From an optimization exercise on the open Yosys and OpenROAD flow, aimed at small area; shortcuts taken in it are not production practice. Where RTL was checked, it was by simulation tests only, not by an equivalence proof against the original. Not every run is shown, and edits may drop behaviour that the tests do not exercise. For runs 4 to 8, only the layout was checked, not whether the RTL still works. Power and IR drop assume default switching activity.

==> flow/design.v <==
module MULT18x12 (input [11:0] X, output wire[11:0] WX,  
                  input [17:0] W,
                  input clk);
  reg[27:0] P ;  
  wire SX=X[11] ;  
  wire SW=W[17] ;  
  wire SP= SX^SW ;  
  wire [10:0]mod_X = SX? -X : X ;  
  wire [16:0]mod_W = SW? -W : W ;  
  wire [27:0]mod_P = mod_X*mod_W;  
  assign WX = P>>16 ;  
  always @ (posedge clk) begin
    P <= SP? -mod_P : mod_P ;  
  end
endmodule
module ROM_18x100_Wre (input [6:0] k, output wire[17:0] Wre);
  reg [17:0]ROM[100:0] ;
  assign Wre = ROM[k] ;  
  initial  
  $readmemh ("Wr100.hex", ROM, 0, 100);
endmodule
module ROM_18x100_Wim (input [6:0] k, output wire[17:0] Wim);
  reg [17:0]ROM[100:0] ;
  assign Wim = ROM[k] ;  
  initial  
  $readmemh ("Wi100.hex", ROM, 0, 100);
endmodule
module SQRT_BL (input [2*18-1:0] X, output reg[18-1:0]Q,
                input st, output reg en,
                input rst,
                input clk);
  wire [2*18-1:0]M=Q*Q ;
  wire DI =(M<=X);
  reg[18:0] T ;  
  integer i ;
  always @ (posedge clk) begin
    if (rst) begin
      T <= 0 ; Q <= 0 ; en <= 0 ;
    end else begin
      T <= st? 1<<18 :en? T>>1 : T ;  
      Q[18-1] <= st? 1 : T[18]? DI : Q[18-1] ;  
      for (i=18-2 ; i>= 0; i=i-1)
      Q[i] <= st? 0 : T[i+2]? 1 : T[i+1]? DI : Q[i] ;  
      en<= st? 1 : (T[0] &en)? 0 :en ;  
    end
  end
endmodule
module DFTn (input[11:0]X, output wire [10:0]modY,  
             input ce,
             input clk,
             input rst,
             input st,
             input ce_bit,
             input [6:0]n);
  wire [17:0]Wre;  
  wire [17:0]Wim;  
  wire [11:0]WXre;  
  wire [11:0]WXim;  
  reg [18:0]Yre;  
  reg [18:0]Yim;  
  wire [35:0]SQreim;  
  wire [6:0]k;  
  reg [7:0]ACC;  
  assign k =(ACC>=100)? ACC-100 : ACC[6:0] ;  
  MULT18x12 DD1 (.X(X), .WX(WXre),
                 .W(Wre),
                 .clk(clk));
  MULT18x12 DD2 (.X(X), .WX(WXim),
                 .W(Wim),
                 .clk(clk));
  ROM_18x100_Wre DD3 (.k(k), .Wre(Wre));
  ROM_18x100_Wim DD4 (.k(k), .Wim(Wim));
  reg st_SQRT ;  
  reg tce_bit , tst;
  reg [18:0] bfYre ; reg [18:0] bfYim ;  
  wire CO = (ACC>=100) & ce ;  
  always @ (posedge clk) begin
    if (rst) begin
      tce_bit <= 0 ; tst <= 0 ; ACC <= 0 ; Yre <= 0 ; Yim <= 0 ;
      bfYre <= 0 ; bfYim <= 0 ; st_SQRT <= 0 ;
    end else begin
      tce_bit <= ce_bit ; tst <= st ;  
      ACC <= (ce_bit)? 0 : CO? (ACC+n)-100 : ce? ACC+n : ACC;
      Yre <= (tst | tce_bit)? {{7{WXre[11]}},WXre} : ce? Yre+{{7{WXre[11]}},WXre} : Yre ;
      Yim <= (tst | tce_bit)? {{7{WXim[11]}},WXim} : ce? Yim+{{7{WXim[11]}},WXim} : Yim ;
      bfYre <= ce_bit? Yre : bfYre ;
      bfYim <= ce_bit? Yim : bfYim ;
      st_SQRT <= tce_bit ;
    end
  end
  wire S_Yre=bfYre[18] ; wire S_Yim=bfYim[18] ;  
  wire [17:0]modYre = S_Yre? -bfYre : bfYre ;  
  wire [17:0]modYim = S_Yim? -bfYim : bfYim ;  
  wire [35:0]SQre = modYre[17:0]*modYre[17:0] ;  
  wire [35:0]SQim = modYim[17:0]*modYim[17:0] ;  
  assign SQreim = SQre+SQim ;  
  wire [17:0]SQRT ;
  wire SQRT_en ;
  assign modY = (SQRT*1310)>>16 ;  
  SQRT_BL DD5 (.X(SQreim), .Q(SQRT),
               .st(st_SQRT),
               .en(SQRT_en),
               .rst(rst),
               .clk(clk));
endmodule
module FSK_DFT2 (input clk,
                 input rst,
                 input [11:0] X,
                 input ce,
                 input st,
                 input ce_bit,
                 output wire [10:0] F1_AMP,
                 output wire [10:0] F2_AMP);
  wire [6:0]n1= 1 ;
  DFTn DD2 (.X(X), .modY(F1_AMP),
            .ce(ce), .clk(clk), .rst(rst),
            .st(st), .ce_bit(ce_bit), .n(n1));
  wire [6:0]n0= 2 ;
  DFTn DD3 (.X(X), .modY(F2_AMP),
            .ce(ce), .clk(clk), .rst(rst),
            .st(st), .ce_bit(ce_bit), .n(n0));
endmodule
==> flow/Wi100.hex <==
00000
01013
02015
02FF8
03FAA
04F1B
05E3D
06CFF
07B54
0892B
09679
0A32E
0AF3E
0BA9D
0C540
0CF1B
0D825
0E055
0E7A2
0EE05
0F378
0F7F5
0FB77
0FDFB
0FF7E
10000
0FF7E
0FDFB
0FB77
0F7F5
0F378
0EE05
0E7A2
0E055
0D825
0CF1B
0C540
0BA9D
0AF3E
0A32E
09679
0892B
07B54
06CFF
05E3D
04F1B
03FAA
02FF8
02015
01013
00000
3EFED
3DFEB
3D008
3C056
3B0E5
3A1C3
39301
384AC
376D5
36987
35CD2
350C2
34563
33AC0
330E5
327DB
31FAB
3185E
311FB
30C88
3080B
30489
30205
30082
30000
30082
30205
30489
3080B
30C88
311FB
3185E
31FAB
327DB
330E5
33AC0
34563
350C2
35CD2
36987
376D5
384AC
39301
3A1C3
3B0E5
3C056
3D008
3DFEB
3EFED
00000
==> flow/Wr100.hex <==
10000
0FF7E
0FDFB
0FB77
0F7F5
0F378
0EE05
0E7A2
0E055
0D825
0CF1B
0C540
0BA9D
0AF3E
0A32E
09679
0892B
07B54
06CFF
05E3D
04F1B
03FAA
02FF8
02015
01013
00000
3EFED
3DFEB
3D008
3C056
3B0E5
3A1C3
39301
384AC
376D5
36987
35CD2
350C2
34563
33AC0
330E5
327DB
31FAB
3185E
311FB
30C88
3080B
30489
30205
30082
30000
30082
30205
30489
3080B
30C88
311FB
3185E
31FAB
327DB
330E5
33AC0
34563
350C2
35CD2
36987
376D5
384AC
39301
3A1C3
3B0E5
3C056
3D008
3DFEB
3EFED
00000
01013
02015
02FF8
03FAA
04F1B
05E3D
06CFF
07B54
0892B
09679
0A32E
0AF3E
0BA9D
0C540
0CF1B
0D825
0E055
0E7A2
0EE05
0F378
0F7F5
0FB77
0FDFB
0FF7E
00000
==> flow/run.sh <==
#!/bin/bash
# synth_recipe.tcl (not shown) runs the flow's synth.tcl, then flattens the netlist and writes it again
# the make line also repeats each setting of config.mk as NAME=value (left out here)
make -C /OpenROAD-flow-scripts/flow DESIGN_CONFIG=/design/flow/config.mk WORK_HOME=/design/flow/orfs CLKGATE_MAP_FILE= SYNTH_SCRIPT=/design/flow/synth_recipe.tcl finish
==> flow/config.mk <==
export PLATFORM = sky130hd
export DESIGN_NAME = FSK_DFT2
export DESIGN_NICKNAME = FSK_DFT2
export VERILOG_FILES = /design/flow/design.v
export SDC_FILE = /design/flow/constraint.sdc
export NUM_CORES = 4
export LEC_CHECK = 0
export CAP_MARGIN = 20
export CORE_MARGIN = 2
export CORE_UTILIZATION = 40
export SLEW_MARGIN = 20
==> flow/constraint.sdc <==
create_clock -name core_clock -period 20.0 [get_ports {clk}]
set_input_delay 4.0000 -clock core_clock [delete_from_list [all_inputs] [get_ports {clk}]]
set_output_delay 4.0000 -clock core_clock [all_outputs]
set_load 0.01 [all_outputs]
run_1/ir_map.png
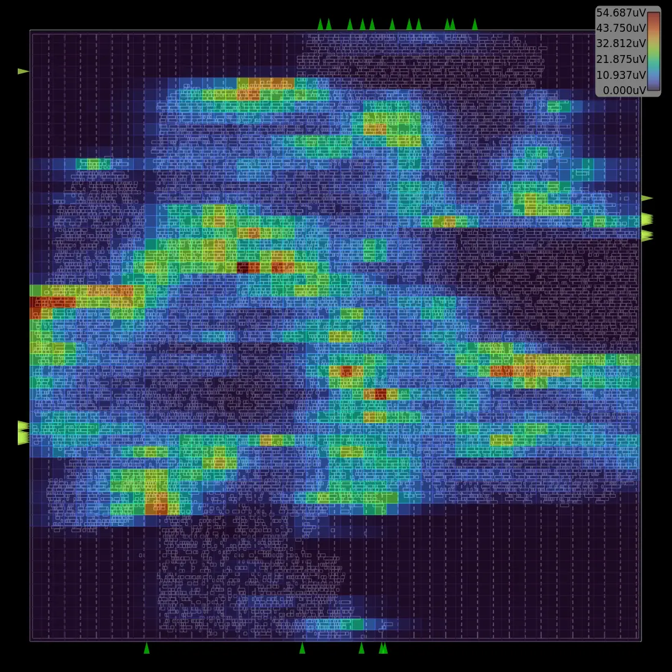
PD cells: 51.3 mW/mm2
NetSw: 3.16 mW
Tot Pwr: 6.05 mW
P_int: 2.89 mW

run_1/layers.png
Bar = 200 um. Only two layers are drawn.
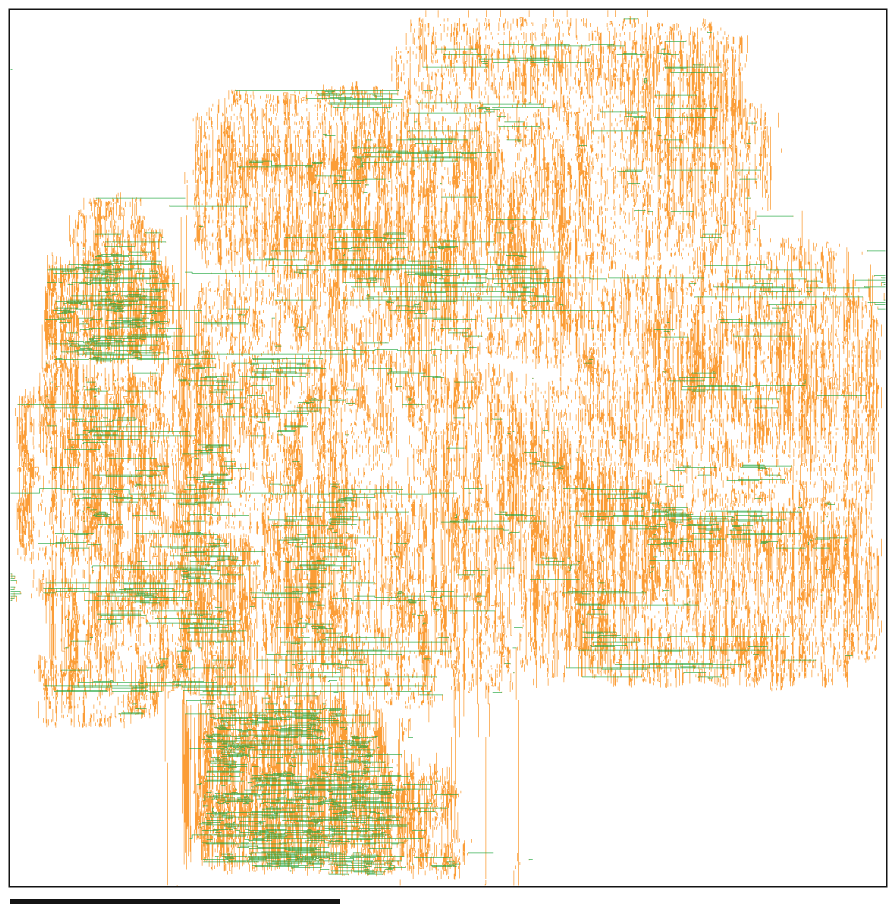
legend:
  orange:
    layer: M2
    wire_length: 146 mm
  green:
    layer: M3
    wire_length: 23.6 mm
routed wire length: 318000 um
Tot GR Track Use: 0.228
vias: 88500

==> results by group, run 1 <==
Timing
  – Final worst-path cycle share: 0.702
  – Max_slew headroom: 0.124
  – Peak Freq: 71.2 MHz
  – Clk_skew: 0.0239 ns
  – Max-slew violations: 0
  – Final min period: 14.05 ns
  – Final setup viols: 0
  – Final hold viol count: 0
  – Worst Max-Slew Pin Slew: 1.31 ns
  – RSZ-0062 raised after global routing: false
  – Setup_tns: 0 ns

Power and ir drop
  – Leakage power: 60.9 nW
  – Max VDD drop: 138 uV

Setup path
  – CP endpoint kind: flop
  – Req. time, crit path: 20.51 ns
  – Most frequent CP cell: inv_1
  – Critical setup path kind: flop to flop
  – CP max stage delay: 0.86 ns
  – Kind of start point of the critical path: flop
  – Slowest CP cell: nor3_1
  – Crit Path Max Fanout: 22
  – Crit path arrival time: 14.56 ns

CTS
  – Clk pin slew, worst setup/hold paths: 0.06 ns
  – Worst-skew pair later-pin latency: 0.62 ns
  – CTS tree: done
  – Cts hold-fix bufs: 0
  – H-tree depth: 2
  – Clock root buffer: clkbuf_16
  – Clk buf depth: 3
  – Setup repair bufs after CTS: 0
  – Sink Count: 294
  – # resized after CTS: 0
  – Num CTS Buffers: 41

Synthesis
  – Synth cell types: 114
  – Yosys top cell area share: 0.376
  – Post-synth EDFFs: 0
  – Top post-synthesis cells by area: fa_1, ha_1, inv_1
  – Ys async rst share: 0
  – Adder-Cell Fraction of Synth Area: 0.521
  – Synth Area in XOR/XNOR: 0.0429
  – Synthesized net count: 16500
  – Most frequent cell after synthesis: inv_1
  – Synthesized area: 0.111 mm2
  – Post-synth top flop: dfxtp_1
  – Simple-gate share of the synthesized area: 0.133
  – YS warnings: 5
  – Mux contribution to synthesized area: 0.0171
  – Area fraction in compound gates after synthesis: 0.117
  – Sequential share of the synthesized area: 0.0529
  – Yosys reg bits: 294
  – Synth top cells by count: inv_1, fa_1, ha_1
  – Combinational family with the most area after synthesis: adder cells
  – Cells after Synth: 13100
  – Cell taking the most area after synthesis: fa_1
  – Syn avg cell area: 8.51 um2

Layout
  – Final nets: 16300
  – Final instance area: 0.118 mm2
  – Syn-to-layout area delta: 5.99%
  – Share of post-route cells with drive strength above 1: 0.0395

GRT
  – Vias in the first global route: 91600
  – First-pass GRT wire length: 515000 um
  – Grt ovf: 0
  – Initial antenna violation count: 5
  – Largest net degree at the start of global routing: 78

Route
  – DRC viols: 0
  – DR vias/cell: 5.32
  – Pre-Repair DR Iteration Count: 8
  – DR WL/cell: 19.1 um
  – Antenna Nets Post-Route: 0
  – DRT iter0 DRCs: 6550

Floorplanning
  – Die area: 0.282 mm2
  – Core area: 0.276 mm2
  – Initial core utilization: 0.402
  – Row Count: 193
  – Die Wd: 531 um
  – Die Y: 531 um

Placed design
  – Final GP Congestion: 0.973
  – Area post-placement: 0.116 mm2
  – DP HPWL: 253000 um

Run status
  – Status: finished clean

Min path
  – Min-Delay Path Class: flop to flop

Run
  – Max-cap check violation count: 0
run_1/m3.png
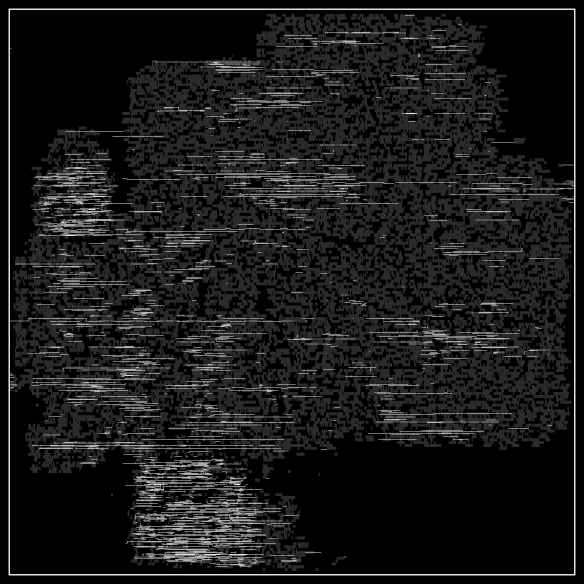
wire length on this layer: 23.6 mm
share of all routed wire: 7.4%
nets with wire on the layer: 836
grt met3 use: 0.0356

run_1/port_trees.png
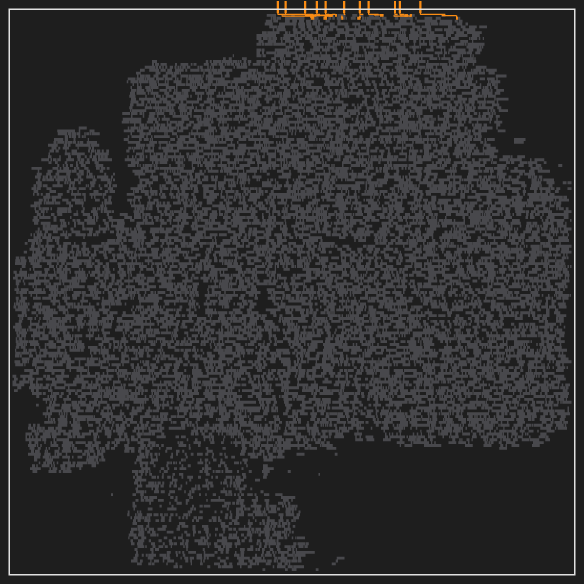
legend:
  orange:
    port: `F2_AMP`
    direction: output
    edge: top
    end_cells: 11
    buffers: 11
    wire: 270 um
I/O pins: 39
Port-buffer cells: 38

==> run 1: report_power, final <==
| part | leakage, nW | total [mW] | switching (mW) | internal (mW) |
|---|---|---|---|---|
| Sequential | 2.42 | 0.784 | 0.107 | 0.677 |
| Clock | 0.731 | 0.816 | 0.324 | 0.491 |
| Combinational | 57.8 | 4.45 | 2.73 | 1.72 |
==> run 1: placed cells by master (no fill, tap or decap), types with 80 or more instances in the layout <==
cell,count
o211ai_1,80
mux2i_1,170
nand2_1,1224
ha_1,1286
inv_1,2857
and2_1,235
a21o_1,157
dfxtp_1,292
a211oi_1,123
o21ai_0,335
xnor2_1,338
buf_4,251
nor3_1,142
nand3_1,157
a21oi_1,468
xor2_1,176
fa_1,2089
nor2_1,1141
==> run 1: worst paths after layout <==
check,slack [ns],endpoint,cells past startpoint,from
worst max register to register,5.95,DD3.DD1.P[27],42,DD3.ACC[2]
worst min-delay path,0.49,DD2.DD5.Q[16],2,DD2.DD5.T[18]
worst max-delay path,5.95,DD3.DD1.P[27],42,DD3.ACC[2]
worst min register to register,0.49,DD2.DD5.Q[16],2,DD2.DD5.T[18]
==> run 1: layout make-up <==
cell class	count	area (um2)
Tap cell	3705	4640
Clock inverter	24	345
Inverter	2904	10900
Sequential cell	294	5890
Timing Repair Buffer	287	2240
Clock buffer	51	1140
Multi-Input combinational cell	9354	92700
Fill cell	27700	159000
Antenna cell	5	12.5
==> run 1: layer usage <==
| metal | share of wire | track usage | routed length, um |
|---|---|---|---|
| met1 | 0.44 | 0.312 | 138000 |
| met5 | 0 | 0 | 0 |
| met3 | 0.074 | 0.0356 | 23600 |
| met2 | 0.46 | 0.371 | 146000 |
| met4 | 0.032 | 0.0627 | 10100 |
==> run 1: through the flow <==
stage                     instances  setup slack [ns]   util  power [mW]  hold WS [ns]
after floorplan               13100              8.09      -        3.94         0.449
after CTS                     16600              6.16  0.426        6.08         0.491
after detailed placement      16500              6.21  0.421        5.22         0.483
final                         16600              5.95  0.426        6.05         0.489
after global placement        16500              6.21  0.421        5.19         0.479
after global routing          16600              5.08  0.426        6.70         0.495
==> run 1: worst max-delay path, delay by kind of cell (launching register included) <==
family,cells,cell delay (ns)
adder cells (fa/ha/maj),9,4.17
AND/OR/NAND/NOR,11,3.88
AO/OA/AOI/OAI,11,2.58
buffers and inverters,8,1.37
XOR/XNOR,3,1.16
flip-flops,1,0.76
## Run 2: files that changed since run 1, shown whole
removed: flow/Wi100.hex
removed: flow/Wr100.hex
==> flow/design.v <==
module MULT18x12 #(parameter W = 8)
  (input [W-1:0] a, input [W-1:0] b, input ci, output [W:0] s);
  wire [W:0] c;
  assign c[0] = ci;
  genvar i;
  generate for (i = 0; i < W; i = i + 1) begin : fa
    assign s[i]   = a[i] ^ b[i] ^ c[i];
    assign c[i+1] = (a[i] & b[i]) | (c[i] & (a[i] ^ b[i]));
  end endgenerate
  assign s[W] = c[W];
endmodule
module ROM_18x100_Wre (input [4:0] m, output reg [16:0] q);
  always @* begin
    case (m)
      5'd0:  q = 17'd65536; 5'd1:  q = 17'd65406; 5'd2:  q = 17'd65019;
      5'd3:  q = 17'd64375; 5'd4:  q = 17'd63477; 5'd5:  q = 17'd62328;
      5'd6:  q = 17'd60933; 5'd7:  q = 17'd59298; 5'd8:  q = 17'd57429;
      5'd9:  q = 17'd55333; 5'd10: q = 17'd53019; 5'd11: q = 17'd50496;
      5'd12: q = 17'd47773; 5'd13: q = 17'd44862; 5'd14: q = 17'd41774;
      5'd15: q = 17'd38521; 5'd16: q = 17'd35115; 5'd17: q = 17'd31572;
      5'd18: q = 17'd27903; 5'd19: q = 17'd24125; 5'd20: q = 17'd20251;
      5'd21: q = 17'd16298; 5'd22: q = 17'd12280; 5'd23: q = 17'd8213;
      5'd24: q = 17'd4115;
      default: q = 17'd0;
    endcase
  end
endmodule
module FSK_DFT2 (input clk,
                 input rst,
                 input [11:0] X,
                 input ce,
                 input st,
                 input ce_bit,
                 output wire [10:0] F1_AMP,
                 output wire [10:0] F2_AMP);
  reg [10:0] xm;       
  reg        xs;       
  reg        rs;       
  reg        cb;       
  reg        fresh;    
  reg        z;        
  reg        busy;
  reg [2:0]  stp;      
  reg [4:0]  kr;       
  reg [1:0]  kq;
  wire [11:0] xabs;
  MULT18x12 #(11) XA (.a(X[10:0] ^ {11{X[11]}}), .b(11'd0), .ci(X[11]), .s(xabs));
  wire last = busy & (stp == 3'd7);
  always @(posedge clk) begin
    if (rst) begin
      busy <= 1'b0; stp <= 3'd0; kr <= 5'd0; kq <= 2'd0; fresh <= 1'b1;
    end else begin
      if (ce) begin
        busy <= 1'b1; stp <= 3'd0; fresh <= 1'b0;
      end else begin
        if (last) busy <= 1'b0;
        stp <= stp + 3'd1;
      end
      if (last) begin
        if (cb) begin kr <= 5'd0; kq <= 2'd0; end
        else if (kr == 5'd24) begin kr <= 5'd0; kq <= kq + 2'd1; end
        else kr <= kr + 5'd1;
      end
    end
    if (ce) begin
      xm <= xabs[10:0];
      xs <= X[11];
      rs <= st | ce_bit | fresh;
      cb <= ce_bit;
      z  <= fresh;
    end
  end
  wire       hi   = stp[0];
  wire       hsel = stp[2];      
  wire       sn   = stp[1];      
  wire [5:0] r2x  = {kr, 1'b0};
  wire       r2o  = (r2x >= 6'd25);
  wire [4:0] r    = hsel ? (r2o ? r2x - 6'd25 : r2x) : kr;
  wire [1:0] qd   = hsel ? {kq[0], r2o} : kq;
  wire       mir  = qd[0] ^ sn;
  wire [4:0] m    = mir ? 5'd25 - r : r;
  wire       neg  = sn ? qd[1] : (qd[1] ^ qd[0]);
  wire [16:0] q;
  ROM_18x100_Wre TAB (.m(m), .q(q));
  reg  [10:0] lc;
  wire        s    = xs ^ neg;
  wire [8:0]  qsel = hi ? q[16:8] : {1'b0, q[7:0]};
  wire [10:0] l0   = hi ? lc : 11'd0;
  wire [19:0] acc [0:8];
  wire [11:0] r0;
  MULT18x12 #(11) M0 (.a(l0), .b(xm & {11{qsel[0]}}), .ci(1'b0), .s(r0));
  assign acc[0] = {8'd0, r0};
  wire        rnd = s & (|acc[7][7:0]);
  genvar gi;
  generate for (gi = 1; gi <= 8; gi = gi + 1) begin : mrow
    wire [11:0] rr;
    wire [10:0] top = acc[gi-1][gi+10:gi];
    MULT18x12 #(11) MR (.a(top), .b(xm & {11{qsel[gi]}}),
                        .ci(gi == 8 ? rnd : 1'b0), .s(rr));
    if (gi + 12 <= 19)
      assign acc[gi] = {{(19-gi-11){1'b0}}, rr, acc[gi-1][gi-1:0]};
    else
      assign acc[gi] = {rr[19-gi:0], acc[gi-1][gi-1:0]};
  end endgenerate
  wire [10:0] c = acc[8][18:8];
  always @(posedge clk) lc <= c;
  reg [18:0] y0, y1, y2, y3;
  wire [18:0] yin = y0 & {19{~rs}};
  wire [19:0] ysum;
  MULT18x12 #(19) YA (.a(yin), .b({{8{s}}, c ^ {11{s}}}), .ci(s), .s(ysum));
  wire rot = busy & hi;
  always @(posedge clk) begin
    if (rot) begin
      y0 <= y1; y1 <= y2; y2 <= y3; y3 <= ysum[18:0];
    end
  end
  wire [18:0] yc = y0 & {19{~z}};
  wire [18:0] yabs;
  MULT18x12 #(18) YB (.a(yc[17:0] ^ {18{yc[18]}}), .b(18'd0), .ci(yc[18]), .s(yabs));
  wire [17:0] ya = yabs[17:0];
  wire cap  = rot & cb;
  wire cap3 = cap & stp[2] & stp[1];
  reg [6:0] mc;                  
  wire mh = mc[6];
  wire [5:0] u = mc[5:0];
  wire run = (mc != 7'd127);
  wire sq  = run & (u < 6'd18);
  wire sr  = run & (u >= 6'd18) & (u < 6'd36);
  wire sc  = run & (u >= 6'd36) & (u < 6'd54);
  wire sw  = run & ~mh & (u >= 6'd54) & (u < 6'd56);
  wire sh  = cap | sw;           
  reg [19:0] WA;
  reg [17:0] WB, ZA, ZB;
  reg [35:0] P;
  reg [17:0] mask;
  integer mi;
  always @* for (mi = 0; mi < 18; mi = mi + 1) mask[mi] = (u[4:0] > mi);
  wire [17:0] pa = WA[17:0] & mask & {18{WA[17]}};
  wire [17:0] pb = WB & mask & {18{WB[17]}};
  wire ab = WA[17] & sq, bb = WB[17] & sq;
  wire [18:0] s1;    
  MULT18x12 #(18) SQ1 (.a(P[17:0]), .b(pa & {18{sq}}), .ci(1'b0), .s(s1));
  wire [18:0] s2;
  MULT18x12 #(18) SQ2 (.a(s1[17:0]), .b(pb & {18{sq}}), .ci(1'b0), .s(s2));
  wire [16:0] s3;    
  MULT18x12 #(16) SQ3 (.a(P[33:18]), .b({15'd0, s1[18]}), .ci(s2[18]), .s(s3));
  wire [35:0] Pn = {s3[15:0], s2[17:0], ab & bb, ab ^ bb};
  wire [1:0] t  = P[35:34];
  wire       bi = (t == 2'd0);                  
  wire [20:0] d;                                
  MULT18x12 #(20) SR (.a(WA), .b(~{2'b00, WB}), .ci(~bi), .s(d));
  wire       qb = d[20];                        
  wire [19:0] Rn = qb ? {d[17:0], t - 2'd1} : {WA[17:0], t};
  wire [11:0] ac;
  MULT18x12 #(11) SC (.a(WA[10:0]), .b(WB[0] ? 11'd1310 : 11'd0), .ci(1'b0), .s(ac));
  wire lsq = (u == 6'd17), lsr = (u == 6'd35);
  always @(posedge clk) begin
    if (rst) mc <= 7'd127;
    else if (cap3) mc <= 7'd0;
    else if (run) mc <= mc + 7'd1;
    P <= Pn;
    if (rst) begin
      WA[8:0] <= 9'd0; WB[17:16] <= 2'd0; ZA[8:0] <= 9'd0; ZB[17:16] <= 2'd0;
    end else if (sh) begin
      WA <= {2'b00, WB}; WB <= ZA; ZA <= ZB; ZB <= cap ? ya : WA[17:0];
    end else if (sq) begin
      WA <= lsq ? 20'd0 : {2'b00, WA[16:0], WA[17]};
      WB <= lsq ? 18'd0 : {WB[16:0], WB[17]};
    end else if (sr) begin
      WA <= lsr ? 20'd0 : Rn;
      WB <= {WB[16:0], qb};
    end else if (sc) begin
      WA <= {9'd0, ac[11:1]};
      WB <= {ac[0], WB[17:1]};
    end
  end
  assign F1_AMP = {ZA[8:0], ZB[17:16]};
  assign F2_AMP = {WA[8:0], WB[17:16]};
endmodule
==> flow/config.mk <==
export PLATFORM = sky130hd
export DESIGN_NAME = FSK_DFT2
export DESIGN_NICKNAME = FSK_DFT2
export VERILOG_FILES = /design/flow/design.v
export SDC_FILE = /design/flow/constraint.sdc
export NUM_CORES = 4
export LEC_CHECK = 0
export ABC_AREA = 1
export CAP_MARGIN = 20
export CORE_MARGIN = 2
export CORE_UTILIZATION = 40
export CTS_BUF_LIST = sky130_fd_sc_hd__clkbuf_8
export CTS_CLUSTER_SIZE = 30
export SLEW_MARGIN = 20
run_2/layers.png
Bar = 50 um. Only two layers are drawn.
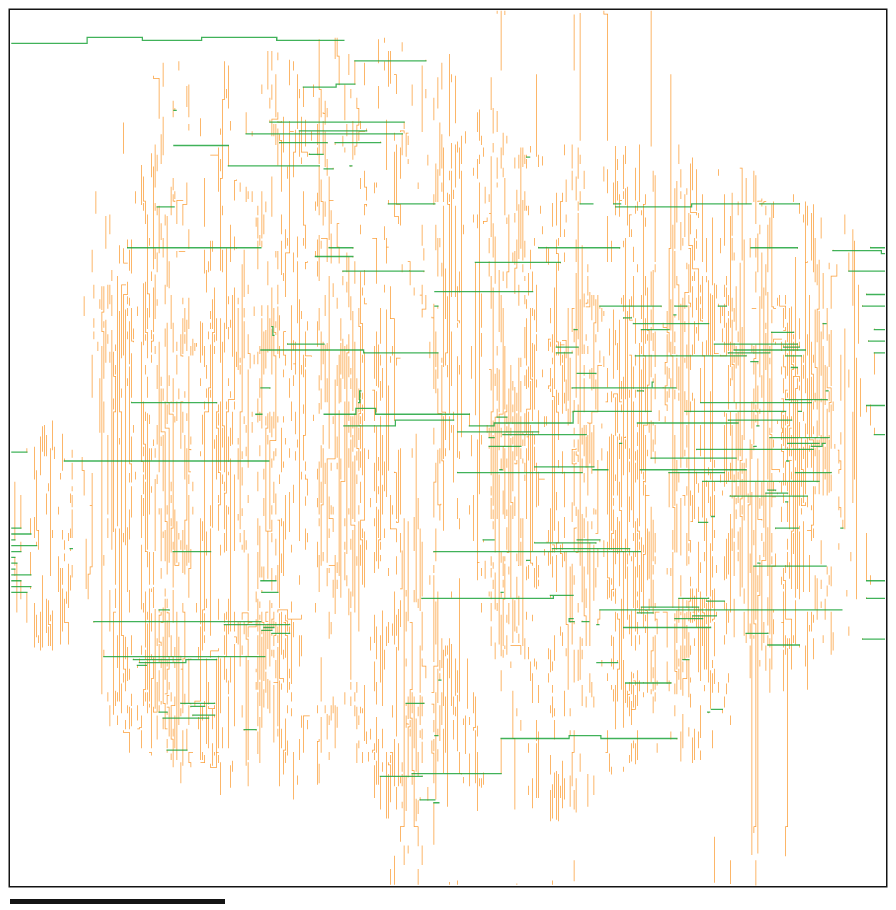
legend:
  orange:
    layer: M2
    wire_length: 17900 um
  green:
    layer: M3
    wire_length: 1900 um
vias: 11100
Tot GR Track Use: 0.184
DR WL/cell: 16.7 um

run_2/ff_map.png
Other sequential cells in the stronger gray, the rest of the logic in the fainter gray.
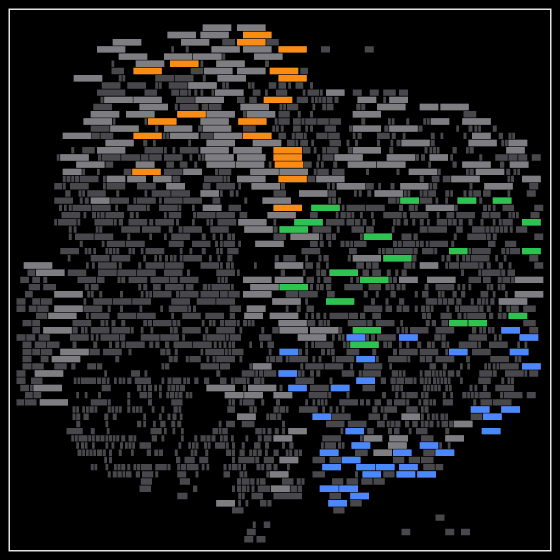
legend:
  green:
    signal: `WA`
    sequential_cells: 20
  blue:
    signal: `P`
    sequential_cells: 36
  orange:
    signal: `y0`
    sequential_cells: 19
    where: top middle
area occupied by registers: 0.00606 mm2
fraction of area in registers: 0.345
utilization after layout: 0.444

==> results by group, run 2 <==
Timing
  – Peak Freq: 53.7 MHz (-25%)
  – Final hold viol count: 0 (unchanged)
  – Setup_tns: 0 ns (unchanged)
  – Max_slew headroom: 0.370 (+0.246)
  – Final min period: 18.63 ns (+4.58 ns)

Power and ir drop
  – Leakage power: 7.24 nW (-88%)

Floorplanning
  – Die Y: 204 um (-62%)
  – Core area: 0.0395 mm2 (-86%)
  – Row Count: 73 (-62%)

Min path
  – Hold Startpoint: ZB[14]
  – Hold path depth: 0 (-2)
  – Worst hold path endpoint: ZA[14]

Setup path
  – Crit Path Max Fanout: 11 (-50%)
  – CP endpoint kind: flop
  – Critical setup path kind: flop to flop
  – CP max stage delay: 0.55 ns (-0.31 ns)
  – Crit path arrival time: 18.95 ns (+4.39 ns)
  – Req. time, crit path: 20.32 ns (-0.19 ns)
  – Most frequent CP cell: fa_1
  – Kind of start point of the critical path: flop
  – Reg2reg end: y3[18]
  – Kind of cell adding the most delay to the critical path: adder cells
  – Worst reg2reg path startpoint: kr[0]

Placed design
  – Port-buffer cells: 38 (unchanged)
  – Area post-placement: 0.0167 mm2 (-86%)

Synthesis
  – Adder-Cell Fraction of Synth Area: 0.266 (-0.255)
  – Mux contribution to synthesized area: 0.00125 (-0.0158)
  – Most frequent cell after synthesis: nand2_1
  – Syn avg cell area: 9.83 um2 (+15%)
  – Sequential share of the synthesized area: 0.379 (+0.326)
  – YS warnings: 2 (-3)
  – Top post-synthesis cells by area: edfxtp_1, fa_1, dfxtp_1
  – Synth cell types: 53 (-54%)
  – Synthesized net count: 1885 (-89%)
  – Synth top cells by count: nand2_1, inv_1, fa_1

GRT
  – First-pass GRT wire length: 60000 um (-88%)
  – Initial antenna violation count: 0 (-5)
  – Vias in the first global route: 11200 (-88%)

CTS
  – Setup repair bufs after CTS: 0 (unchanged)

Run
  – Max-cap check violation count: 0 (unchanged)

Layout
  – Syn-to-layout area delta: 9.78%

Route
  – Pre-Repair DR Iteration Count: 5 (-3)
  – DR vias/cell: 5.04 (-5.3%)
  – DRT iter0 DRCs: 793 (-88%)

Run status
  – Status: finished clean
run_2/m3.png
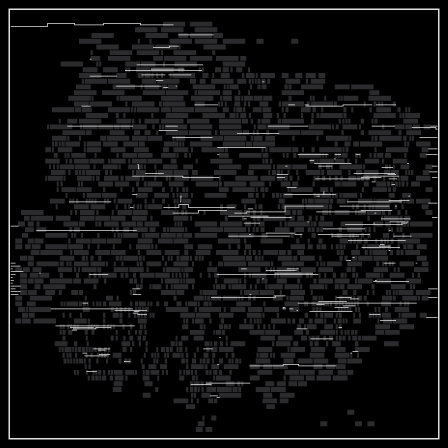
nets with wire on the layer: 118
main direction: horizontal
routed wire length: 36800 um
grt met3 use: 0.0289

-- run 2: kinds of logic (layout without fill, tap and decap cells) --
family,count (synthesis),in the layout
muxes,2,2
and+or+nand+nor,588,588
buffers and inverters,310,362
AOI/OAI and AO/OA,210,210
xor gates and xnor gates,45,45
DFF,231,231
adders and majority gates,241,241
-- run 2: metal layers --
layer | global-route usage | routed length [um] | vias up
met5 | 0 | 0 | -
met1 | 0.242 | 15900 | 5394
met4 | 0.0675 | 1190 | 0
met2 | 0.308 | 17900 | 306
li1 | - | - | 5337
met3 | 0.0289 | 1900 | 75
-- run 2: how the worst max path moves through the flow --
| stage | from | to | cells past startpoint |
|---|---|---|---|
| floorplan | kr[0] | y3[18] | 64 |
| global placement | kr[0] | y3[18] | 63 |
| detailed placement | kr[0] | y3[18] | 63 |
| CTS | kr[0] | y3[18] | 63 |
| global route | stp[2] | y3[18] | 60 |
| finish | kr[0] | y3[18] | 63 |
-- run 2: cell type report --
cell class	count	area (um2)
fill	3820	22000
multi-input combinational	1086	8600
sequential	231	6060
inverter	234	881
timing repair buffer	50	470
tap	525	657
clock buffer	51	702
clock inverter	27	186
-- run 2: through the flow --
| stage | setup WS, ns | utilization | cells | hold WS, ns | total power [mW] |
|---|---|---|---|---|---|
| floorplan | 2.36 | - | 1627 | 0.400 | 1.59 |
| finish | 1.37 | 0.444 | 2204 | 0.413 | 2.29 |
| CTS | 1.30 | 0.444 | 2204 | 0.413 | 2.33 |
| global placement | 1.56 | 0.421 | 2126 | 0.400 | 1.82 |
| detailed placement | 1.38 | 0.421 | 2126 | 0.405 | 1.85 |
| global route | 0.478 | 0.444 | 2204 | 0.418 | 2.53 |
-- run 2: worst reg2reg max path, delay by kind of cell (launching register included) --
family        cells  cell delay [ns]
fa+ha+maj        37            15.24
buf+inv          12             0.80
simple gates     11             1.39
xor+xnor          3             0.49
flops             1             0.40
-- run 2: power by group --
group          internal (mW)  total [mW]  switching, mW  leakage, nW
Sequential             0.652       0.732         0.0804         2.03
Combinational          0.458        1.09          0.636         4.72
Clock                  0.260       0.469          0.209        0.489
run_2/ir_map.png
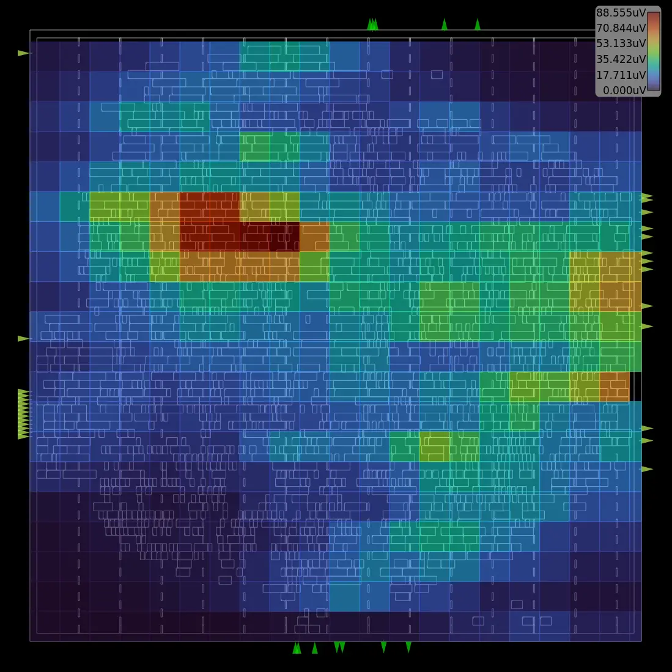

## Run 3: what changed since run 2
--- a/flow/config.mk
+++ b/flow/config.mk
@@ -6,9 +6,6 @@
 export NUM_CORES = 4
 export LEC_CHECK = 0
-export ABC_AREA = 1
 export CAP_MARGIN = 20
 export CORE_MARGIN = 2
 export CORE_UTILIZATION = 40
-export CTS_BUF_LIST = sky130_fd_sc_hd__clkbuf_8
-export CTS_CLUSTER_SIZE = 30
 export SLEW_MARGIN = 20
run_3/ir_map.png
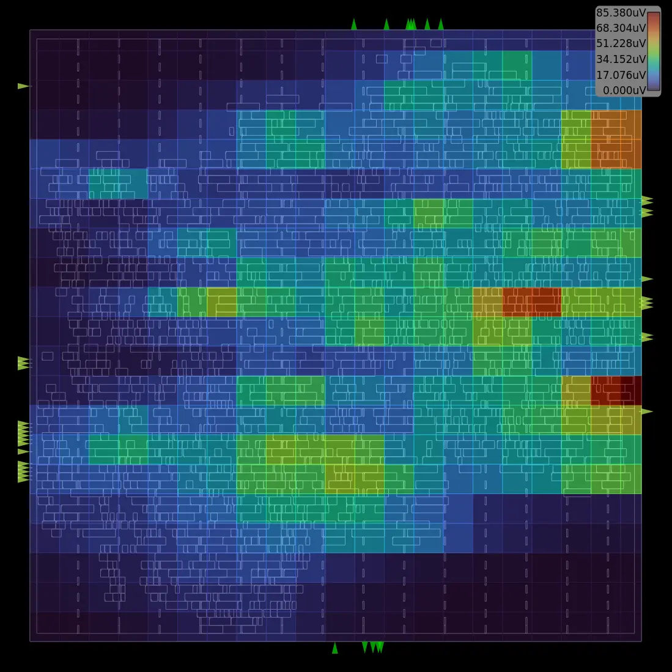
NetSw: 0.726 mW
PD cells: 110 mW/mm2
Tot Pwr: 1.99 mW

run_3/m3.png
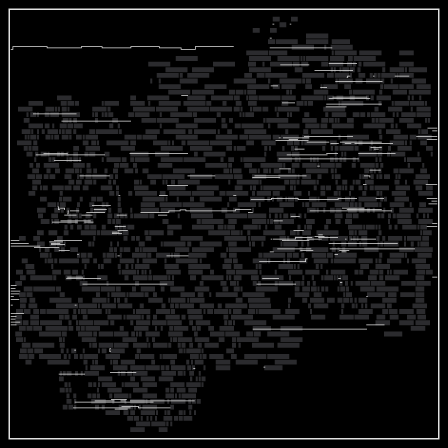
nets with wire on the layer: 112
main direction: horizontal
wire length on this layer: 1740 um
share of all routed wire: 4.7%
vias: 11000
grt met3 use: 0.0253
routed wire length: 37300 um

==> results by group, run 3 <==
CTS
  – Sink Count: 231
  – Clk buf depth: 3
  – Clk pin slew, worst setup/hold paths: 0.06 ns
  – Clock root buffer: clkbuf_16
  – H-tree depth: 1
  – Worst-skew pair later-pin latency: 0.56 ns
  – CTS tree: done

Layout
  – Largest registers: P: 36 flops, WA: 20 flops
  – Antenna Cells: 0
  – Max reg flops: 36
  – Fillers: 3847 (+0.71%)
  – Most flops, register: P
  – Final nets: 1752
  – Utilization after layout: 0.443 (-0.000678)
  – Syn-to-layout area delta: 9.46%
  – Non-filler cells, final: 2045 (-7.2%)
  – Most frequent cells in the layout: fa_1, inv_1, edfxtp_1
  – Share of post-route cells with drive strength above 1: 0.0872

Synthesis
  – Syn avg cell area: 10.8 um2 (+10%)
  – Post-synth EDFFs: 143
  – Synthesized area: 0.0165 mm2
  – YS warnings: 2 (unchanged)
  – Synth top cells by count: fa_1, inv_1, edfxtp_1
  – Most frequent cell after synthesis: fa_1
  – Cell taking the most area after synthesis: edfxtp_1
  – Synth cell types: 80 (+51%)
  – Top post-synthesis cells by area: edfxtp_1, fa_1, dfxtp_1
  – Cells after Synth: 1521
  – Post-synth top flop: edfxtp_1
  – Sequential share of the synthesized area: 0.367 (-0.0116)
  – Yosys reg bits: 231
  – Synthesized net count: 1779 (-5.6%)

Placed design
  – Final GP Congestion: 0.859
  – Pre-CTS worst setup slack: 0.589 ns (-0.788 ns)
  – DP HPWL: 27900 um
  – Port-buffer cells: 38 (unchanged)
  – Placed Cells: 1999 (-6.0%)

Min path
  – Worst hold path endpoint: y0[6]
  – Hold Startpoint: y1[6]
  – Hold path depth: 0 (unchanged)

Floorplanning
  – Die Y: 207 um (+1.5%)
  – Row Count: 74 (+1.4%)
  – I/O pins: 39
  – Core area: 0.0407 mm2 (+3.0%)

Setup path
  – Worst reg2reg path startpoint: kr[2]
  – CP max stage delay: 0.60 ns (+0.05 ns)
  – CP endpoint kind: flop
  – Crit path arrival time: 19.41 ns (+0.46 ns)
  – Kind of start point of the critical path: flop
  – Critical setup path kind: flop to flop
  – Crit Path Max Fanout: 14 (+3)
  – Kind of cell adding the most delay to the critical path: adder cells
  – R2R setup slack: 0.87 ns
  – Reg2reg end: y3[18]
  – Slowest CP cell: dfxtp_1
  – Most frequent CP cell: fa_1
  – Req. time, crit path: 20.28 ns (-0.04 ns)

GRT
  – First-pass GRT wire length: 61700 um (+2.8%)
  – Vias in the first global route: 11400 (+1.2%)
  – Grt ovf: 0
  – Largest net degree at the start of global routing: 78
  – Initial antenna violation count: 0 (unchanged)

Timing
  – Final setup viols: 0
  – Peak Freq: 52.3 MHz (-2.6%)
  – Max_slew headroom: 0.310 (-0.0599)
  – Worst Max-Slew Pin Slew: 1.03 ns
  – Final hold viol count: 0 (unchanged)
  – Final min period: 19.13 ns (+0.503 ns)
  – Setup_tns: 0 ns (unchanged)
  – Min Hold Slack: 0.396 ns (-0.0174 ns)
  – Setup WS post-layout: 0.869 ns (-0.503 ns)
  – Clk_skew: 0.0313 ns
  – RSZ-0062 raised after global routing: false

Route
  – DRC viols: 0
  – Pre-Repair DR Iteration Count: 6 (+1)
  – DR vias/cell: 5.36 (+6.4%)
  – DRT iter0 DRCs: 832 (+4.9%)
  – Antenna Nets Post-Route: 0

Power and ir drop
  – Leakage power: 7.08 nW (-2.2%)
  – Max VDD drop: 71.5 uV

Run status
  – Status: finished clean

Run
  – Max-cap check violation count: 0 (unchanged)
run_3/layers.png
Bar = 50 um. Only two layers are drawn.
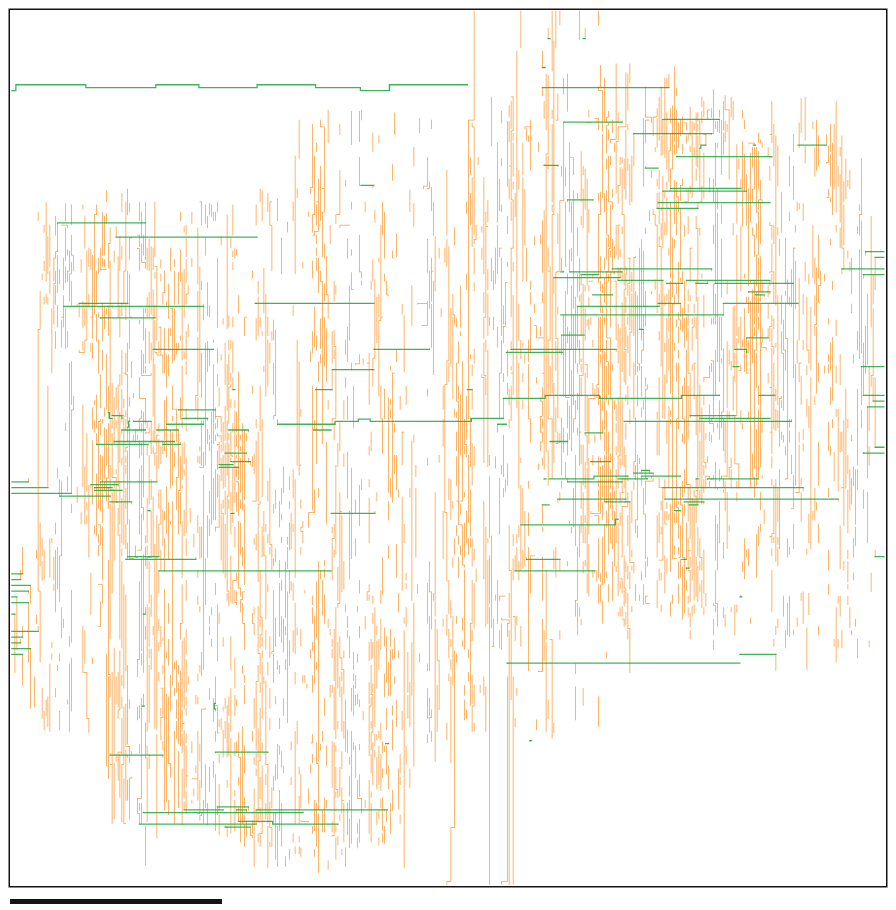
legend:
  green:
    layer: M3
    wire_length: 1740 um
  orange:
    layer: M2
    wire_length: 18400 um
Tot GR Track Use: 0.178
DR WL/cell: 18.2 um

-- run 3: cell types whose count changed after synthesis, sizes merged, moves of 17 or more --
cell	previous run	this run
nand2b	0	26
and2	0	39
mux2	0	30
o221ai	28	1
nor2	142	75
inv	231	163
buf	52	71
and3	0	24
clkbuf	24	53
o21ai	89	54
a311oi	0	17
nand3	110	72
mux2i	2	22
nand2	302	96
-- run 3: cells by family (layout without fill, tap and decap cells) --
group                    count (synthesis)  after routing  synth area share
XOR/XNOR                                67             67            0.0378
AO/OA/AOI/OAI                          239            239             0.105
flip-flops                             231            231             0.367
adder cells (fa/ha/maj)                241            241             0.258
AND/OR/NAND/NOR                        402            402             0.122
buffers and inverters                  289            281            0.0765
multiplexers                            52             52            0.0338
-- run 3: repair_timing --
item	in CTS	in global routing
buffers inserted	0	0
setup endpoints to repair	0	2
resized for setup	0	1
-- run 3: layout make-up --
class | count | area, um2 | share of cell area
flip-flops and latches | 231 | 6060 | 0.335
well taps | 532 | 666 | 0.0369
inverters | 165 | 619 | 0.0343
repair buffers | 70 | 616 | 0.0341
clock inverters | 17 | 243 | 0.0134
clock buffers | 29 | 641 | 0.0355
multi-input cells | 1001 | 9210 | 0.510
-- run 3: worst max-delay path by stage --
stage | from | end | cells past startpoint
after floorplan | stp[2] | y3[18] | 59
after global placement | kr[0] | y3[18] | 56
after detailed placement | kr[0] | y3[18] | 58
after CTS | kr[0] | y3[18] | 58
after global routing | kr[2] | y3[18] | 57
final | kr[2] | y3[18] | 57
-- run 3: per-layer routing --
metal	GRT usage	wire length, um	part of all wire	up-vias
li1	-	-	-	5103
met1	0.240	16300	0.44	5531
met2	0.301	18400	0.49	278
met3	0.0253	1740	0.047	55
met4	0.0424	882	0.024	0
met5	0	0	0	-
-- run 3: power breakdown --
group	total [mW]	internal (mW)	switching, mW
sequential	0.712	0.618	0.0937
clock	0.502	0.298	0.204
combinational	0.774	0.346	0.428
total	1.99	1.26	0.726
-- run 3: metrics by stage --
step / power [mW] / instance area, um2
after floorplan: 1.31 / 16500
after global placement: 1.49 / 17200
after detailed placement: 1.51 / 17200
after CTS: 2.01 / 18000
after global routing: 2.16 / 18100
final: 1.99 / 18100
run_3/port_trees.png
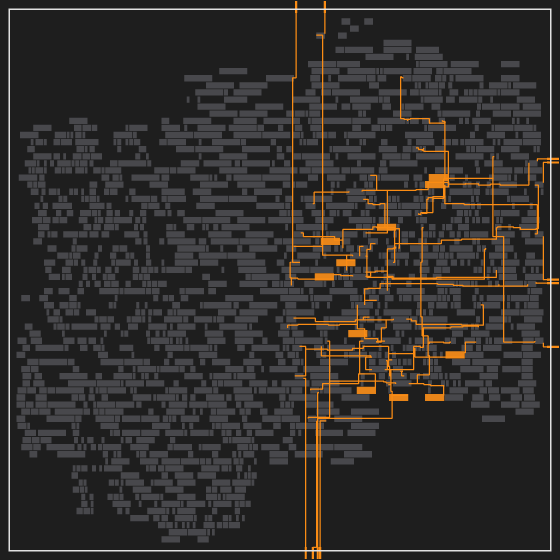

==> run 4: a larger rewrite; changed files in full <==
==> flow/design.v <==
module MULT18x12 #(parameter W = 8)
  (input [W-1:0] a, input [W-1:0] b, input ci, output [W:0] s);
  wire [W:0] c;
  assign c[0] = ci;
  genvar i;
  generate for (i = 0; i < W; i = i + 1) begin : fa
    assign s[i]   = a[i] ^ b[i] ^ c[i];
    assign c[i+1] = (a[i] & b[i]) | (c[i] & (a[i] ^ b[i]));
  end endgenerate
  assign s[W] = c[W];
endmodule
module ROM_18x100_Wre (input [4:0] m, output reg [15:0] q);
  always @* begin
    case (m)
      5'd0:  q = 16'd65280; 5'd1:  q = 16'd65406; 5'd2:  q = 16'd65019;
      5'd3:  q = 16'd64375; 5'd4:  q = 16'd63477; 5'd5:  q = 16'd62328;
      5'd6:  q = 16'd60933; 5'd7:  q = 16'd59298; 5'd8:  q = 16'd57429;
      5'd9:  q = 16'd55333; 5'd10: q = 16'd53019; 5'd11: q = 16'd50496;
      5'd12: q = 16'd47773; 5'd13: q = 16'd44862; 5'd14: q = 16'd41774;
      5'd15: q = 16'd38521; 5'd16: q = 16'd35115; 5'd17: q = 16'd31572;
      5'd18: q = 16'd27903; 5'd19: q = 16'd24125; 5'd20: q = 16'd20251;
      5'd21: q = 16'd16298; 5'd22: q = 16'd12280; 5'd23: q = 16'd8213;
      5'd24: q = 16'd4115;
      default: q = 16'd0;
    endcase
  end
endmodule
module FSK_DFT2 (input clk,
                 input rst,
                 input [11:0] X,
                 input ce,
                 input st,
                 input ce_bit,
                 output wire [10:0] F1_AMP,
                 output wire [10:0] F2_AMP);
  reg [10:0] xm;       
  reg        xs;       
  reg        rs;       
  reg        cb;       
  reg        fresh;    
  reg        z;        
  reg        busy;
  reg [2:0]  stp;      
  reg [4:0]  kr;       
  reg [1:0]  kq;
  wire [11:0] xabs;
  MULT18x12 #(11) XA (.a(X[10:0] ^ {11{X[11]}}), .b(11'd0), .ci(X[11]), .s(xabs));
  wire last = busy & (stp == 3'd7);
  always @(posedge clk) begin
    if (rst) begin
      busy <= 1'b0; stp <= 3'd0; kr <= 5'd0; kq <= 2'd0; fresh <= 1'b1;
    end else begin
      if (ce) begin
        busy <= 1'b1; stp <= 3'd0; fresh <= 1'b0;
      end else begin
        if (last) busy <= 1'b0;
        stp <= stp + 3'd1;
      end
      if (last) begin
        if (cb) begin kr <= 5'd0; kq <= 2'd0; end
        else if (kr == 5'd24) begin kr <= 5'd0; kq <= kq + 2'd1; end
        else kr <= kr + 5'd1;
      end
    end
    if (ce) begin
      xm <= xabs[10:0];
      xs <= X[11];
      rs <= st | ce_bit | fresh;
      cb <= ce_bit;
      z  <= fresh;
    end
  end
  wire       hi   = stp[0];
  wire       hsel = stp[2];      
  wire       sn   = stp[1];      
  wire [5:0] r2x  = {kr, 1'b0};
  wire       r2o  = (r2x >= 6'd25);
  wire [4:0] r    = hsel ? (r2o ? r2x - 6'd25 : r2x) : kr;
  wire [1:0] qd   = hsel ? {kq[0], r2o} : kq;
  wire       mir  = qd[0] ^ sn;
  wire [4:0] m    = mir ? 5'd25 - r : r;
  wire       neg  = sn ? qd[1] : (qd[1] ^ qd[0]);
  wire       big  = (m == 5'd0);   
  wire [15:0] q;
  ROM_18x100_Wre TAB (.m(m), .q(q));
  reg  [10:0] lc;
  wire        s    = xs ^ neg;
  wire [7:0]  qsel = hi ? q[15:8] : q[7:0];
  wire [10:0] l0   = hi ? (lc | (xm & {11{big}})) : 11'd0;
  wire [19:0] acc [0:7];
  wire [11:0] r0;
  MULT18x12 #(11) M0 (.a(l0), .b(xm & {11{qsel[0]}}), .ci(s), .s(r0));
  assign acc[0] = {8'd0, r0};
  genvar gi;
  generate for (gi = 1; gi <= 7; gi = gi + 1) begin : mrow
    wire [11:0] rr;
    MULT18x12 #(11) MR (.a(acc[gi-1][gi+10:gi]), .b(xm & {11{qsel[gi]}}),
                        .ci(s), .s(rr));
    assign acc[gi] = {{(8-gi){1'b0}}, rr, acc[gi-1][gi-1:0]};
  end endgenerate
  wire [10:0] c = acc[7][18:8];
  always @(posedge clk) lc <= c;
  reg [18:0] y0, y1, y2, y3;
  wire [18:0] yin = y0 & {19{~rs}};
  wire [19:0] ysum;
  MULT18x12 #(19) YA (.a(yin), .b({{8{s}}, c ^ {11{s}}}), .ci(s), .s(ysum));
  wire rot = busy & hi;
  always @(posedge clk) begin
    if (rot) begin
      y0 <= y1; y1 <= y2; y2 <= y3; y3 <= ysum[18:0];
    end
  end
  wire [18:0] yc = y0 & {19{~z}};
  wire [18:0] yabs;
  MULT18x12 #(18) YB (.a(yc[17:0] ^ {18{yc[18]}}), .b(18'd0), .ci(yc[18]), .s(yabs));
  wire [17:0] ya = yabs[17:0];
  wire cap  = rot & cb;
  wire cap3 = cap & stp[2] & stp[1];
  reg [7:0] mc;                  
  wire mh = mc[7];
  wire [6:0] u = mc[6:0];
  wire run = (mc != 8'd255);
  wire sq  = run & (u < 7'd18);                       
  wire sr  = run & (u >= 7'd32) & (u < 7'd50);        
  wire sc  = run & (u >= 7'd64) & (u < 7'd73);        
  wire sw  = run & ((u == 7'd73) | ((u == 7'd74) & ~mh));
  wire sh  = cap | sw;           
  reg [19:0] WA;
  reg [17:0] WB, ZA, ZB;
  reg [35:0] P;
  reg [17:0] mask;               
  integer mi;
  always @* for (mi = 0; mi < 18; mi = mi + 1) mask[mi] = (u[4:0] > mi);
  wire [3:0] si = u[3:0];
  wire qh = WB[5'd17 - {si, 1'b0}];
  wire ql = WB[5'd16 - {si, 1'b0}];
  wire ab = WA[17] & sq, bb = WB[17] & sq;
  wire [19:0] ta = {WA[17:0] & mask & {18{ab}}, 1'b0, ab} | ((sc & qh) ? 20'd2620 : 20'd0);
  wire [19:0] tb = {WB & mask & {18{bb}}, 1'b0, bb}      | ((sc & ql) ? 20'd1310 : 20'd0);
  wire [20:0] s1;
  MULT18x12 #(20) SQ1 (.a({P[17:0], 2'b00}), .b(ta), .ci(1'b0), .s(s1));
  wire [20:0] s2;
  MULT18x12 #(20) SQ2 (.a(s1[19:0]), .b(tb), .ci(1'b0), .s(s2));
  wire [16:0] s3;
  MULT18x12 #(16) SQ3 (.a(P[33:18]), .b({15'd0, s1[20]}), .ci(s2[20]), .s(s3));
  wire [35:0] Pn = {s3[15:0], s2[19:0]};
  wire [1:0]  t  = P[35:34];
  wire        bi = (t == 2'd0);                   
  wire [20:0] d;                                  
  MULT18x12 #(20) SR (.a(WA), .b(~{2'b00, WB & mask}), .ci(~bi), .s(d));
  wire        qb = d[20];                         
  wire [19:0] Rn = qb ? {d[17:0], t - 2'd1} : {WA[17:0], t};
  always @(posedge clk) begin
    if (rst) mc <= 8'd255;
    else if (cap3) mc <= 8'd0;
    else if (sq & (u == 7'd17)) mc <= {mh, 7'd32};    
    else if (run) mc <= mc + 8'd1;
    P <= Pn;
    if (rst) begin
      WB[10:0] <= 11'd0; ZB[10:0] <= 11'd0;
    end else if (sh) begin
      WA <= {2'b00, WB}; WB <= ZA; ZA <= ZB;
      ZB <= cap ? ya : {7'd0, P[26:16]};
    end else if (sq) begin
      WA <= (u == 7'd17) ? 20'd0 : {2'b00, WA[16:0], WA[17]};
      WB <= {WB[16:0], WB[17]};
    end else if (sr) begin
      WA <= Rn;
      WB <= {WB[16:0], qb};
    end
  end
  assign F1_AMP = WB[10:0];
  assign F2_AMP = ZB[10:0];
endmodule
==> flow/config.mk <==
export PLATFORM = sky130hd
export DESIGN_NAME = FSK_DFT2
export DESIGN_NICKNAME = FSK_DFT2
export VERILOG_FILES = /design/flow/design.v
export SDC_FILE = /design/flow/constraint.sdc
export NUM_CORES = 4
export LEC_CHECK = 0
export ABC_AREA = 1
export CAP_MARGIN = 20
export CORE_MARGIN = 2
export CORE_UTILIZATION = 40
export CTS_BUF_LIST = sky130_fd_sc_hd__clkbuf_4
export CTS_CLUSTER_DIAMETER = 30
export CTS_CLUSTER_SIZE = 8
export SLEW_MARGIN = 20
run_4/port_trees.png
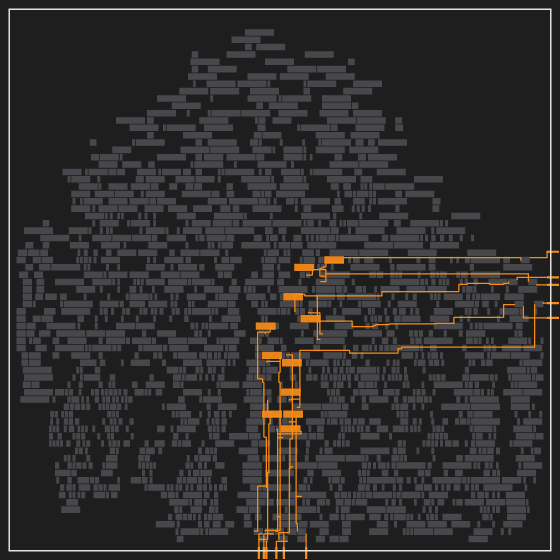
legend:
  orange:
    port: `F2_AMP`
    direction: output
    edge: 6 bottom, 5 right
    end_cells: 11
    buffers: 11
    wire: 1010 um

run_4/m3.png
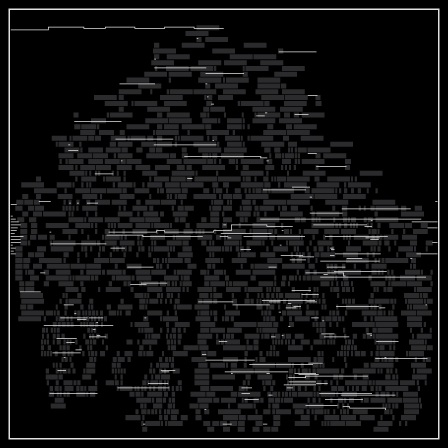
nets with wire on the layer: 102
longest straight run: 75.0 um
main direction: horizontal
wire length on this layer: 1770 um
vias: 10800
grt met3 use: 0.0311
routed wire length: 34300 um

run_4/ff_map.png
Other sequential cells in the stronger gray, the rest of the logic in the fainter gray.
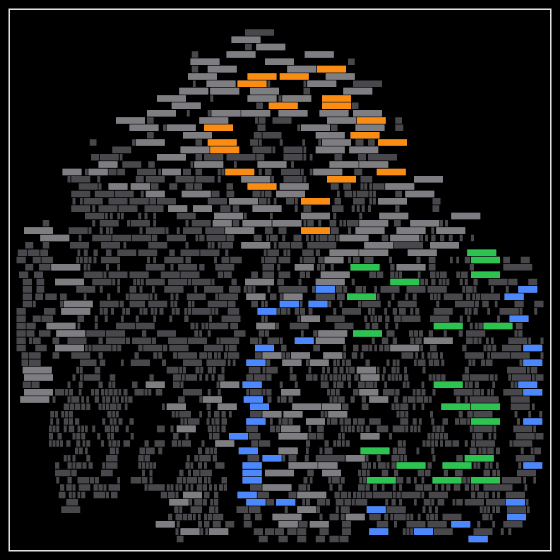
legend:
  orange:
    signal: `y0`
    sequential_cells: 19
    where: top middle
  green:
    signal: `WA`
    sequential_cells: 20
  blue:
    signal: `P`
    sequential_cells: 36
sequential cell power: 0.719 mW
area occupied by registers: 0.00608 mm2

==> results by group, run 4 <==
Setup path
  – CP endpoint kind: flop
  – Cells on worst reg2reg path: 63
  – Crit path arrival time: 19.22 ns (-0.19 ns)
  – Most frequent CP cell: fa_1
  – CP max stage delay: 0.59 ns (about the same)
  – Crit Path Max Fanout: 13 (-1)
  – Req. time, crit path: 20.52 ns (+0.24 ns)
  – Kind of start point of the critical path: flop
  – Slowest CP cell: dfxtp_1
  – Critical setup path kind: flop to flop

Synthesis
  – Synth cell types: 46 (-43%)
  – Cell taking the most area after synthesis: edfxtp_1
  – Mux contribution to synthesized area: 0.000732 (-0.0331)
  – Top post-synthesis cells by area: edfxtp_1, fa_1, dfxtp_1
  – Area fraction in compound gates after synthesis: 0.0770 (-0.0276)
  – Most frequent cell after synthesis: nand2_1
  – Post-synth top flop: edfxtp_1
  – Combinational family with the most area after synthesis: adder cells
  – Synth top cells by count: nand2_1, inv_1, nor2_1
  – Cells after Synth: 1569 (+3.2%)
  – YS warnings: 2 (unchanged)
  – Adder-Cell Fraction of Synth Area: 0.254 (-0.00439)
  – Yosys reg bits: 232 (+0.43%)
  – Post-synth EDFFs: 143 (unchanged)
  – Synth Area in XOR/XNOR: 0.0273 (-0.0104)
  – Synthesized area: 0.0154 mm2 (-6.8%)
  – Synthesized net count: 1807 (+1.6%)
  – Simple-gate share of the synthesized area: 0.161 (+0.0384)
  – Syn avg cell area: 9.80 um2 (-9.6%)
  – Sequential share of the synthesized area: 0.395 (+0.0280)

CTS
  – H-tree depth: 2 (+1)
  – Sink Count: 232 (+0.43%)
  – CTS tree: done
  – Clk buf depth: 3 (unchanged)
  – Clk pin slew, worst setup/hold paths: 0.08 ns (+0.02 ns)
  – Setup repair bufs after CTS: 0 (unchanged)
  – Worst-skew pair later-pin latency: 0.81 ns (+0.25 ns)
  – # resized after CTS: 0 (unchanged)
  – Clock root buffer: clkbuf_4

Timing
  – Peak Freq: 53.5 MHz (+2.3%)
  – Final setup viols: 0 (unchanged)
  – Clk_skew: 0.0598 ns (+0.0286 ns)
  – RSZ-0062 raised after global routing: false
  – Min Hold Slack: 0.392 ns (-0.00386 ns)
  – Worst Max-Slew Pin Slew: 0.978 ns (-0.0555 ns)
  – Final min period: 18.71 ns (-0.424 ns)
  – Setup_tns: 0 ns (unchanged)
  – Max_slew headroom: 0.345 (+0.0354)
  – Setup WS post-layout: 1.29 ns (+0.424 ns)
  – Final hold viol count: 0 (unchanged)

Layout
  – Fillers: 3652 (-5.1%)
  – Largest registers: P: 36 flops, WA: 20 flops
  – Multi-input gate area: 0.00800 mm2 (-13%)
  – Syn-to-layout area delta: 11.6%
  – Share of post-route cells with drive strength above 1: 0.112 (+0.0246)
  – Final nets: 1845 (+5.3%)
  – Max reg flops: 36 (unchanged)
  – Most flops, register: P
  – Most frequent cells in the layout: nand2_1, inv_1, nor2_1
  – Utilization after layout: 0.454 (+0.0113)

Floorplanning
  – Die area: 0.0400 mm2
  – I/O pins: 39 (unchanged)
  – Row Count: 71 (-4.1%)
  – Core area: 0.0378 mm2 (-7.3%)
  – Die Y: 200 um (-3.4%)
  – Initial core utilization: 0.407

GRT
  – Vias in the first global route: 11000 (-3.2%)
  – Initial antenna violation count: 1 (+1)
  – Largest net degree at the start of global routing: 77 (-1.3%)
  – Tot GR Track Use: 0.181 (+0.00360)
  – First-pass GRT wire length: 56200 um (-8.9%)
  – Grt ovf: 0 (unchanged)

Min path
  – Hold path depth: 0 (unchanged)

Run status
  – Status: finished clean

Route
  – DR WL/cell: 15.8 um (-13%)
  – DRT iter0 DRCs: 784 (-5.8%)
  – Antenna Nets Post-Route: 0 (unchanged)
  – DR vias/cell: 4.96 (-7.5%)
  – DRC viols: 0 (unchanged)
  – Pre-Repair DR Iteration Count: 7 (+1)

Power and ir drop
  – Leakage power: 7.11 nW (+0.35%)
  – PD cells: 176 mW/mm2 (+60%)
  – Max VDD drop: 250 uV (+250%)

Run
  – Max-cap check violation count: 0 (unchanged)

Placed design
  – DP HPWL: 25800 um (-7.5%)
  – Final GP Congestion: 0.891 (+3.7%)
  – Port-buffer cells: 38 (unchanged)
  – Pre-CTS worst setup slack: 1.26 ns (+0.666 ns)
==> run 4: cells by family after synthesis <==
kind of cell,count (synthesis)
AND/OR/NAND/NOR,557
AO/OA/AOI/OAI,195
adder cells (fa/ha/maj),221
multiplexers,1
flip-flops,232
buffers and inverters,315
XOR/XNOR,48
==> run 4: power breakdown <==
group / internal, mW / switching [mW] / leakage [nW]
logic: 0.801 / 0.947 / 4.51
clock network: 0.320 / 0.236 / 0.560
registers: 0.681 / 0.0387 / 2.03
==> run 4: metal layers <==
layer  vias up  wire length (um)  global-route usage  part of all wire
met1      5214             14400               0.223              0.42
met4         0              1120              0.0752             0.033
met3        77              1770              0.0311             0.052
met2       277             16900               0.315              0.49
met5         -                 0                   0                 0
li1       5184                 -                   -                 -
==> run 4: stage by stage <==
step	power (mW)	std cells	area, um2
floorplan	2.06	1569	15400
global placement	2.47	2056	16100
detailed placement	2.55	2056	16100
CTS	3.12	2165	17100
global route	3.37	2167	17200
finish	3.02	2167	17200
==> run 4: final timing paths <==
check | start | to | slack [ns]
worst max register to register | stp[2] | y3[18] | 1.29
worst min register to register | y2[12] | y1[12] | 0.39
worst max-delay path | stp[2] | y3[18] | 1.29
worst min-delay path | y2[12] | y1[12] | 0.39
==> run 4: worst max-delay path, delay by kind of cell (launching register included) <==
family	cells	cell delay, ns
and+or+nand+nor	8	1.28
buffers and inverters	8	0.81
xor gates and xnor gates	3	0.52
DFF	1	0.59
AOI/OAI and AO/OA	9	2.09
adders and majority gates	35	13.14
==> run 4: final cells by class <==
class | instances | area share
Antenna cell | 2 | 0.000292
Clock buffer | 69 | 0.0302
Clock inverter | 40 | 0.0318
Inverter | 241 | 0.0529
Multi-Input combinational cell | 1022 | 0.466
Sequential cell | 232 | 0.354
Tap cell | 511 | 0.0373
Timing Repair Buffer | 50 | 0.0274
run_4/ir_map.png
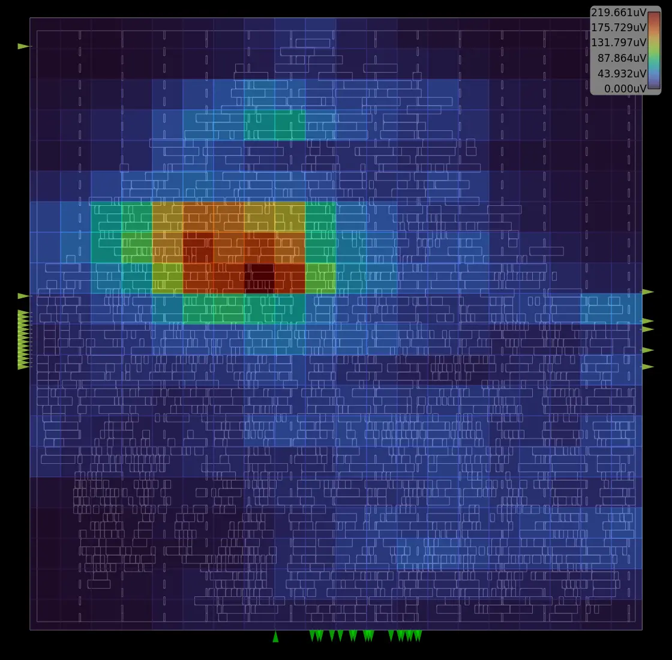

## Run 5: what changed since run 4
--- a/flow/config.mk
+++ b/flow/config.mk
@@ -10,6 +10,4 @@
 export CORE_MARGIN = 2
 export CORE_UTILIZATION = 40
-export CTS_BUF_LIST = sky130_fd_sc_hd__clkbuf_4
-export CTS_CLUSTER_DIAMETER = 30
-export CTS_CLUSTER_SIZE = 8
+export CTS_BUF_LIST = sky130_fd_sc_hd__clkbuf_4 sky130_fd_sc_hd__clkbuf_8
 export SLEW_MARGIN = 20
run_5/ir_map.png
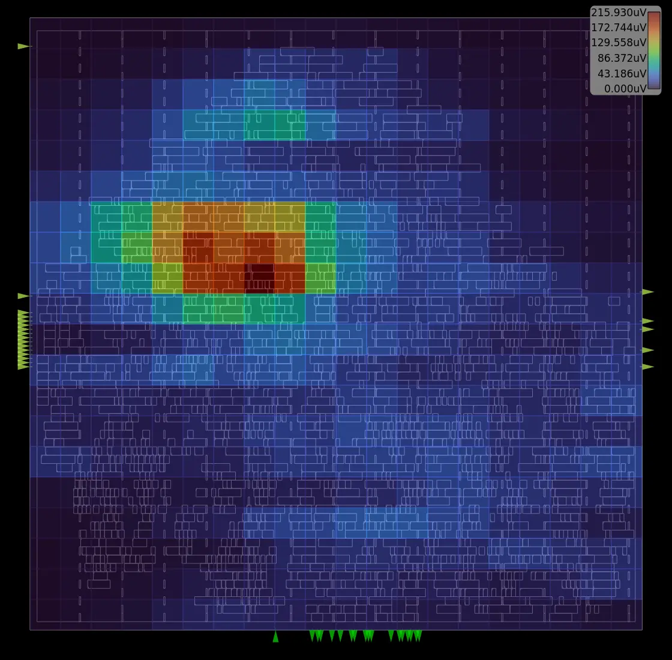
NetSw: 1.19 mW
P_int: 1.76 mW

run_5/ff_map.png
Other sequential cells in the stronger gray, the rest of the logic in the fainter gray.
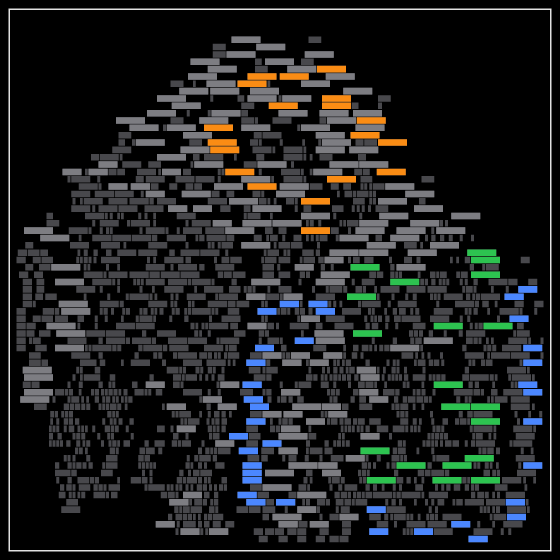
legend:
  blue:
    signal: `P`
    sequential_cells: 36
  green:
    signal: `WA`
    sequential_cells: 20
  orange:
    signal: `y0`
    sequential_cells: 19
    where: top middle
not colored: 157
utilization after layout: 0.451
sequential cell power: 0.720 mW

==> results by group, run 5 <==
GRT
  – Largest net degree at the start of global routing: 77 (unchanged)
  – Vias in the first global route: 10900 (-0.97%)
  – Initial antenna violation count: 0 (-1)
  – Grt ovf: 0 (unchanged)
  – First-pass GRT wire length: 56000 um (-0.36%)
  – Tot GR Track Use: 0.181 (+0.000256)

Power and ir drop
  – Power share of the sequential group: 0.244 (+0.006)
  – Max VDD drop: 240 uV (-3.9%)
  – Leakage power: 7.04 nW (-0.88%)
  – Clock share of power: 0.164 (-0.020)
  – Pwr top: combinational logic
  – Clock Power: 0.484 mW (-13%)
  – Power share of the combinational group: 0.592 (+0.014)
  – Switching share of total power: 0.404 (about the same)
  – PD cells: 173 mW/mm2 (-1.6%)

Setup path
  – CP endpoint kind: flop
  – Crit path arrival time: 19.04 ns (-0.18 ns)
  – Req. time, crit path: 20.32 ns (-0.20 ns)
  – Reg2reg end: y3[18]
  – Most frequent CP cell: fa_1
  – Slowest CP cell: dfxtp_1
  – Critical setup path kind: flop to flop
  – Kind of start point of the critical path: flop
  – Worst reg2reg path startpoint: stp[2]
  – CP max stage delay: 0.59 ns (about the same)
  – R2R setup slack: 1.28 ns (-0.02 ns)
  – Cells on worst reg2reg path: 63 (unchanged)

Route
  – DRT iter0 DRCs: 659 (-16%)
  – Routed wire length: 34200 um (-0.12%)
  – DRC viols: 0 (unchanged)
  – DR vias/cell: 4.98 (+0.42%)
  – Pre-Repair DR Iteration Count: 6 (-1)

Synthesis
  – Top post-synthesis cells by area: edfxtp_1, fa_1, dfxtp_1
  – Cell taking the most area after synthesis: edfxtp_1
  – YS warnings: 2 (unchanged)
  – Post-synth EDFFs: 143 (unchanged)
  – Cells after Synth: 1569 (unchanged)
  – Synth top cells by count: nand2_1, inv_1, nor2_1
  – Synthesized area: 0.0154 mm2 (unchanged)
  – Post-synth top flop: edfxtp_1
  – Syn avg cell area: 9.80 um2 (unchanged)
  – Synth cell types: 46 (unchanged)
  – Synthesized net count: 1807 (unchanged)

CTS
  – H-tree depth: 2 (unchanged)
  – Worst-skew pair later-pin latency: 0.62 ns (-0.19 ns)
  – Sink Count: 232 (unchanged)
  – Clk pin slew, worst setup/hold paths: 0.06 ns (-0.02 ns)
  – Clk buf depth: 3 (unchanged)
  – Clock root buffer: clkbuf_8
  – # resized after CTS: 0 (unchanged)
  – CTS tree: done
  – Setup repair bufs after CTS: 0 (unchanged)

Layout
  – Syn-to-layout area delta: 10.6%
  – Final nets: 1829 (-0.87%)
  – Max reg flops: 36 (unchanged)
  – Most flops, register: P
  – Antenna Cells: 0 (-2)
  – Share of post-route cells with drive strength above 1: 0.0983 (-0.0135)
  – Most frequent cells in the layout: nand2_1, inv_1, nor2_1
  – Largest registers: P: 36 flops, WA: 20 flops
  – Commonest non-fill, non-tap cell in the layout: nand2_1

Timing
  – Final hold viol count: 0 (unchanged)
  – Clk_skew: 0.0555 ns (-0.00433 ns)
  – Final min period: 18.72 ns (+0.0155 ns)
  – Max_slew headroom: 0.354 (+0.00843)
  – Peak Freq: 53.4 MHz (about the same)
  – Worst Max-Slew Pin Slew: 0.969 ns (-0.00918 ns)
  – Final setup viols: 0 (unchanged)
  – RSZ-0062 raised after global routing: false
  – Setup_tns: 0 ns (unchanged)

Floorplanning
  – Row Count: 71 (unchanged)
  – Initial core utilization: 0.407 (unchanged)
  – Core area: 0.0378 mm2 (unchanged)
  – Die Y: 200 um (unchanged)
  – Die area: 0.0400 mm2 (unchanged)

Run
  – Max-cap check violation count: 0 (unchanged)

Min path
  – Hold Startpoint: y3[0]

Placed design
  – DP HPWL: 25800 um (unchanged)
  – Port-buffer cells: 38 (unchanged)

Run status
  – Status: finished clean
run_5/layers.png
Bar = 50 um. Only two layers are drawn.
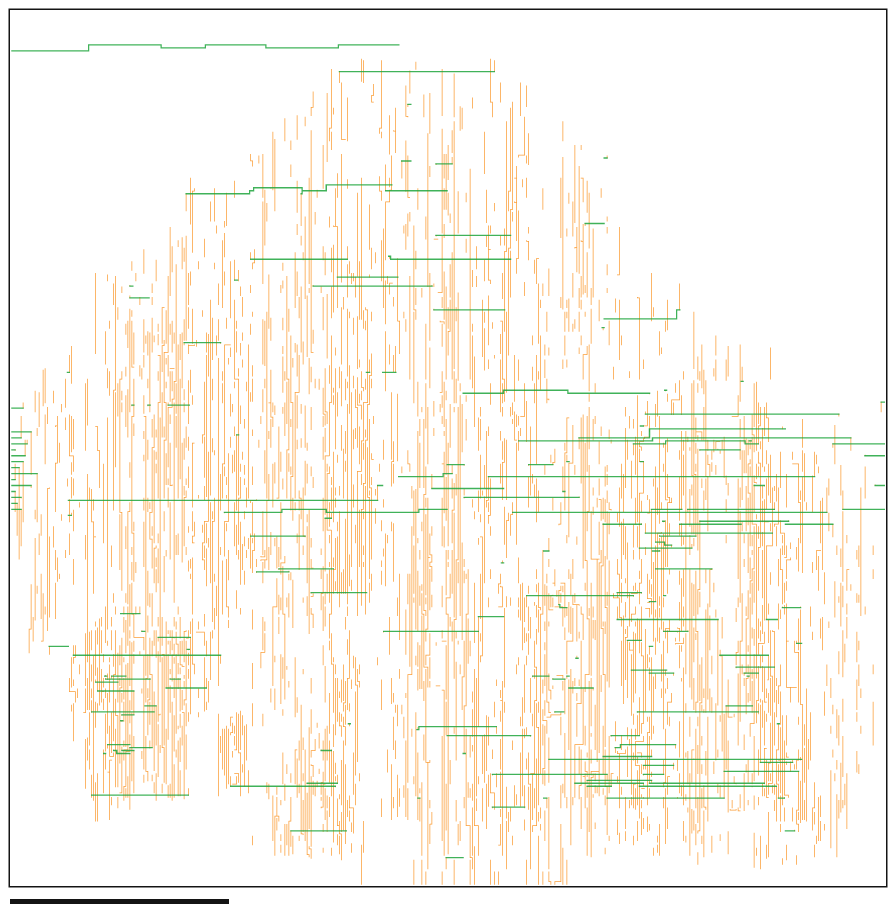
legend:
  orange:
    layer: M2
    wire_length: 16800 um
  green:
    layer: M3
    wire_length: 1930 um
vias: 10700
DR WL/cell: 16.0 um

==> run 5: cell types whose count changed in the layout (fill, tap and decap cells not counted), sizes merged <==
cell | before | now
clkinv | 27 | 10
bufinv | 11 | 0
clkinvlp | 6 | 1
clkbuf | 69 | 73
diode | 2 | 0
inv | 237 | 239
==> run 5: area by class of cell <==
class,instances,area [um2],share of cell area
Multi-Input combinational cell,1022,8000,0.470
Tap cell,511,639,0.0376
Sequential cell,232,6080,0.357
Inverter,241,907,0.0533
Timing Repair Buffer,50,470,0.0277
Clock inverter,9,55.1,0.00324
Clock buffer,73,867,0.0510
==> run 5: worst max-delay path by stage <==
stage	from	to	slack [ns]	cells after the start
2_1_floorplan	kr[2]	y3[18]	2.59	69
3_3_place_gp	stp[2]	y3[18]	1.55	64
3_5_place_dp	stp[2]	y3[18]	1.26	63
4_1_cts	stp[2]	y3[18]	1.20	63
5_1_grt	stp[2]	y3[18]	0.40	64
6_report	stp[2]	y3[18]	1.28	63
==> run 5: cells by family (layout without fill, tap and decap cells) <==
family,Yosys count,after routing,share of synthesized area
buf+inv,315,373,0.0857
compound gates,195,195,0.0770
mux,1,1,0.000732
fa+ha+maj,221,221,0.254
flops,232,232,0.395
simple gates,557,557,0.161
xor+xnor,48,48,0.0273
==> run 5: per-layer routing <==
metal / vias up / global-route usage / part of all wire
met4: 0 / 0.0727 / 0.036
met2: 281 / 0.315 / 0.49
met1: 5168 / 0.222 / 0.42
met3: 79 / 0.0349 / 0.056
li1: 5125 / - / -
met5: - / 0 / 0
==> run 5: worst max-delay path, delay by kind of cell (launching register included) <==
| kind | cells | cell delay (ns) |
|---|---|---|
| AOI/OAI and AO/OA | 9 | 2.09 |
| xor gates and xnor gates | 3 | 0.52 |
| and+or+nand+nor | 8 | 1.29 |
| buffers and inverters | 8 | 0.81 |
| DFF | 1 | 0.59 |
| adders and majority gates | 35 | 13.12 |
==> run 5: through the flow <==
step | hold WS (ns) | setup slack, ns | std cells | instance area (um2)
2_1_floorplan | 0.400 | 2.59 | 1569 | 15400
3_3_place_gp | 0.401 | 1.55 | 2056 | 16100
3_5_place_dp | 0.405 | 1.26 | 2056 | 16100
4_1_cts | 0.373 | 1.20 | 2138 | 17000
5_1_grt | 0.413 | 0.400 | 2138 | 17000
6_report | 0.390 | 1.28 | 2138 | 17000
run_5/port_trees.png
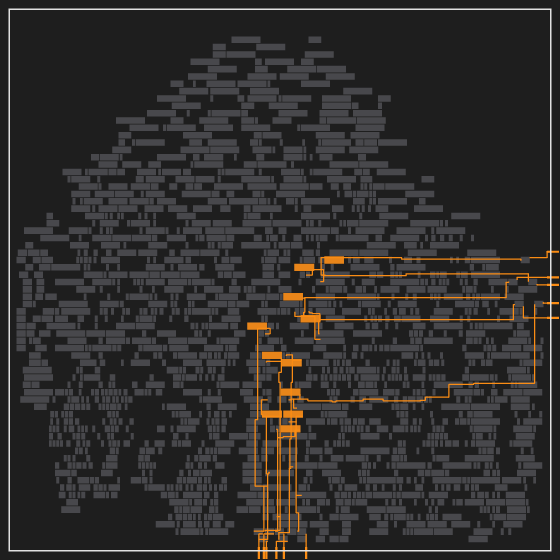

## Run 6: what changed since run 5
--- a/flow/config.mk
+++ b/flow/config.mk
@@ -10,4 +10,6 @@
 export CORE_MARGIN = 2
 export CORE_UTILIZATION = 40
-export CTS_BUF_LIST = sky130_fd_sc_hd__clkbuf_4 sky130_fd_sc_hd__clkbuf_8
+export CTS_BUF_LIST = sky130_fd_sc_hd__clkbuf_8
+export CTS_CLUSTER_DIAMETER = 60
+export CTS_CLUSTER_SIZE = 12
 export SLEW_MARGIN = 20
run_6/port_trees.png
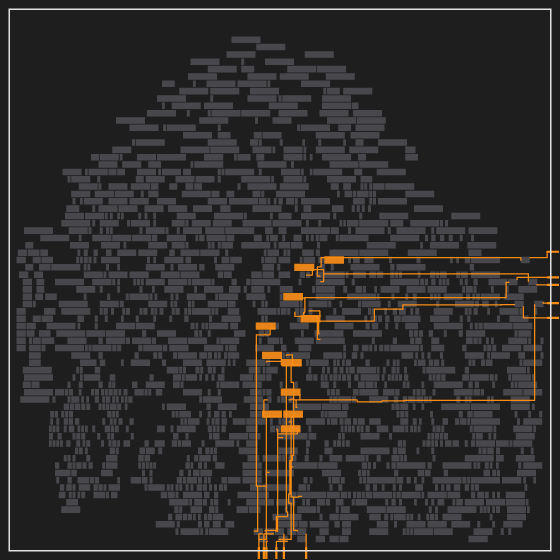
legend:
  orange:
    port: `F2_AMP`
    direction: output
    edge: 6 bottom, 5 right
    end_cells: 11
    buffers: 11
    wire: 1010 um

run_6/m3.png
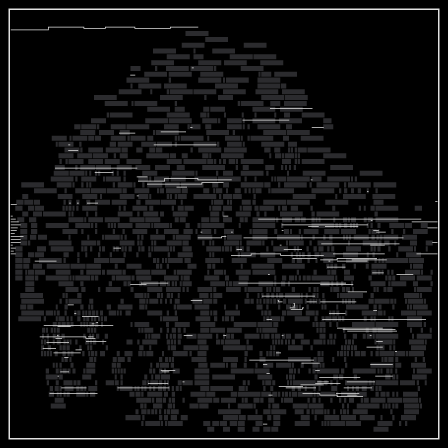
longest straight run: 75.9 um
nets with wire on the layer: 96
main direction: horizontal
share of all routed wire: 4.6%
routed wire length: 34000 um
vias: 10500
grt met3 use: 0.0259

==> results by group, run 6 <==
Run status
  – Status: finished clean

Timing
  – Final setup viols: 0 (unchanged)
  – Min Hold Slack: 0.415 ns (+0.0246 ns)
  – Clk_skew: 0.0287 ns (-0.0268 ns)
  – Setup_tns: 0 ns (unchanged)
  – Peak Freq: 53.5 MHz (+0.11%)
  – RSZ-0062 raised after global routing: false
  – Worst Max-Slew Pin Slew: 0.975 ns (+0.00605 ns)

CTS
  – Setup repair bufs after CTS: 0 (unchanged)
  – Clk buf depth: 3 (unchanged)
  – Sink Count: 232 (unchanged)
  – CTS tree: done

Synthesis
  – Mux contribution to synthesized area: 0.000732 (unchanged)
  – Synthesized net count: 1807 (unchanged)
  – Area fraction in compound gates after synthesis: 0.0770 (unchanged)
  – Adder-Cell Fraction of Synth Area: 0.254 (unchanged)
  – Syn avg cell area: 9.80 um2 (unchanged)
  – Cells after Synth: 1569 (unchanged)
  – Post-synth top flop: edfxtp_1
  – Synth cell types: 46 (unchanged)
  – Top post-synthesis cells by area: edfxtp_1, fa_1, dfxtp_1
  – Synth Area in XOR/XNOR: 0.0273 (unchanged)

Setup path
  – Crit path arrival time: 19.06 ns (+0.02 ns)
  – Kind of start point of the critical path: flop
  – Most frequent CP cell: fa_1
  – CP endpoint kind: flop
  – CP max stage delay: 0.60 ns (about the same)
  – Critical setup path kind: flop to flop

GRT
  – Initial antenna violation count: 0 (unchanged)
  – Tot GR Track Use: 0.178 (-0.00317)
  – Vias in the first global route: 10800 (-1.4%)
  – Grt ovf: 0 (unchanged)

Floorplanning
  – Die area: 0.0400 mm2 (unchanged)
  – Die Y: 200 um (unchanged)
  – Row Count: 71 (unchanged)

Placed design
  – Port-buffer cells: 38 (unchanged)
  – DP HPWL: 25800 um (unchanged)
  – Area post-placement: 0.0161 mm2 (unchanged)

Layout
  – Final instance area: 0.0167 mm2 (-1.8%)
  – Utilization after layout: 0.442 (-0.00829)
  – Syn-to-layout area delta: 8.59%
  – Commonest non-fill, non-tap cell in the layout: inv_1
  – Largest registers: P: 36 flops, WA: 20 flops
  – Most frequent cells in the layout: inv_1, nand2_1, nor2_1
  – Antenna Cells: 0 (unchanged)

Route
  – DRC viols: 0 (unchanged)
  – DR vias/cell: 5.00 (+0.36%)
  – DRT iter0 DRCs: 666 (+1.1%)
  – Pre-Repair DR Iteration Count: 5 (-1)

Power and ir drop
  – Max VDD drop: 270 uV (+12%)

Run
  – Max-cap check violation count: 0 (unchanged)
run_6/ir_map.png
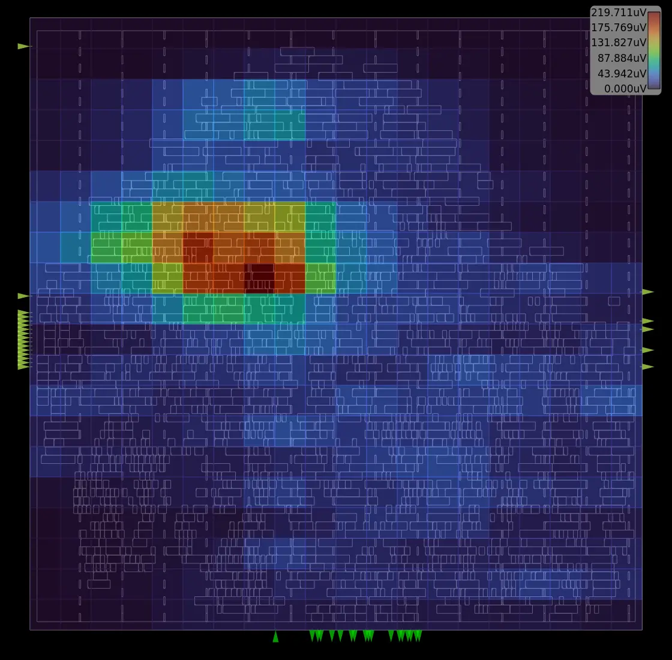
NetSw: 1.18 mW
P_int: 1.67 mW
PD cells: 171 mW/mm2

==> run 6: changes by cell type in the layout (fill, tap and decap cells not counted), sizes merged <==
cell / delta
clkinv: -3
clkbuf: -43
bufinv: +3
inv: +12
==> run 6: cell families after synthesis <==
logic type / Yosys count
buffers and inverters: 315
XOR/XNOR: 48
multiplexers: 1
AO/OA/AOI/OAI: 195
AND/OR/NAND/NOR: 557
flip-flops: 232
adder cells (fa/ha/maj): 221
==> run 6: routing by layer <==
layer | up-vias | share of wire | GRT usage
li1 | 5079 | - | -
met1 | 5151 | 0.42 | 0.224
met2 | 237 | 0.50 | 0.316
met3 | 69 | 0.046 | 0.0259
met4 | 0 | 0.032 | 0.0579
met5 | - | 0 | 0
==> run 6: where the power goes <==
part | switching (mW) | internal, mW
registers | 0.0387 | 0.680
clock network | 0.190 | 0.182
logic | 0.952 | 0.803
==> run 6: final cells by class <==
type                       instances  area [um2]
clock buffer                      30         413
clock inverter                    21         196
fill                            3687       21100
inverter                         241         907
multi-input combinational       1022        8000
sequential                       232        6080
tap                              511         639
timing repair buffer              50         470
==> run 6: metrics by stage <==
step / setup slack (ns) / instances
after floorplan: 2.59 / 1569
after global placement: 1.55 / 2056
after detailed placement: 1.26 / 2056
after CTS: 1.24 / 2107
after global routing: 0.411 / 2107
final: 1.30 / 2107
==> run 6: path summary, 6_finish.rpt <==
path | from | to | slack, ns | depth (start not counted)
max | stp[2] | y3[18] | 1.30 | 63
min | y2[8] | y1[8] | 0.41 | 0
max reg2reg | stp[2] | y3[18] | 1.30 | 63
min reg2reg | y2[8] | y1[8] | 0.41 | 0
run_6/ff_map.png
Other sequential cells in the stronger gray, the rest of the logic in the fainter gray.
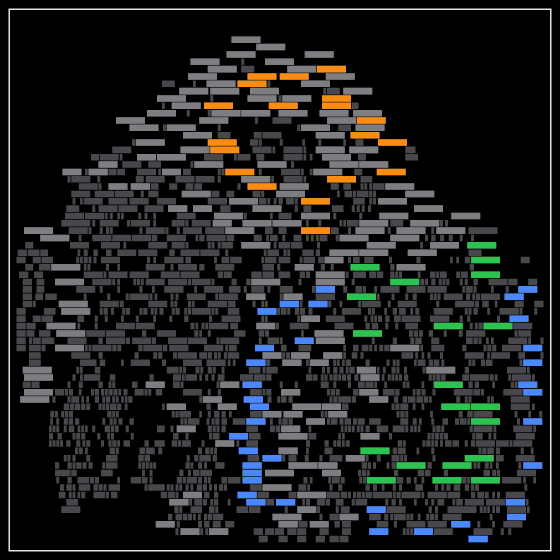

## Run 7: what changed since run 6
--- a/flow/config.mk
+++ b/flow/config.mk
@@ -10,6 +10,6 @@
 export CORE_MARGIN = 2
 export CORE_UTILIZATION = 40
-export CTS_BUF_LIST = sky130_fd_sc_hd__clkbuf_8
-export CTS_CLUSTER_DIAMETER = 60
-export CTS_CLUSTER_SIZE = 12
+export CTS_BUF_LIST = sky130_fd_sc_hd__clkbuf_16
+export CTS_CLUSTER_DIAMETER = 100
+export CTS_CLUSTER_SIZE = 20
 export SLEW_MARGIN = 20
run_7/ff_map.png
Other sequential cells in the stronger gray, the rest of the logic in the fainter gray.
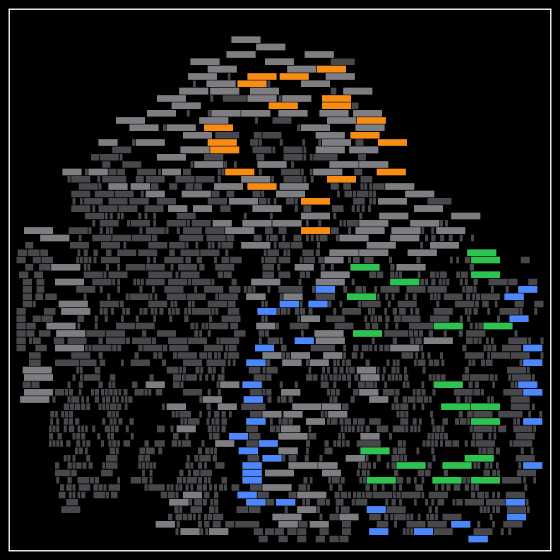
legend:
  orange:
    signal: `y0`
    sequential_cells: 19
    where: top middle
  green:
    signal: `WA`
    sequential_cells: 20
  blue:
    signal: `P`
    sequential_cells: 36
fraction of area in registers: 0.366
utilization after layout: 0.440

run_7/m3.png
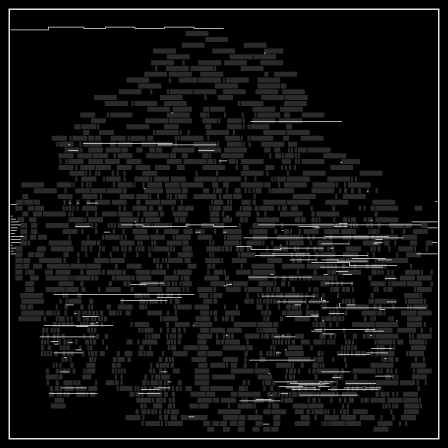
nets with wire on the layer: 115
main direction: horizontal
routed wire length: 33800 um
vias: 10500
grt met3 use: 0.0245

run_7/layers.png
Bar = 50 um. Only two layers are drawn.
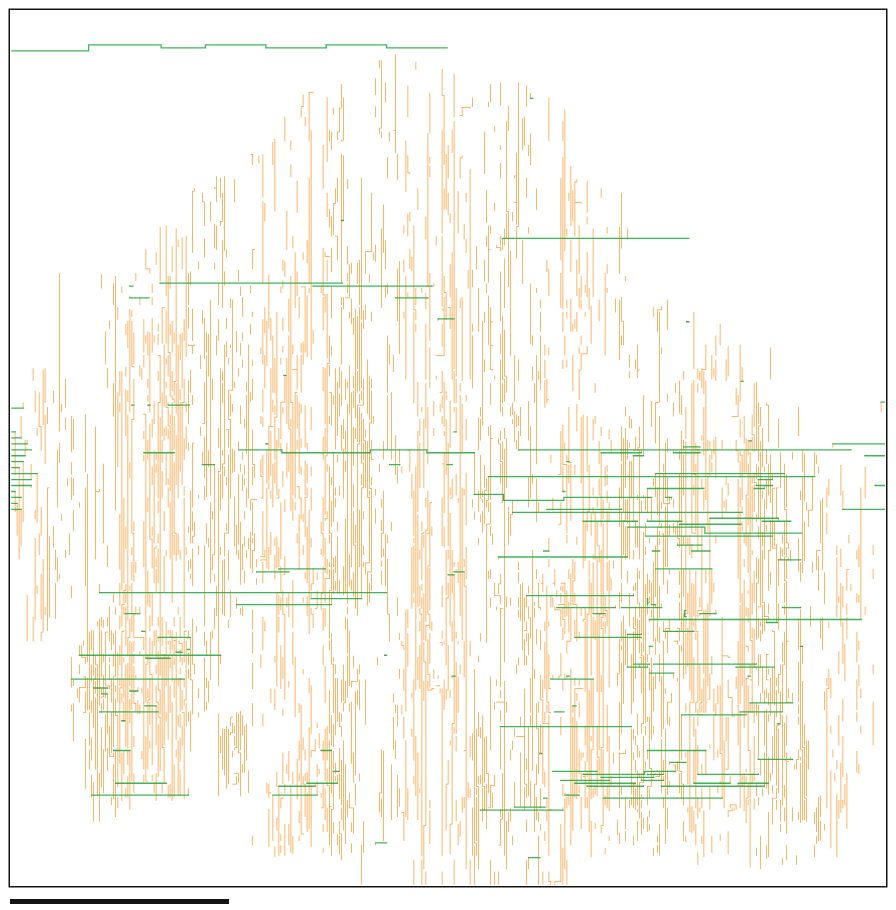
legend:
  orange:
    layer: M2
    wire_length: 16900 um
  green:
    layer: M3
    wire_length: 1680 um
Tot GR Track Use: 0.177
DR WL/cell: 16.2 um

==> results by group, run 7 <==
Timing
  – RSZ-0062 raised after global routing: false
  – Worst Max-Slew Pin Slew: 0.972 ns (-0.00356 ns)
  – Peak Freq: 53.4 MHz (about the same)
  – Setup_tns: 0 ns (unchanged)
  – Final hold viol count: 0
  – Final min period: 18.71 ns
  – Final setup viols: 0 (unchanged)
  – Max-slew violations: 0
  – Clk_skew: 0.0211 ns (-0.00753 ns)

Min path
  – Min-Delay Path Class: flop to flop

Setup path
  – CP max stage delay: 0.60 ns (about the same)
  – Buf/Inv on CP: 8
  – Critical setup path kind: flop to flop
  – CP endpoint kind: flop
  – Req. time, crit path: 20.26 ns
  – Most frequent CP cell: fa_1
  – Kind of start point of the critical path: flop
  – Crit path arrival time: 18.97 ns (-0.09 ns)
  – Slowest CP cell: dfxtp_1
  – Kind of cell adding the most delay to the critical path: adder cells

Route
  – DRT iter0 DRCs: 696 (+4.5%)
  – Pre-Repair DR Iteration Count: 5 (unchanged)
  – Antenna Nets Post-Route: 0
  – DR vias/cell: 5.06 (+1.1%)
  – DRC viols: 0 (unchanged)

GRT
  – First-pass GRT wire length: 55100 um
  – Grt ovf: 0 (unchanged)
  – Initial antenna violation count: 0 (unchanged)
  – Vias in the first global route: 10600 (-1.1%)

Synthesis
  – Yosys top cell area share: 0.279
  – Post-synth EDFFs: 143
  – Synth cell types: 46 (unchanged)
  – Most frequent cell after synthesis: nand2_1
  – YS warnings: 2
  – Post-synth top flop: edfxtp_1
  – Cell taking the most area after synthesis: edfxtp_1
  – Synthesized area: 0.0154 mm2
  – Cells after Synth: 1569 (unchanged)
  – Synthesized net count: 1807 (unchanged)
  – Synth top cells by count: nand2_1, inv_1, nor2_1
  – Top post-synthesis cells by area: edfxtp_1, fa_1, dfxtp_1
  – Syn avg cell area: 9.80 um2 (unchanged)
  – Ys async rst share: 0

Layout
  – Largest registers: P: 36 flops, WA: 20 flops
  – Final nets: 1802
  – Share of post-route cells with drive strength above 1: 0.0654
  – Antenna Cells: 0 (unchanged)
  – Area occupied by registers: 0.00608 mm2 (unchanged)
  – Fillers: 3670 (-0.46%)
  – Most frequent cells in the layout: inv_1, nand2_1, nor2_1
  – Syn-to-layout area delta: 7.93%
  – Commonest non-fill, non-tap cell in the layout: inv_1
  – Multi-input gate area: 0.00800 mm2 (unchanged)
  – Most flops, register: P

Power and ir drop
  – Tot Pwr: 2.82 mW
  – Power share of the sequential group: 0.255 (+0.002)
  – Max VDD drop: 259 uV (-3.9%)
  – PD cells: 170 mW/mm2 (-0.49%)
  – Switching share of total power: 0.416 (+0.00134)
  – NetSw: 1.17 mW (-0.77%)
  – Leakage power: 6.82 nW
  – P_int: 1.64 mW (-1.3%)
  – Power share of the combinational group: 0.624 (+0.008)
  – Clock share of power: 0.121 (-0.010)

CTS
  – Clock root buffer: clkbuf_16
  – Setup repair bufs after CTS: 0 (unchanged)
  – Cts hold-fix bufs: 0
  – Worst-skew pair later-pin latency: 0.51 ns
  – Sink Count: 232 (unchanged)
  – Clk pin slew, worst setup/hold paths: 0.08 ns
  – # resized after CTS: 0
  – Clk buf depth: 3 (unchanged)
  – H-tree depth: 1
  – CTS tree: done

Placed design
  – DP HPWL: 25800 um (unchanged)
  – Final GP Congestion: 0.891
  – Port-buffer cells: 38 (unchanged)

Floorplanning
  – Initial core utilization: 0.407
  – Row Count: 71 (unchanged)
  – Die area: 0.0400 mm2 (unchanged)
  – Die Y: 200 um (unchanged)
  – I/O pins: 39
  – Die Wd: 200 um
  – Core area: 0.0378 mm2

Run
  – Max-cap check violation count: 0 (unchanged)

Run status
  – Status: finished clean
-- run 7: cell counts after synthesis --
No cell type changed its count.
-- run 7: power by group through the flow --
stage               combinational, mW  sequential (mW)  clock [mW]
global placement                 1.74            0.729           0
finish                           1.76            0.720       0.340
floorplan                        1.35            0.707           0
global route                     2.05            0.724       0.365
CTS                              1.83            0.719       0.352
detailed placement               1.82            0.730           0
-- run 7: worst paths after layout --
kind | cells past startpoint | startpoint | to | slack, ns
setup / recovery | 63 | stp[2] | y3[18] | 1.29
hold / removal | 0 | y2[15] | y1[15] | 0.42
setup reg to reg | 63 | stp[2] | y3[18] | 1.29
hold reg to reg | 0 | y2[15] | y1[15] | 0.42
-- run 7: layout make-up --
| cell class | count | share of cell area |
|---|---|---|
| multi-input combinational | 1022 | 0.482 |
| sequential | 232 | 0.366 |
| inverter | 241 | 0.0547 |
| tap | 511 | 0.0385 |
| timing repair buffer | 50 | 0.0283 |
| clock buffer | 17 | 0.0256 |
| clock inverter | 12 | 0.00498 |
-- run 7: cells by family (layout without fill, tap and decap cells) --
logic type | Yosys count | in the layout | synth area share
buf+inv | 315 | 320 | 0.0857
xor+xnor | 48 | 48 | 0.0273
mux | 1 | 1 | 0.000732
fa+ha+maj | 221 | 221 | 0.254
simple gates | 557 | 557 | 0.161
compound gates | 195 | 195 | 0.0770
flops | 232 | 232 | 0.395
-- run 7: layer usage --
metal / vias to the layer above / wire (um) / global-route usage
li1: 5050 / - / -
met1: 5177 / 14400 / 0.226
met2: 267 / 16900 / 0.314
met3: 48 / 1680 / 0.0245
met4: 0 / 894 / 0.0491
met5: - / 0 / 0
-- run 7: stage by stage --
stage | util | worst slack, ns | area (um2) | hold slack, ns | cells
final | 0.440 | 1.29 | 16600 | 0.418 | 2085
after global routing | 0.440 | 0.417 | 16600 | 0.422 | 2085
after CTS | 0.440 | 1.25 | 16600 | 0.420 | 2085
after detailed placement | 0.426 | 1.26 | 16100 | 0.405 | 2056
after global placement | 0.426 | 1.55 | 16100 | 0.401 | 2056
after floorplan | - | 2.59 | 15400 | 0.400 | 1569
run_7/port_trees.png
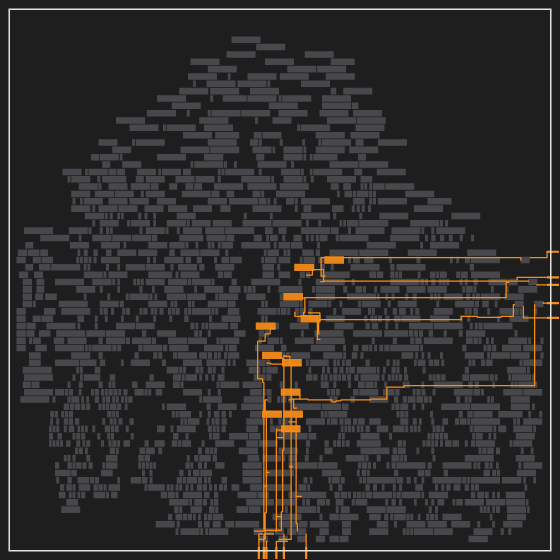

## Run 8: what changed since run 7
--- a/flow/config.mk
+++ b/flow/config.mk
@@ -12,4 +12,4 @@
 export CTS_BUF_LIST = sky130_fd_sc_hd__clkbuf_16
 export CTS_CLUSTER_DIAMETER = 100
-export CTS_CLUSTER_SIZE = 20
+export CTS_CLUSTER_SIZE = 26
 export SLEW_MARGIN = 20
run_8/port_trees.png
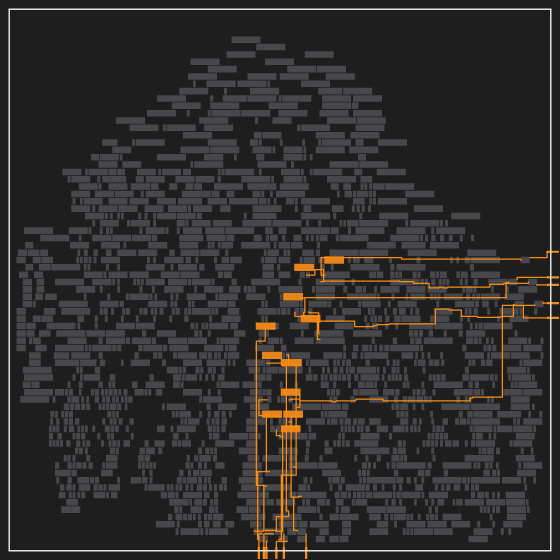
legend:
  orange:
    port: `F2_AMP`
    direction: output
    edge: 6 bottom, 5 right
    end_cells: 11
    buffers: 11
    wire: 1030 um

run_8/m3.png
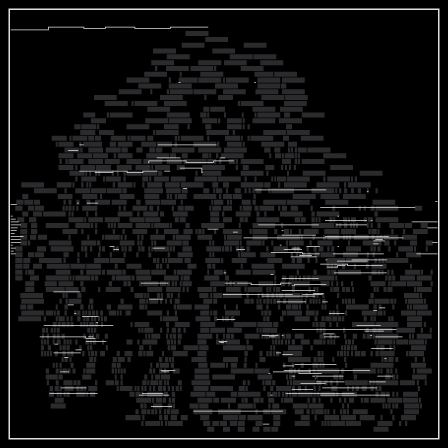
wire length on this layer: 1600 um
main direction: horizontal
share of all routed wire: 4.7%
nets with wire on the layer: 101
grt met3 use: 0.0212
routed wire length: 33800 um
vias: 10400

==> results by group, run 8 <==
Run status
  – Status: finished clean

Layout
  – Antenna Cells: 0 (unchanged)
  – Share of post-route cells with drive strength above 1: 0.0656 (+0.000125)
  – Max reg flops: 36
  – Final nets: 1800 (-0.11%)
  – Syn-to-layout area delta: 8.11%
  – Largest registers: P: 36 flops, WA: 20 flops
  – Fillers: 3667 (-0.082%)
  – Utilization after layout: 0.440 (+0.000729)
  – Most flops, register: P
  – Commonest non-fill, non-tap cell in the layout: inv_1
  – Most frequent cells in the layout: inv_1, nand2_1, nor2_1

Floorplanning
  – Row Count: 71 (unchanged)
  – Initial core utilization: 0.407 (unchanged)
  – Die Y: 200 um (unchanged)
  – I/O pins: 39 (unchanged)
  – Die area: 0.0400 mm2 (unchanged)
  – Die Wd: 200 um (unchanged)
  – Core area: 0.0378 mm2 (unchanged)

Timing
  – Setup_tns: 0 ns (unchanged)
  – Max_slew headroom: 0.351
  – RSZ-0062 raised after global routing: false
  – Final worst-path cycle share: 0.936
  – Min Hold Slack: 0.414 ns (-0.00376 ns)
  – Clk_skew: 0.0479 ns (+0.0268 ns)
  – Max-slew violations: 0 (unchanged)
  – Peak Freq: 53.4 MHz (-0.10%)
  – Worst Max-Slew Pin Slew: 0.973 ns (+0.00161 ns)
  – Final min period: 18.73 ns (+0.0191 ns)
  – Final setup viols: 0 (unchanged)
  – Setup WS post-layout: 1.27 ns (-0.0191 ns)
  – Final hold viol count: 0 (unchanged)

Setup path
  – WP depth: 63 (unchanged)
  – Kind of start point of the critical path: flop
  – Crit Path Max Fanout: 13
  – Req. time, crit path: 20.27 ns (about the same)
  – Slowest CP cell: dfxtp_1
  – CP endpoint kind: flop
  – Critical setup path kind: flop to flop
  – Crit path arrival time: 19.00 ns (+0.03 ns)
  – CP max stage delay: 0.60 ns (about the same)
  – Kind of cell adding the most delay to the critical path: adder cells
  – Buf/Inv on CP: 8 (unchanged)
  – Most frequent CP cell: fa_1
  – Cells on worst reg2reg path: 63 (unchanged)

Placed design
  – Pre-CTS worst setup slack: 1.26 ns (unchanged)
  – Final GP Congestion: 0.891 (unchanged)
  – DP HPWL: 25800 um (unchanged)
  – Port-buffer cells: 38 (unchanged)

Synthesis
  – Syn avg cell area: 9.80 um2 (unchanged)
  – Cell taking the most area after synthesis: edfxtp_1
  – Yosys reg bits: 232
  – Most frequent cell after synthesis: nand2_1
  – YS warnings: 2 (unchanged)
  – Post-synth EDFFs: 143 (unchanged)
  – Cells after Synth: 1569 (unchanged)
  – Synthesized area: 0.0154 mm2 (unchanged)
  – Sequential share of the synthesized area: 0.395
  – Ys async rst share: 0 (unchanged)
  – Synth cell types: 46 (unchanged)
  – Synthesized net count: 1807 (unchanged)
  – Top post-synthesis cells by area: edfxtp_1, fa_1, dfxtp_1
  – Yosys top cell area share: 0.279 (unchanged)
  – Post-synth top flop: edfxtp_1
  – Synth top cells by count: nand2_1, inv_1, nor2_1

CTS
  – Cts hold-fix bufs: 0 (unchanged)
  – Num CTS Buffers: 15
  – Clock root buffer: clkbuf_16
  – H-tree depth: 1 (unchanged)
  – Sink Count: 232 (unchanged)
  – Setup repair bufs after CTS: 0 (unchanged)
  – Worst-skew pair later-pin latency: 0.54 ns (+0.03 ns)
  – Clk pin slew, worst setup/hold paths: 0.10 ns (+0.02 ns)
  – # resized after CTS: 0 (unchanged)
  – Clk buf depth: 3 (unchanged)
  – CTS tree: done

Power and ir drop
  – Switching share of total power: 0.415 (-0.00111)
  – Power share of the sequential group: 0.255 (about the same)
  – PD cells: 170 mW/mm2 (about the same)
  – Clock share of power: 0.126 (+0.005)
  – Power share of the combinational group: 0.618 (-0.006)
  – Leakage power: 6.82 nW (about the same)
  – P_int: 1.65 mW (+0.30%)
  – Max VDD drop: 248 uV (-4.4%)
  – NetSw: 1.17 mW (-0.16%)

GRT
  – Initial antenna violation count: 0 (unchanged)
  – First-pass GRT wire length: 55200 um (about the same)
  – Vias in the first global route: 10600 (-0.15%)
  – Grt ovf: 0 (unchanged)

Min path
  – Hold path depth: 0 (unchanged)
  – Min-Delay Path Class: flop to flop

Route
  – DR vias/cell: 5.01 (-0.94%)
  – DRT iter0 DRCs: 724 (+4.0%)
  – DRC viols: 0 (unchanged)
  – Antenna Nets Post-Route: 0 (unchanged)
  – Pre-Repair DR Iteration Count: 5 (unchanged)

Run
  – Max-cap check violation count: 0 (unchanged)
run_8/layers.png
Bar = 50 um. Only two layers are drawn.
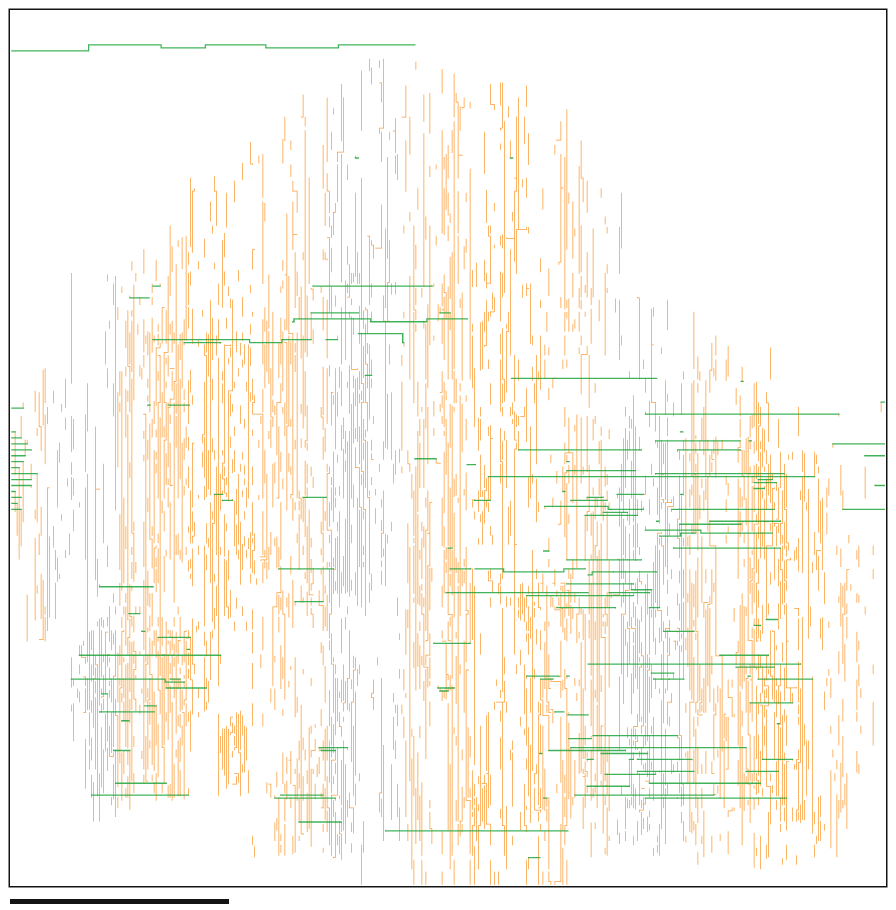
legend:
  orange:
    layer: M2
    wire_length: 16800 um
  green:
    layer: M3
    wire_length: 1600 um
Tot GR Track Use: 0.177
DR WL/cell: 16.2 um

## run 8: cell families (layout without fill, tap and decap cells)
logic type	after synthesis	after routing	synth area share
multiplexers	1	1	0.000732
AO/OA/AOI/OAI	195	195	0.0770
buffers and inverters	315	317	0.0857
adder cells (fa/ha/maj)	221	221	0.254
XOR/XNOR	48	48	0.0273
AND/OR/NAND/NOR	557	557	0.161
flip-flops	232	232	0.395
## run 8: stage by stage
stage | total power [mW] | instances | cell area, um2
CTS | 2.92 | 2082 | 16600
finish | 2.82 | 2082 | 16600
global placement | 2.47 | 2056 | 16100
detailed placement | 2.55 | 2056 | 16100
global route | 3.16 | 2082 | 16600
floorplan | 2.06 | 1569 | 15400
## run 8: cell type report
type / instances / area [um2] / share of cell area
clock inverter: 10 / 135 / 0.00813
timing repair buffer: 50 / 470 / 0.0283
clock buffer: 16 / 400 / 0.0241
inverter: 241 / 907 / 0.0546
tap: 511 / 639 / 0.0385
sequential: 232 / 6080 / 0.365
multi-input combinational: 1022 / 8000 / 0.481
## run 8: per-layer routing
| metal | wire [um] | global-route usage |
|---|---|---|
| met5 | 0 | 0 |
| met4 | 875 | 0.0513 |
| met3 | 1600 | 0.0212 |
| met2 | 16800 | 0.315 |
| met1 | 14500 | 0.227 |
## run 8: final timing paths
check                           startpoint  endpoint  slack (ns)
worst min register to register      y3[17]    y2[17]        0.41
worst max-delay path                stp[2]    y3[18]        1.27
worst max register to register      stp[2]    y3[18]        1.27
worst min-delay path                y3[17]    y2[17]        0.41
## run 8: power groups by stage
| stage | logic (mW) | registers [mW] | clock network, mW |
|---|---|---|---|
| 2_1_floorplan | 1.35 | 0.707 | 0 |
| 3_3_place_gp | 1.74 | 0.729 | 0 |
| 3_5_place_dp | 1.82 | 0.730 | 0 |
| 4_1_cts | 1.83 | 0.719 | 0.369 |
| 5_1_grt | 2.05 | 0.724 | 0.382 |
| 6_report | 1.74 | 0.719 | 0.357 |
run_8/ff_map.png
Other sequential cells in the stronger gray, the rest of the logic in the fainter gray.
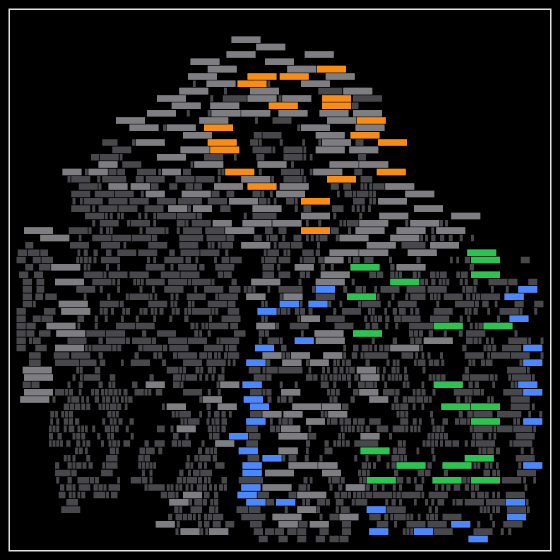

## Run 9: what changed since run 8
--- a/flow/design.v
+++ b/flow/design.v
@@ -111,9 +111,9 @@
     end
   end
-  wire [18:0] yc = y0 & {19{~z}};
+  wire [18:0] yc = y0;
   wire [18:0] yabs;
   MULT18x12 #(18) YB (.a(yc[17:0] ^ {18{yc[18]}}), .b(18'd0), .ci(yc[18]), .s(yabs));
   wire [17:0] ya = yabs[17:0];
-  wire cap  = rot & cb;
+  wire cap  = rot & cb & ~z;     
   wire cap3 = cap & stp[2] & stp[1];
   reg [7:0] mc;                  
@@ -126,5 +126,5 @@
   wire sw  = run & ((u == 7'd73) | ((u == 7'd74) & ~mh));
   wire sh  = cap | sw;           
-  reg [19:0] WA;
+  reg [18:0] WA;
   reg [17:0] WB, ZA, ZB;
   reg [35:0] P;
@@ -147,8 +147,8 @@
   wire [1:0]  t  = P[35:34];
   wire        bi = (t == 2'd0);                   
-  wire [20:0] d;                                  
-  MULT18x12 #(20) SR (.a(WA), .b(~{2'b00, WB & mask}), .ci(~bi), .s(d));
-  wire        qb = d[20];                         
-  wire [19:0] Rn = qb ? {d[17:0], t - 2'd1} : {WA[17:0], t};
+  wire [19:0] d;                                  
+  MULT18x12 #(19) SR (.a(WA), .b(~{1'b0, WB & mask}), .ci(~bi), .s(d));
+  wire        qb = d[19];                         
+  wire [18:0] Rn = qb ? {d[16:0], t - 2'd1} : {WA[16:0], t};
   always @(posedge clk) begin
     if (rst) mc <= 8'd255;
@@ -160,8 +160,8 @@
       WB[10:0] <= 11'd0; ZB[10:0] <= 11'd0;
     end else if (sh) begin
-      WA <= {2'b00, WB}; WB <= ZA; ZA <= ZB;
+      WA <= {1'b0, WB}; WB <= ZA; ZA <= ZB;
       ZB <= cap ? ya : {7'd0, P[26:16]};
     end else if (sq) begin
-      WA <= (u == 7'd17) ? 20'd0 : {2'b00, WA[16:0], WA[17]};
+      WA <= (u == 7'd17) ? 19'd0 : {1'b0, WA[16:0], WA[17]};
       WB <= {WB[16:0], WB[17]};
     end else if (sr) begin
--- a/flow/config.mk
+++ b/flow/config.mk
@@ -12,4 +12,4 @@
 export CTS_BUF_LIST = sky130_fd_sc_hd__clkbuf_16
 export CTS_CLUSTER_DIAMETER = 100
-export CTS_CLUSTER_SIZE = 26
+export CTS_CLUSTER_SIZE = 20
 export SLEW_MARGIN = 20
run_9/ff_map.png
Other sequential cells in the stronger gray, the rest of the logic in the fainter gray.
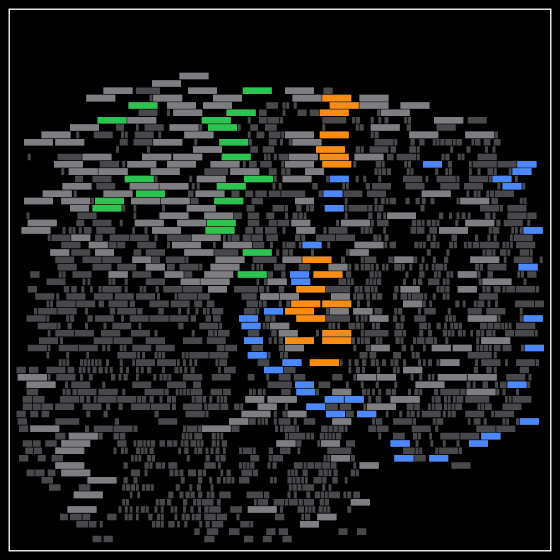
legend:
  blue:
    signal: `P`
    sequential_cells: 36
  orange:
    signal: `ZA`
    sequential_cells: 18
    where: middle
  green:
    signal: `y0`
    sequential_cells: 19
not colored: 158
utilization after layout: 0.437
area occupied by registers: 0.00605 mm2
fraction of area in registers: 0.366
sequential cell power: 0.714 mW

run_9/port_trees.png
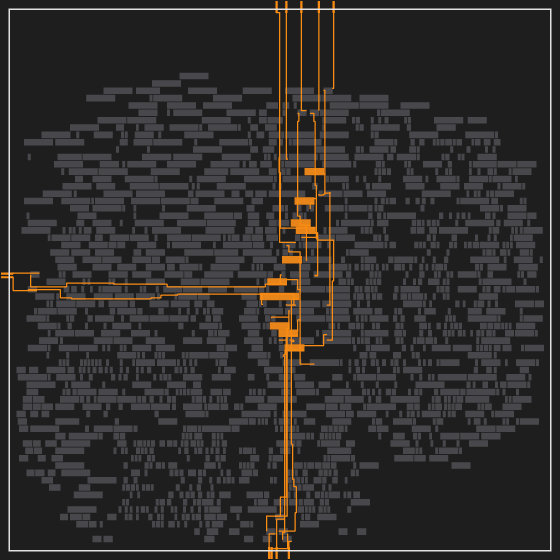
legend:
  orange:
    port: `F2_AMP`
    direction: output
    edge: 5 top, 4 bottom, 2 left
    end_cells: 11
    buffers: 11
    wire: 1280 um

==> results by group, run 9 <==
Placed design
  – Pre-CTS worst setup slack: 1.36 ns (+0.107 ns)
  – DP HPWL: 25200 um (-2.2%)
  – Final GP Congestion: 0.929 (+4.3%)
  – Port-buffer cells: 38 (unchanged)
  – Placed Cells: 2045 (-0.54%)

Setup path
  – Req. time, crit path: 20.25 ns (-0.02 ns)
  – Crit Path Max Fanout: 14 (+1)
  – Slowest CP cell: dfxtp_1
  – Crit path capture: y3[18]
  – Crit. Startpoint: stp[2]
  – Kind of start point of the critical path: flop
  – Worst reg2reg path startpoint: stp[2]
  – Cells on worst reg2reg path: 65 (+3.2%)
  – Most frequent CP cell: fa_1
  – Crit path arrival time: 18.84 ns (-0.16 ns)
  – Critical setup path kind: flop to flop
  – CP endpoint kind: flop
  – Reg2reg end: y3[18]
  – R2R setup slack: 1.42 ns (+0.15 ns)
  – CP max stage delay: 0.62 ns (+0.02 ns)

Synthesis
  – Syn avg cell area: 9.81 um2 (+0.10%)
  – Most frequent cell after synthesis: nand2_1
  – Ys async rst share: 0 (unchanged)
  – Yosys reg bits: 231 (-0.43%)
  – Synthesized area: 0.0154 mm2 (-0.15%)
  – Synthesized net count: 1803 (-0.22%)
  – Yosys top cell area share: 0.278 (-0.00152)
  – Top post-synthesis cells by area: edfxtp_1, fa_1, dfxtp_1
  – YS warnings: 2 (unchanged)
  – Sequential share of the synthesized area: 0.394 (-0.00134)
  – Cell taking the most area after synthesis: edfxtp_1
  – Post-synth EDFFs: 142 (-0.70%)
  – Post-synth top flop: edfxtp_1
  – Cells after Synth: 1565 (-0.25%)
  – Synth top cells by count: nand2_1, inv_1, fa_1
  – Synth cell types: 47 (+2.2%)

Timing
  – RSZ-0062 raised after global routing: false
  – Final min period: 18.58 ns (-0.148 ns)
  – Setup_tns: 0 ns (unchanged)
  – Max_slew headroom: 0.332 (-0.0196)
  – Peak Freq: 53.8 MHz (+0.80%)
  – Final hold viol count: 0 (unchanged)
  – Clk_skew: 0.0364 ns (-0.0115 ns)
  – Max-slew violations: 0 (unchanged)
  – Final setup viols: 0 (unchanged)
  – Setup WS post-layout: 1.42 ns (+0.148 ns)
  – Final worst-path cycle share: 0.929 (-0.00741)
  – Worst Max-Slew Pin Slew: 1.00 ns (+0.0282 ns)

Layout
  – Max reg flops: 36 (unchanged)
  – Syn-to-layout area delta: 7.56%
  – Most flops, register: P
  – Share of post-route cells with drive strength above 1: 0.0678 (+0.00225)
  – Most frequent cells in the layout: inv_1, nand2_1, fa_1
  – Non-filler cells, final: 2074 (-0.38%)
  – Commonest non-fill, non-tap cell in the layout: inv_1
  – Antenna Cells: 0 (unchanged)
  – Final nets: 1791 (-0.50%)
  – Fillers: 3677 (+0.27%)

Min path
  – Min-Delay Path Class: flop to flop
  – Hold Startpoint: y1[5]

Floorplanning
  – Die Wd: 200 um (about the same)
  – Row Count: 71 (unchanged)
  – Die Y: 200 um (about the same)
  – I/O pins: 39 (unchanged)
  – Initial core utilization: 0.407 (-0.000630)
  – Core area: 0.0378 mm2 (unchanged)
  – Die area: 0.0400 mm2 (-0.15%)

CTS
  – Worst-skew pair later-pin latency: 0.51 ns (-0.03 ns)
  – Num CTS Buffers: 16 (+1)
  – Clock root buffer: clkbuf_16
  – CTS tree: done
  – Sink Count: 231 (-0.43%)
  – Setup repair bufs after CTS: 0 (unchanged)
  – Cts hold-fix bufs: 0 (unchanged)
  – # resized after CTS: 0 (unchanged)
  – Clk pin slew, worst setup/hold paths: 0.09 ns (about the same)
  – H-tree depth: 1 (unchanged)
  – Clk buf depth: 3 (unchanged)

Route
  – Antenna Nets Post-Route: 0 (unchanged)
  – DRT iter0 DRCs: 714 (-1.4%)
  – DRC viols: 0 (unchanged)
  – DR vias/cell: 4.95 (-1.2%)
  – Pre-Repair DR Iteration Count: 5 (unchanged)

GRT
  – Initial antenna violation count: 0 (unchanged)
  – Grt ovf: 0 (unchanged)
  – Largest net degree at the start of global routing: 77
  – First-pass GRT wire length: 54500 um (-1.2%)
  – Vias in the first global route: 10500 (-1.6%)

Power and ir drop
  – PD cells: 156 mW/mm2 (-8.2%)
  – NetSw: 1.04 mW (-11%)
  – Switching share of total power: 0.403 (-0.0117)
  – Power share of the combinational group: 0.592 (-0.026)
  – Max VDD drop: 215 uV (-13%)
  – Leakage power: 6.88 nW (+0.87%)
  – Clock share of power: 0.130 (+0.004)
  – P_int: 1.53 mW (-7.0%)
  – Power share of the sequential group: 0.278 (+0.023)
  – Tot Pwr: 2.57 mW (-8.8%)

Run status
  – Status: finished clean

Run
  – Max-cap check violation count: 0 (unchanged)
run_9/layers.png
Bar = 50 um. Only two layers are drawn.
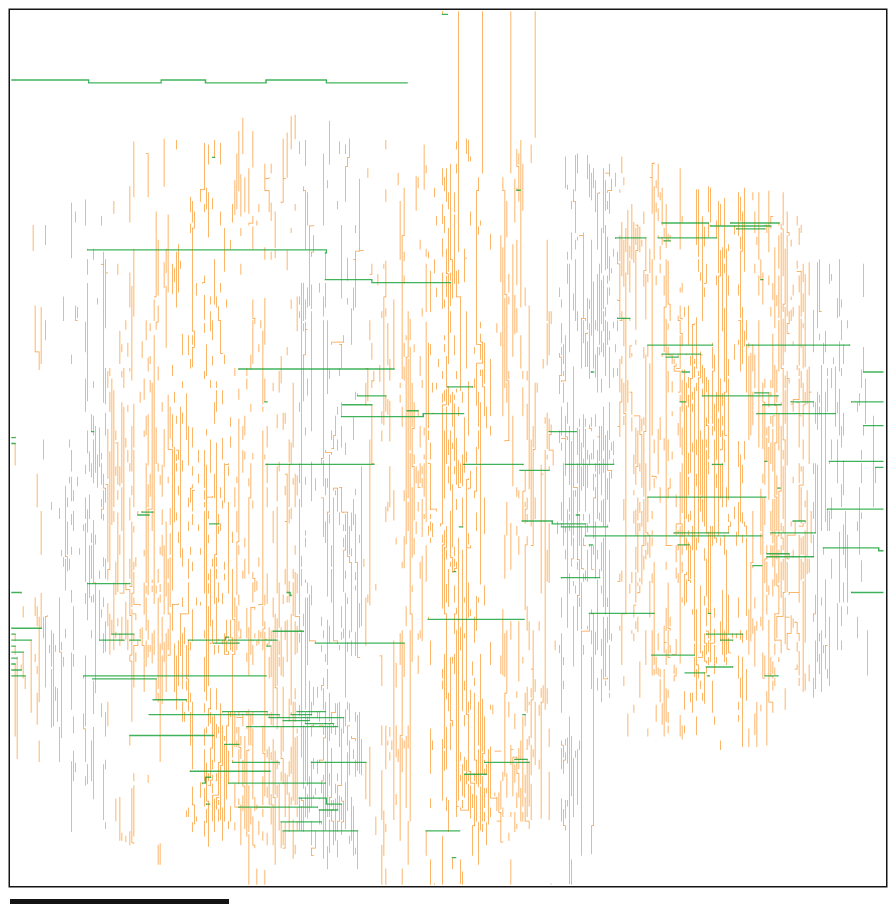
legend:
  green:
    layer: M3
    wire_length: 1230 um
  orange:
    layer: M2
    wire_length: 15800 um
vias: 10300
DR WL/cell: 15.8 um
routed wire length: 32700 um
Tot GR Track Use: 0.172

[run 9: cell count changes in the layout (fill, tap and decap cells not counted), moves of 9 or more]
cell      previous run  this run
a211oi_1             3        20
nor2_1             162       147
xnor2_1             25         9
o211ai_1            24         6
a31oi_1             19        31
nand2_1            225       234
inv_1              227       237
xor2_1              23        40
[run 9: power groups by stage]
stage	combinational [mW]	clock, mW	sequential, mW
finish	1.52	0.335	0.714
global route	1.80	0.365	0.720
CTS	1.58	0.347	0.716
detailed placement	1.57	0	0.726
global placement	1.55	0	0.726
floorplan	1.29	0	0.704
[run 9: cells by family (layout without fill, tap and decap cells)]
kind of cell             count (synthesis)  in the layout  synth area share
XOR/XNOR                                49             49            0.0280
flip-flops                             231            231             0.394
AO/OA/AOI/OAI                          197            197            0.0774
buffers and inverters                  323            321            0.0894
AND/OR/NAND/NOR                        544            544             0.158
adder cells (fa/ha/maj)                221            221             0.253
[run 9: layout make-up]
| class | count | area, um2 | area share |
|---|---|---|---|
| clock inverters | 10 | 57.6 | 0.00349 |
| flip-flops and latches | 231 | 6050 | 0.366 |
| well taps | 511 | 639 | 0.0387 |
| clock buffers | 18 | 450 | 0.0273 |
| repair buffers | 43 | 425 | 0.0258 |
| inverters | 250 | 943 | 0.0571 |
| multi-input cells | 1011 | 7950 | 0.482 |
[run 9: per-layer routing]
metal  wire (um)  GRT usage
met2       15800      0.292
met1       14600      0.230
met3        1230     0.0197
met5           0          0
met4        1100     0.0584
[run 9: metrics by stage]
step                hold WS [ns]  utilization  cell area [um2]
detailed placement         0.405        0.423            16000
CTS                        0.417        0.437            16500
global route               0.424        0.437            16500
global placement           0.401        0.423            16000
finish                     0.420        0.437            16500
floorplan                  0.400            -            15400
[run 9: worst min path at each step]
stage               endpoint  slack [ns]  cells past startpoint
floorplan             ZA[11]        0.40                      0
global placement       y1[3]        0.40                      0
detailed placement    ZA[15]        0.40                      0
CTS                   ZA[11]        0.42                      0
global route           y0[5]        0.42                      0
finish                 y0[5]        0.42                      0
[run 9: worst max-delay path: cells and delay by family (launching register included)]
family	cells	cell delay, ns
adder cells (fa/ha/maj)	35	13.36
AND/OR/NAND/NOR	12	1.58
AO/OA/AOI/OAI	7	1.56
buffers and inverters	8	0.65
flip-flops	1	0.62
XOR/XNOR	3	0.52

separate check: timing with driven ports:
The flow's constraints put no driver on any port. The routed layouts listed below were extracted and timed again, unchanged, in two steps.
Step 1 assumes that a clkbuf_16 drives the clock port and a buf_2 every other input.
Step 2 moves the port delays by t, midway between the first and last clock arrival at a register: inputs arrive t later, outputs are due t later. That takes back most of the time a late clock gives input paths.
a / b / c = ideal / step 1 / step 2; a / b = the first two.
run | t, ns | setup slack, ns | hold WS [ns] | slew at the worst register clock pin (ns) | cell pins on the clock port's net
run 1 | 0.708 | 5.953 / 5.953 / 5.953 | 0.489 / 0.489 / 0.489 | 0.06 / 0.06 | 1
run 2 | 0.626 | 1.372 / 1.372 / 1.372 | 0.413 / 0.413 / 0.413 | 0.06 / 0.06 | 1
run 3 | 0.595 | 0.869 / 0.869 / 0.869 | 0.396 / 0.396 / 0.396 | 0.07 / 0.07 | 1
run 4 | 0.829 | 1.292 / 1.292 / 1.292 | 0.392 / 0.392 / 0.392 | 0.09 / 0.09 | 1
run 5 | 0.641 | 1.277 / 1.277 / 1.277 | 0.390 / 0.390 / 0.390 | 0.06 / 0.06 | 1
run 6 | 0.648 | 1.296 / 1.297 / 1.297 | 0.415 / 0.415 / 0.415 | 0.09 / 0.09 | 1
run 7 | 0.558 | 1.289 / 1.289 / 1.289 | 0.418 / 0.418 / 0.418 | 0.09 / 0.09 | 1
run 8 | 0.565 | 1.270 / 1.270 / 1.270 | 0.414 / 0.414 / 0.414 | 0.11 / 0.11 | 1
run 9 | 0.539 | 1.418 / 1.418 / 1.418 | 0.420 / 0.420 / 0.420 | 0.10 / 0.10 | 1
After both steps setup and hold are still met in every run listed.
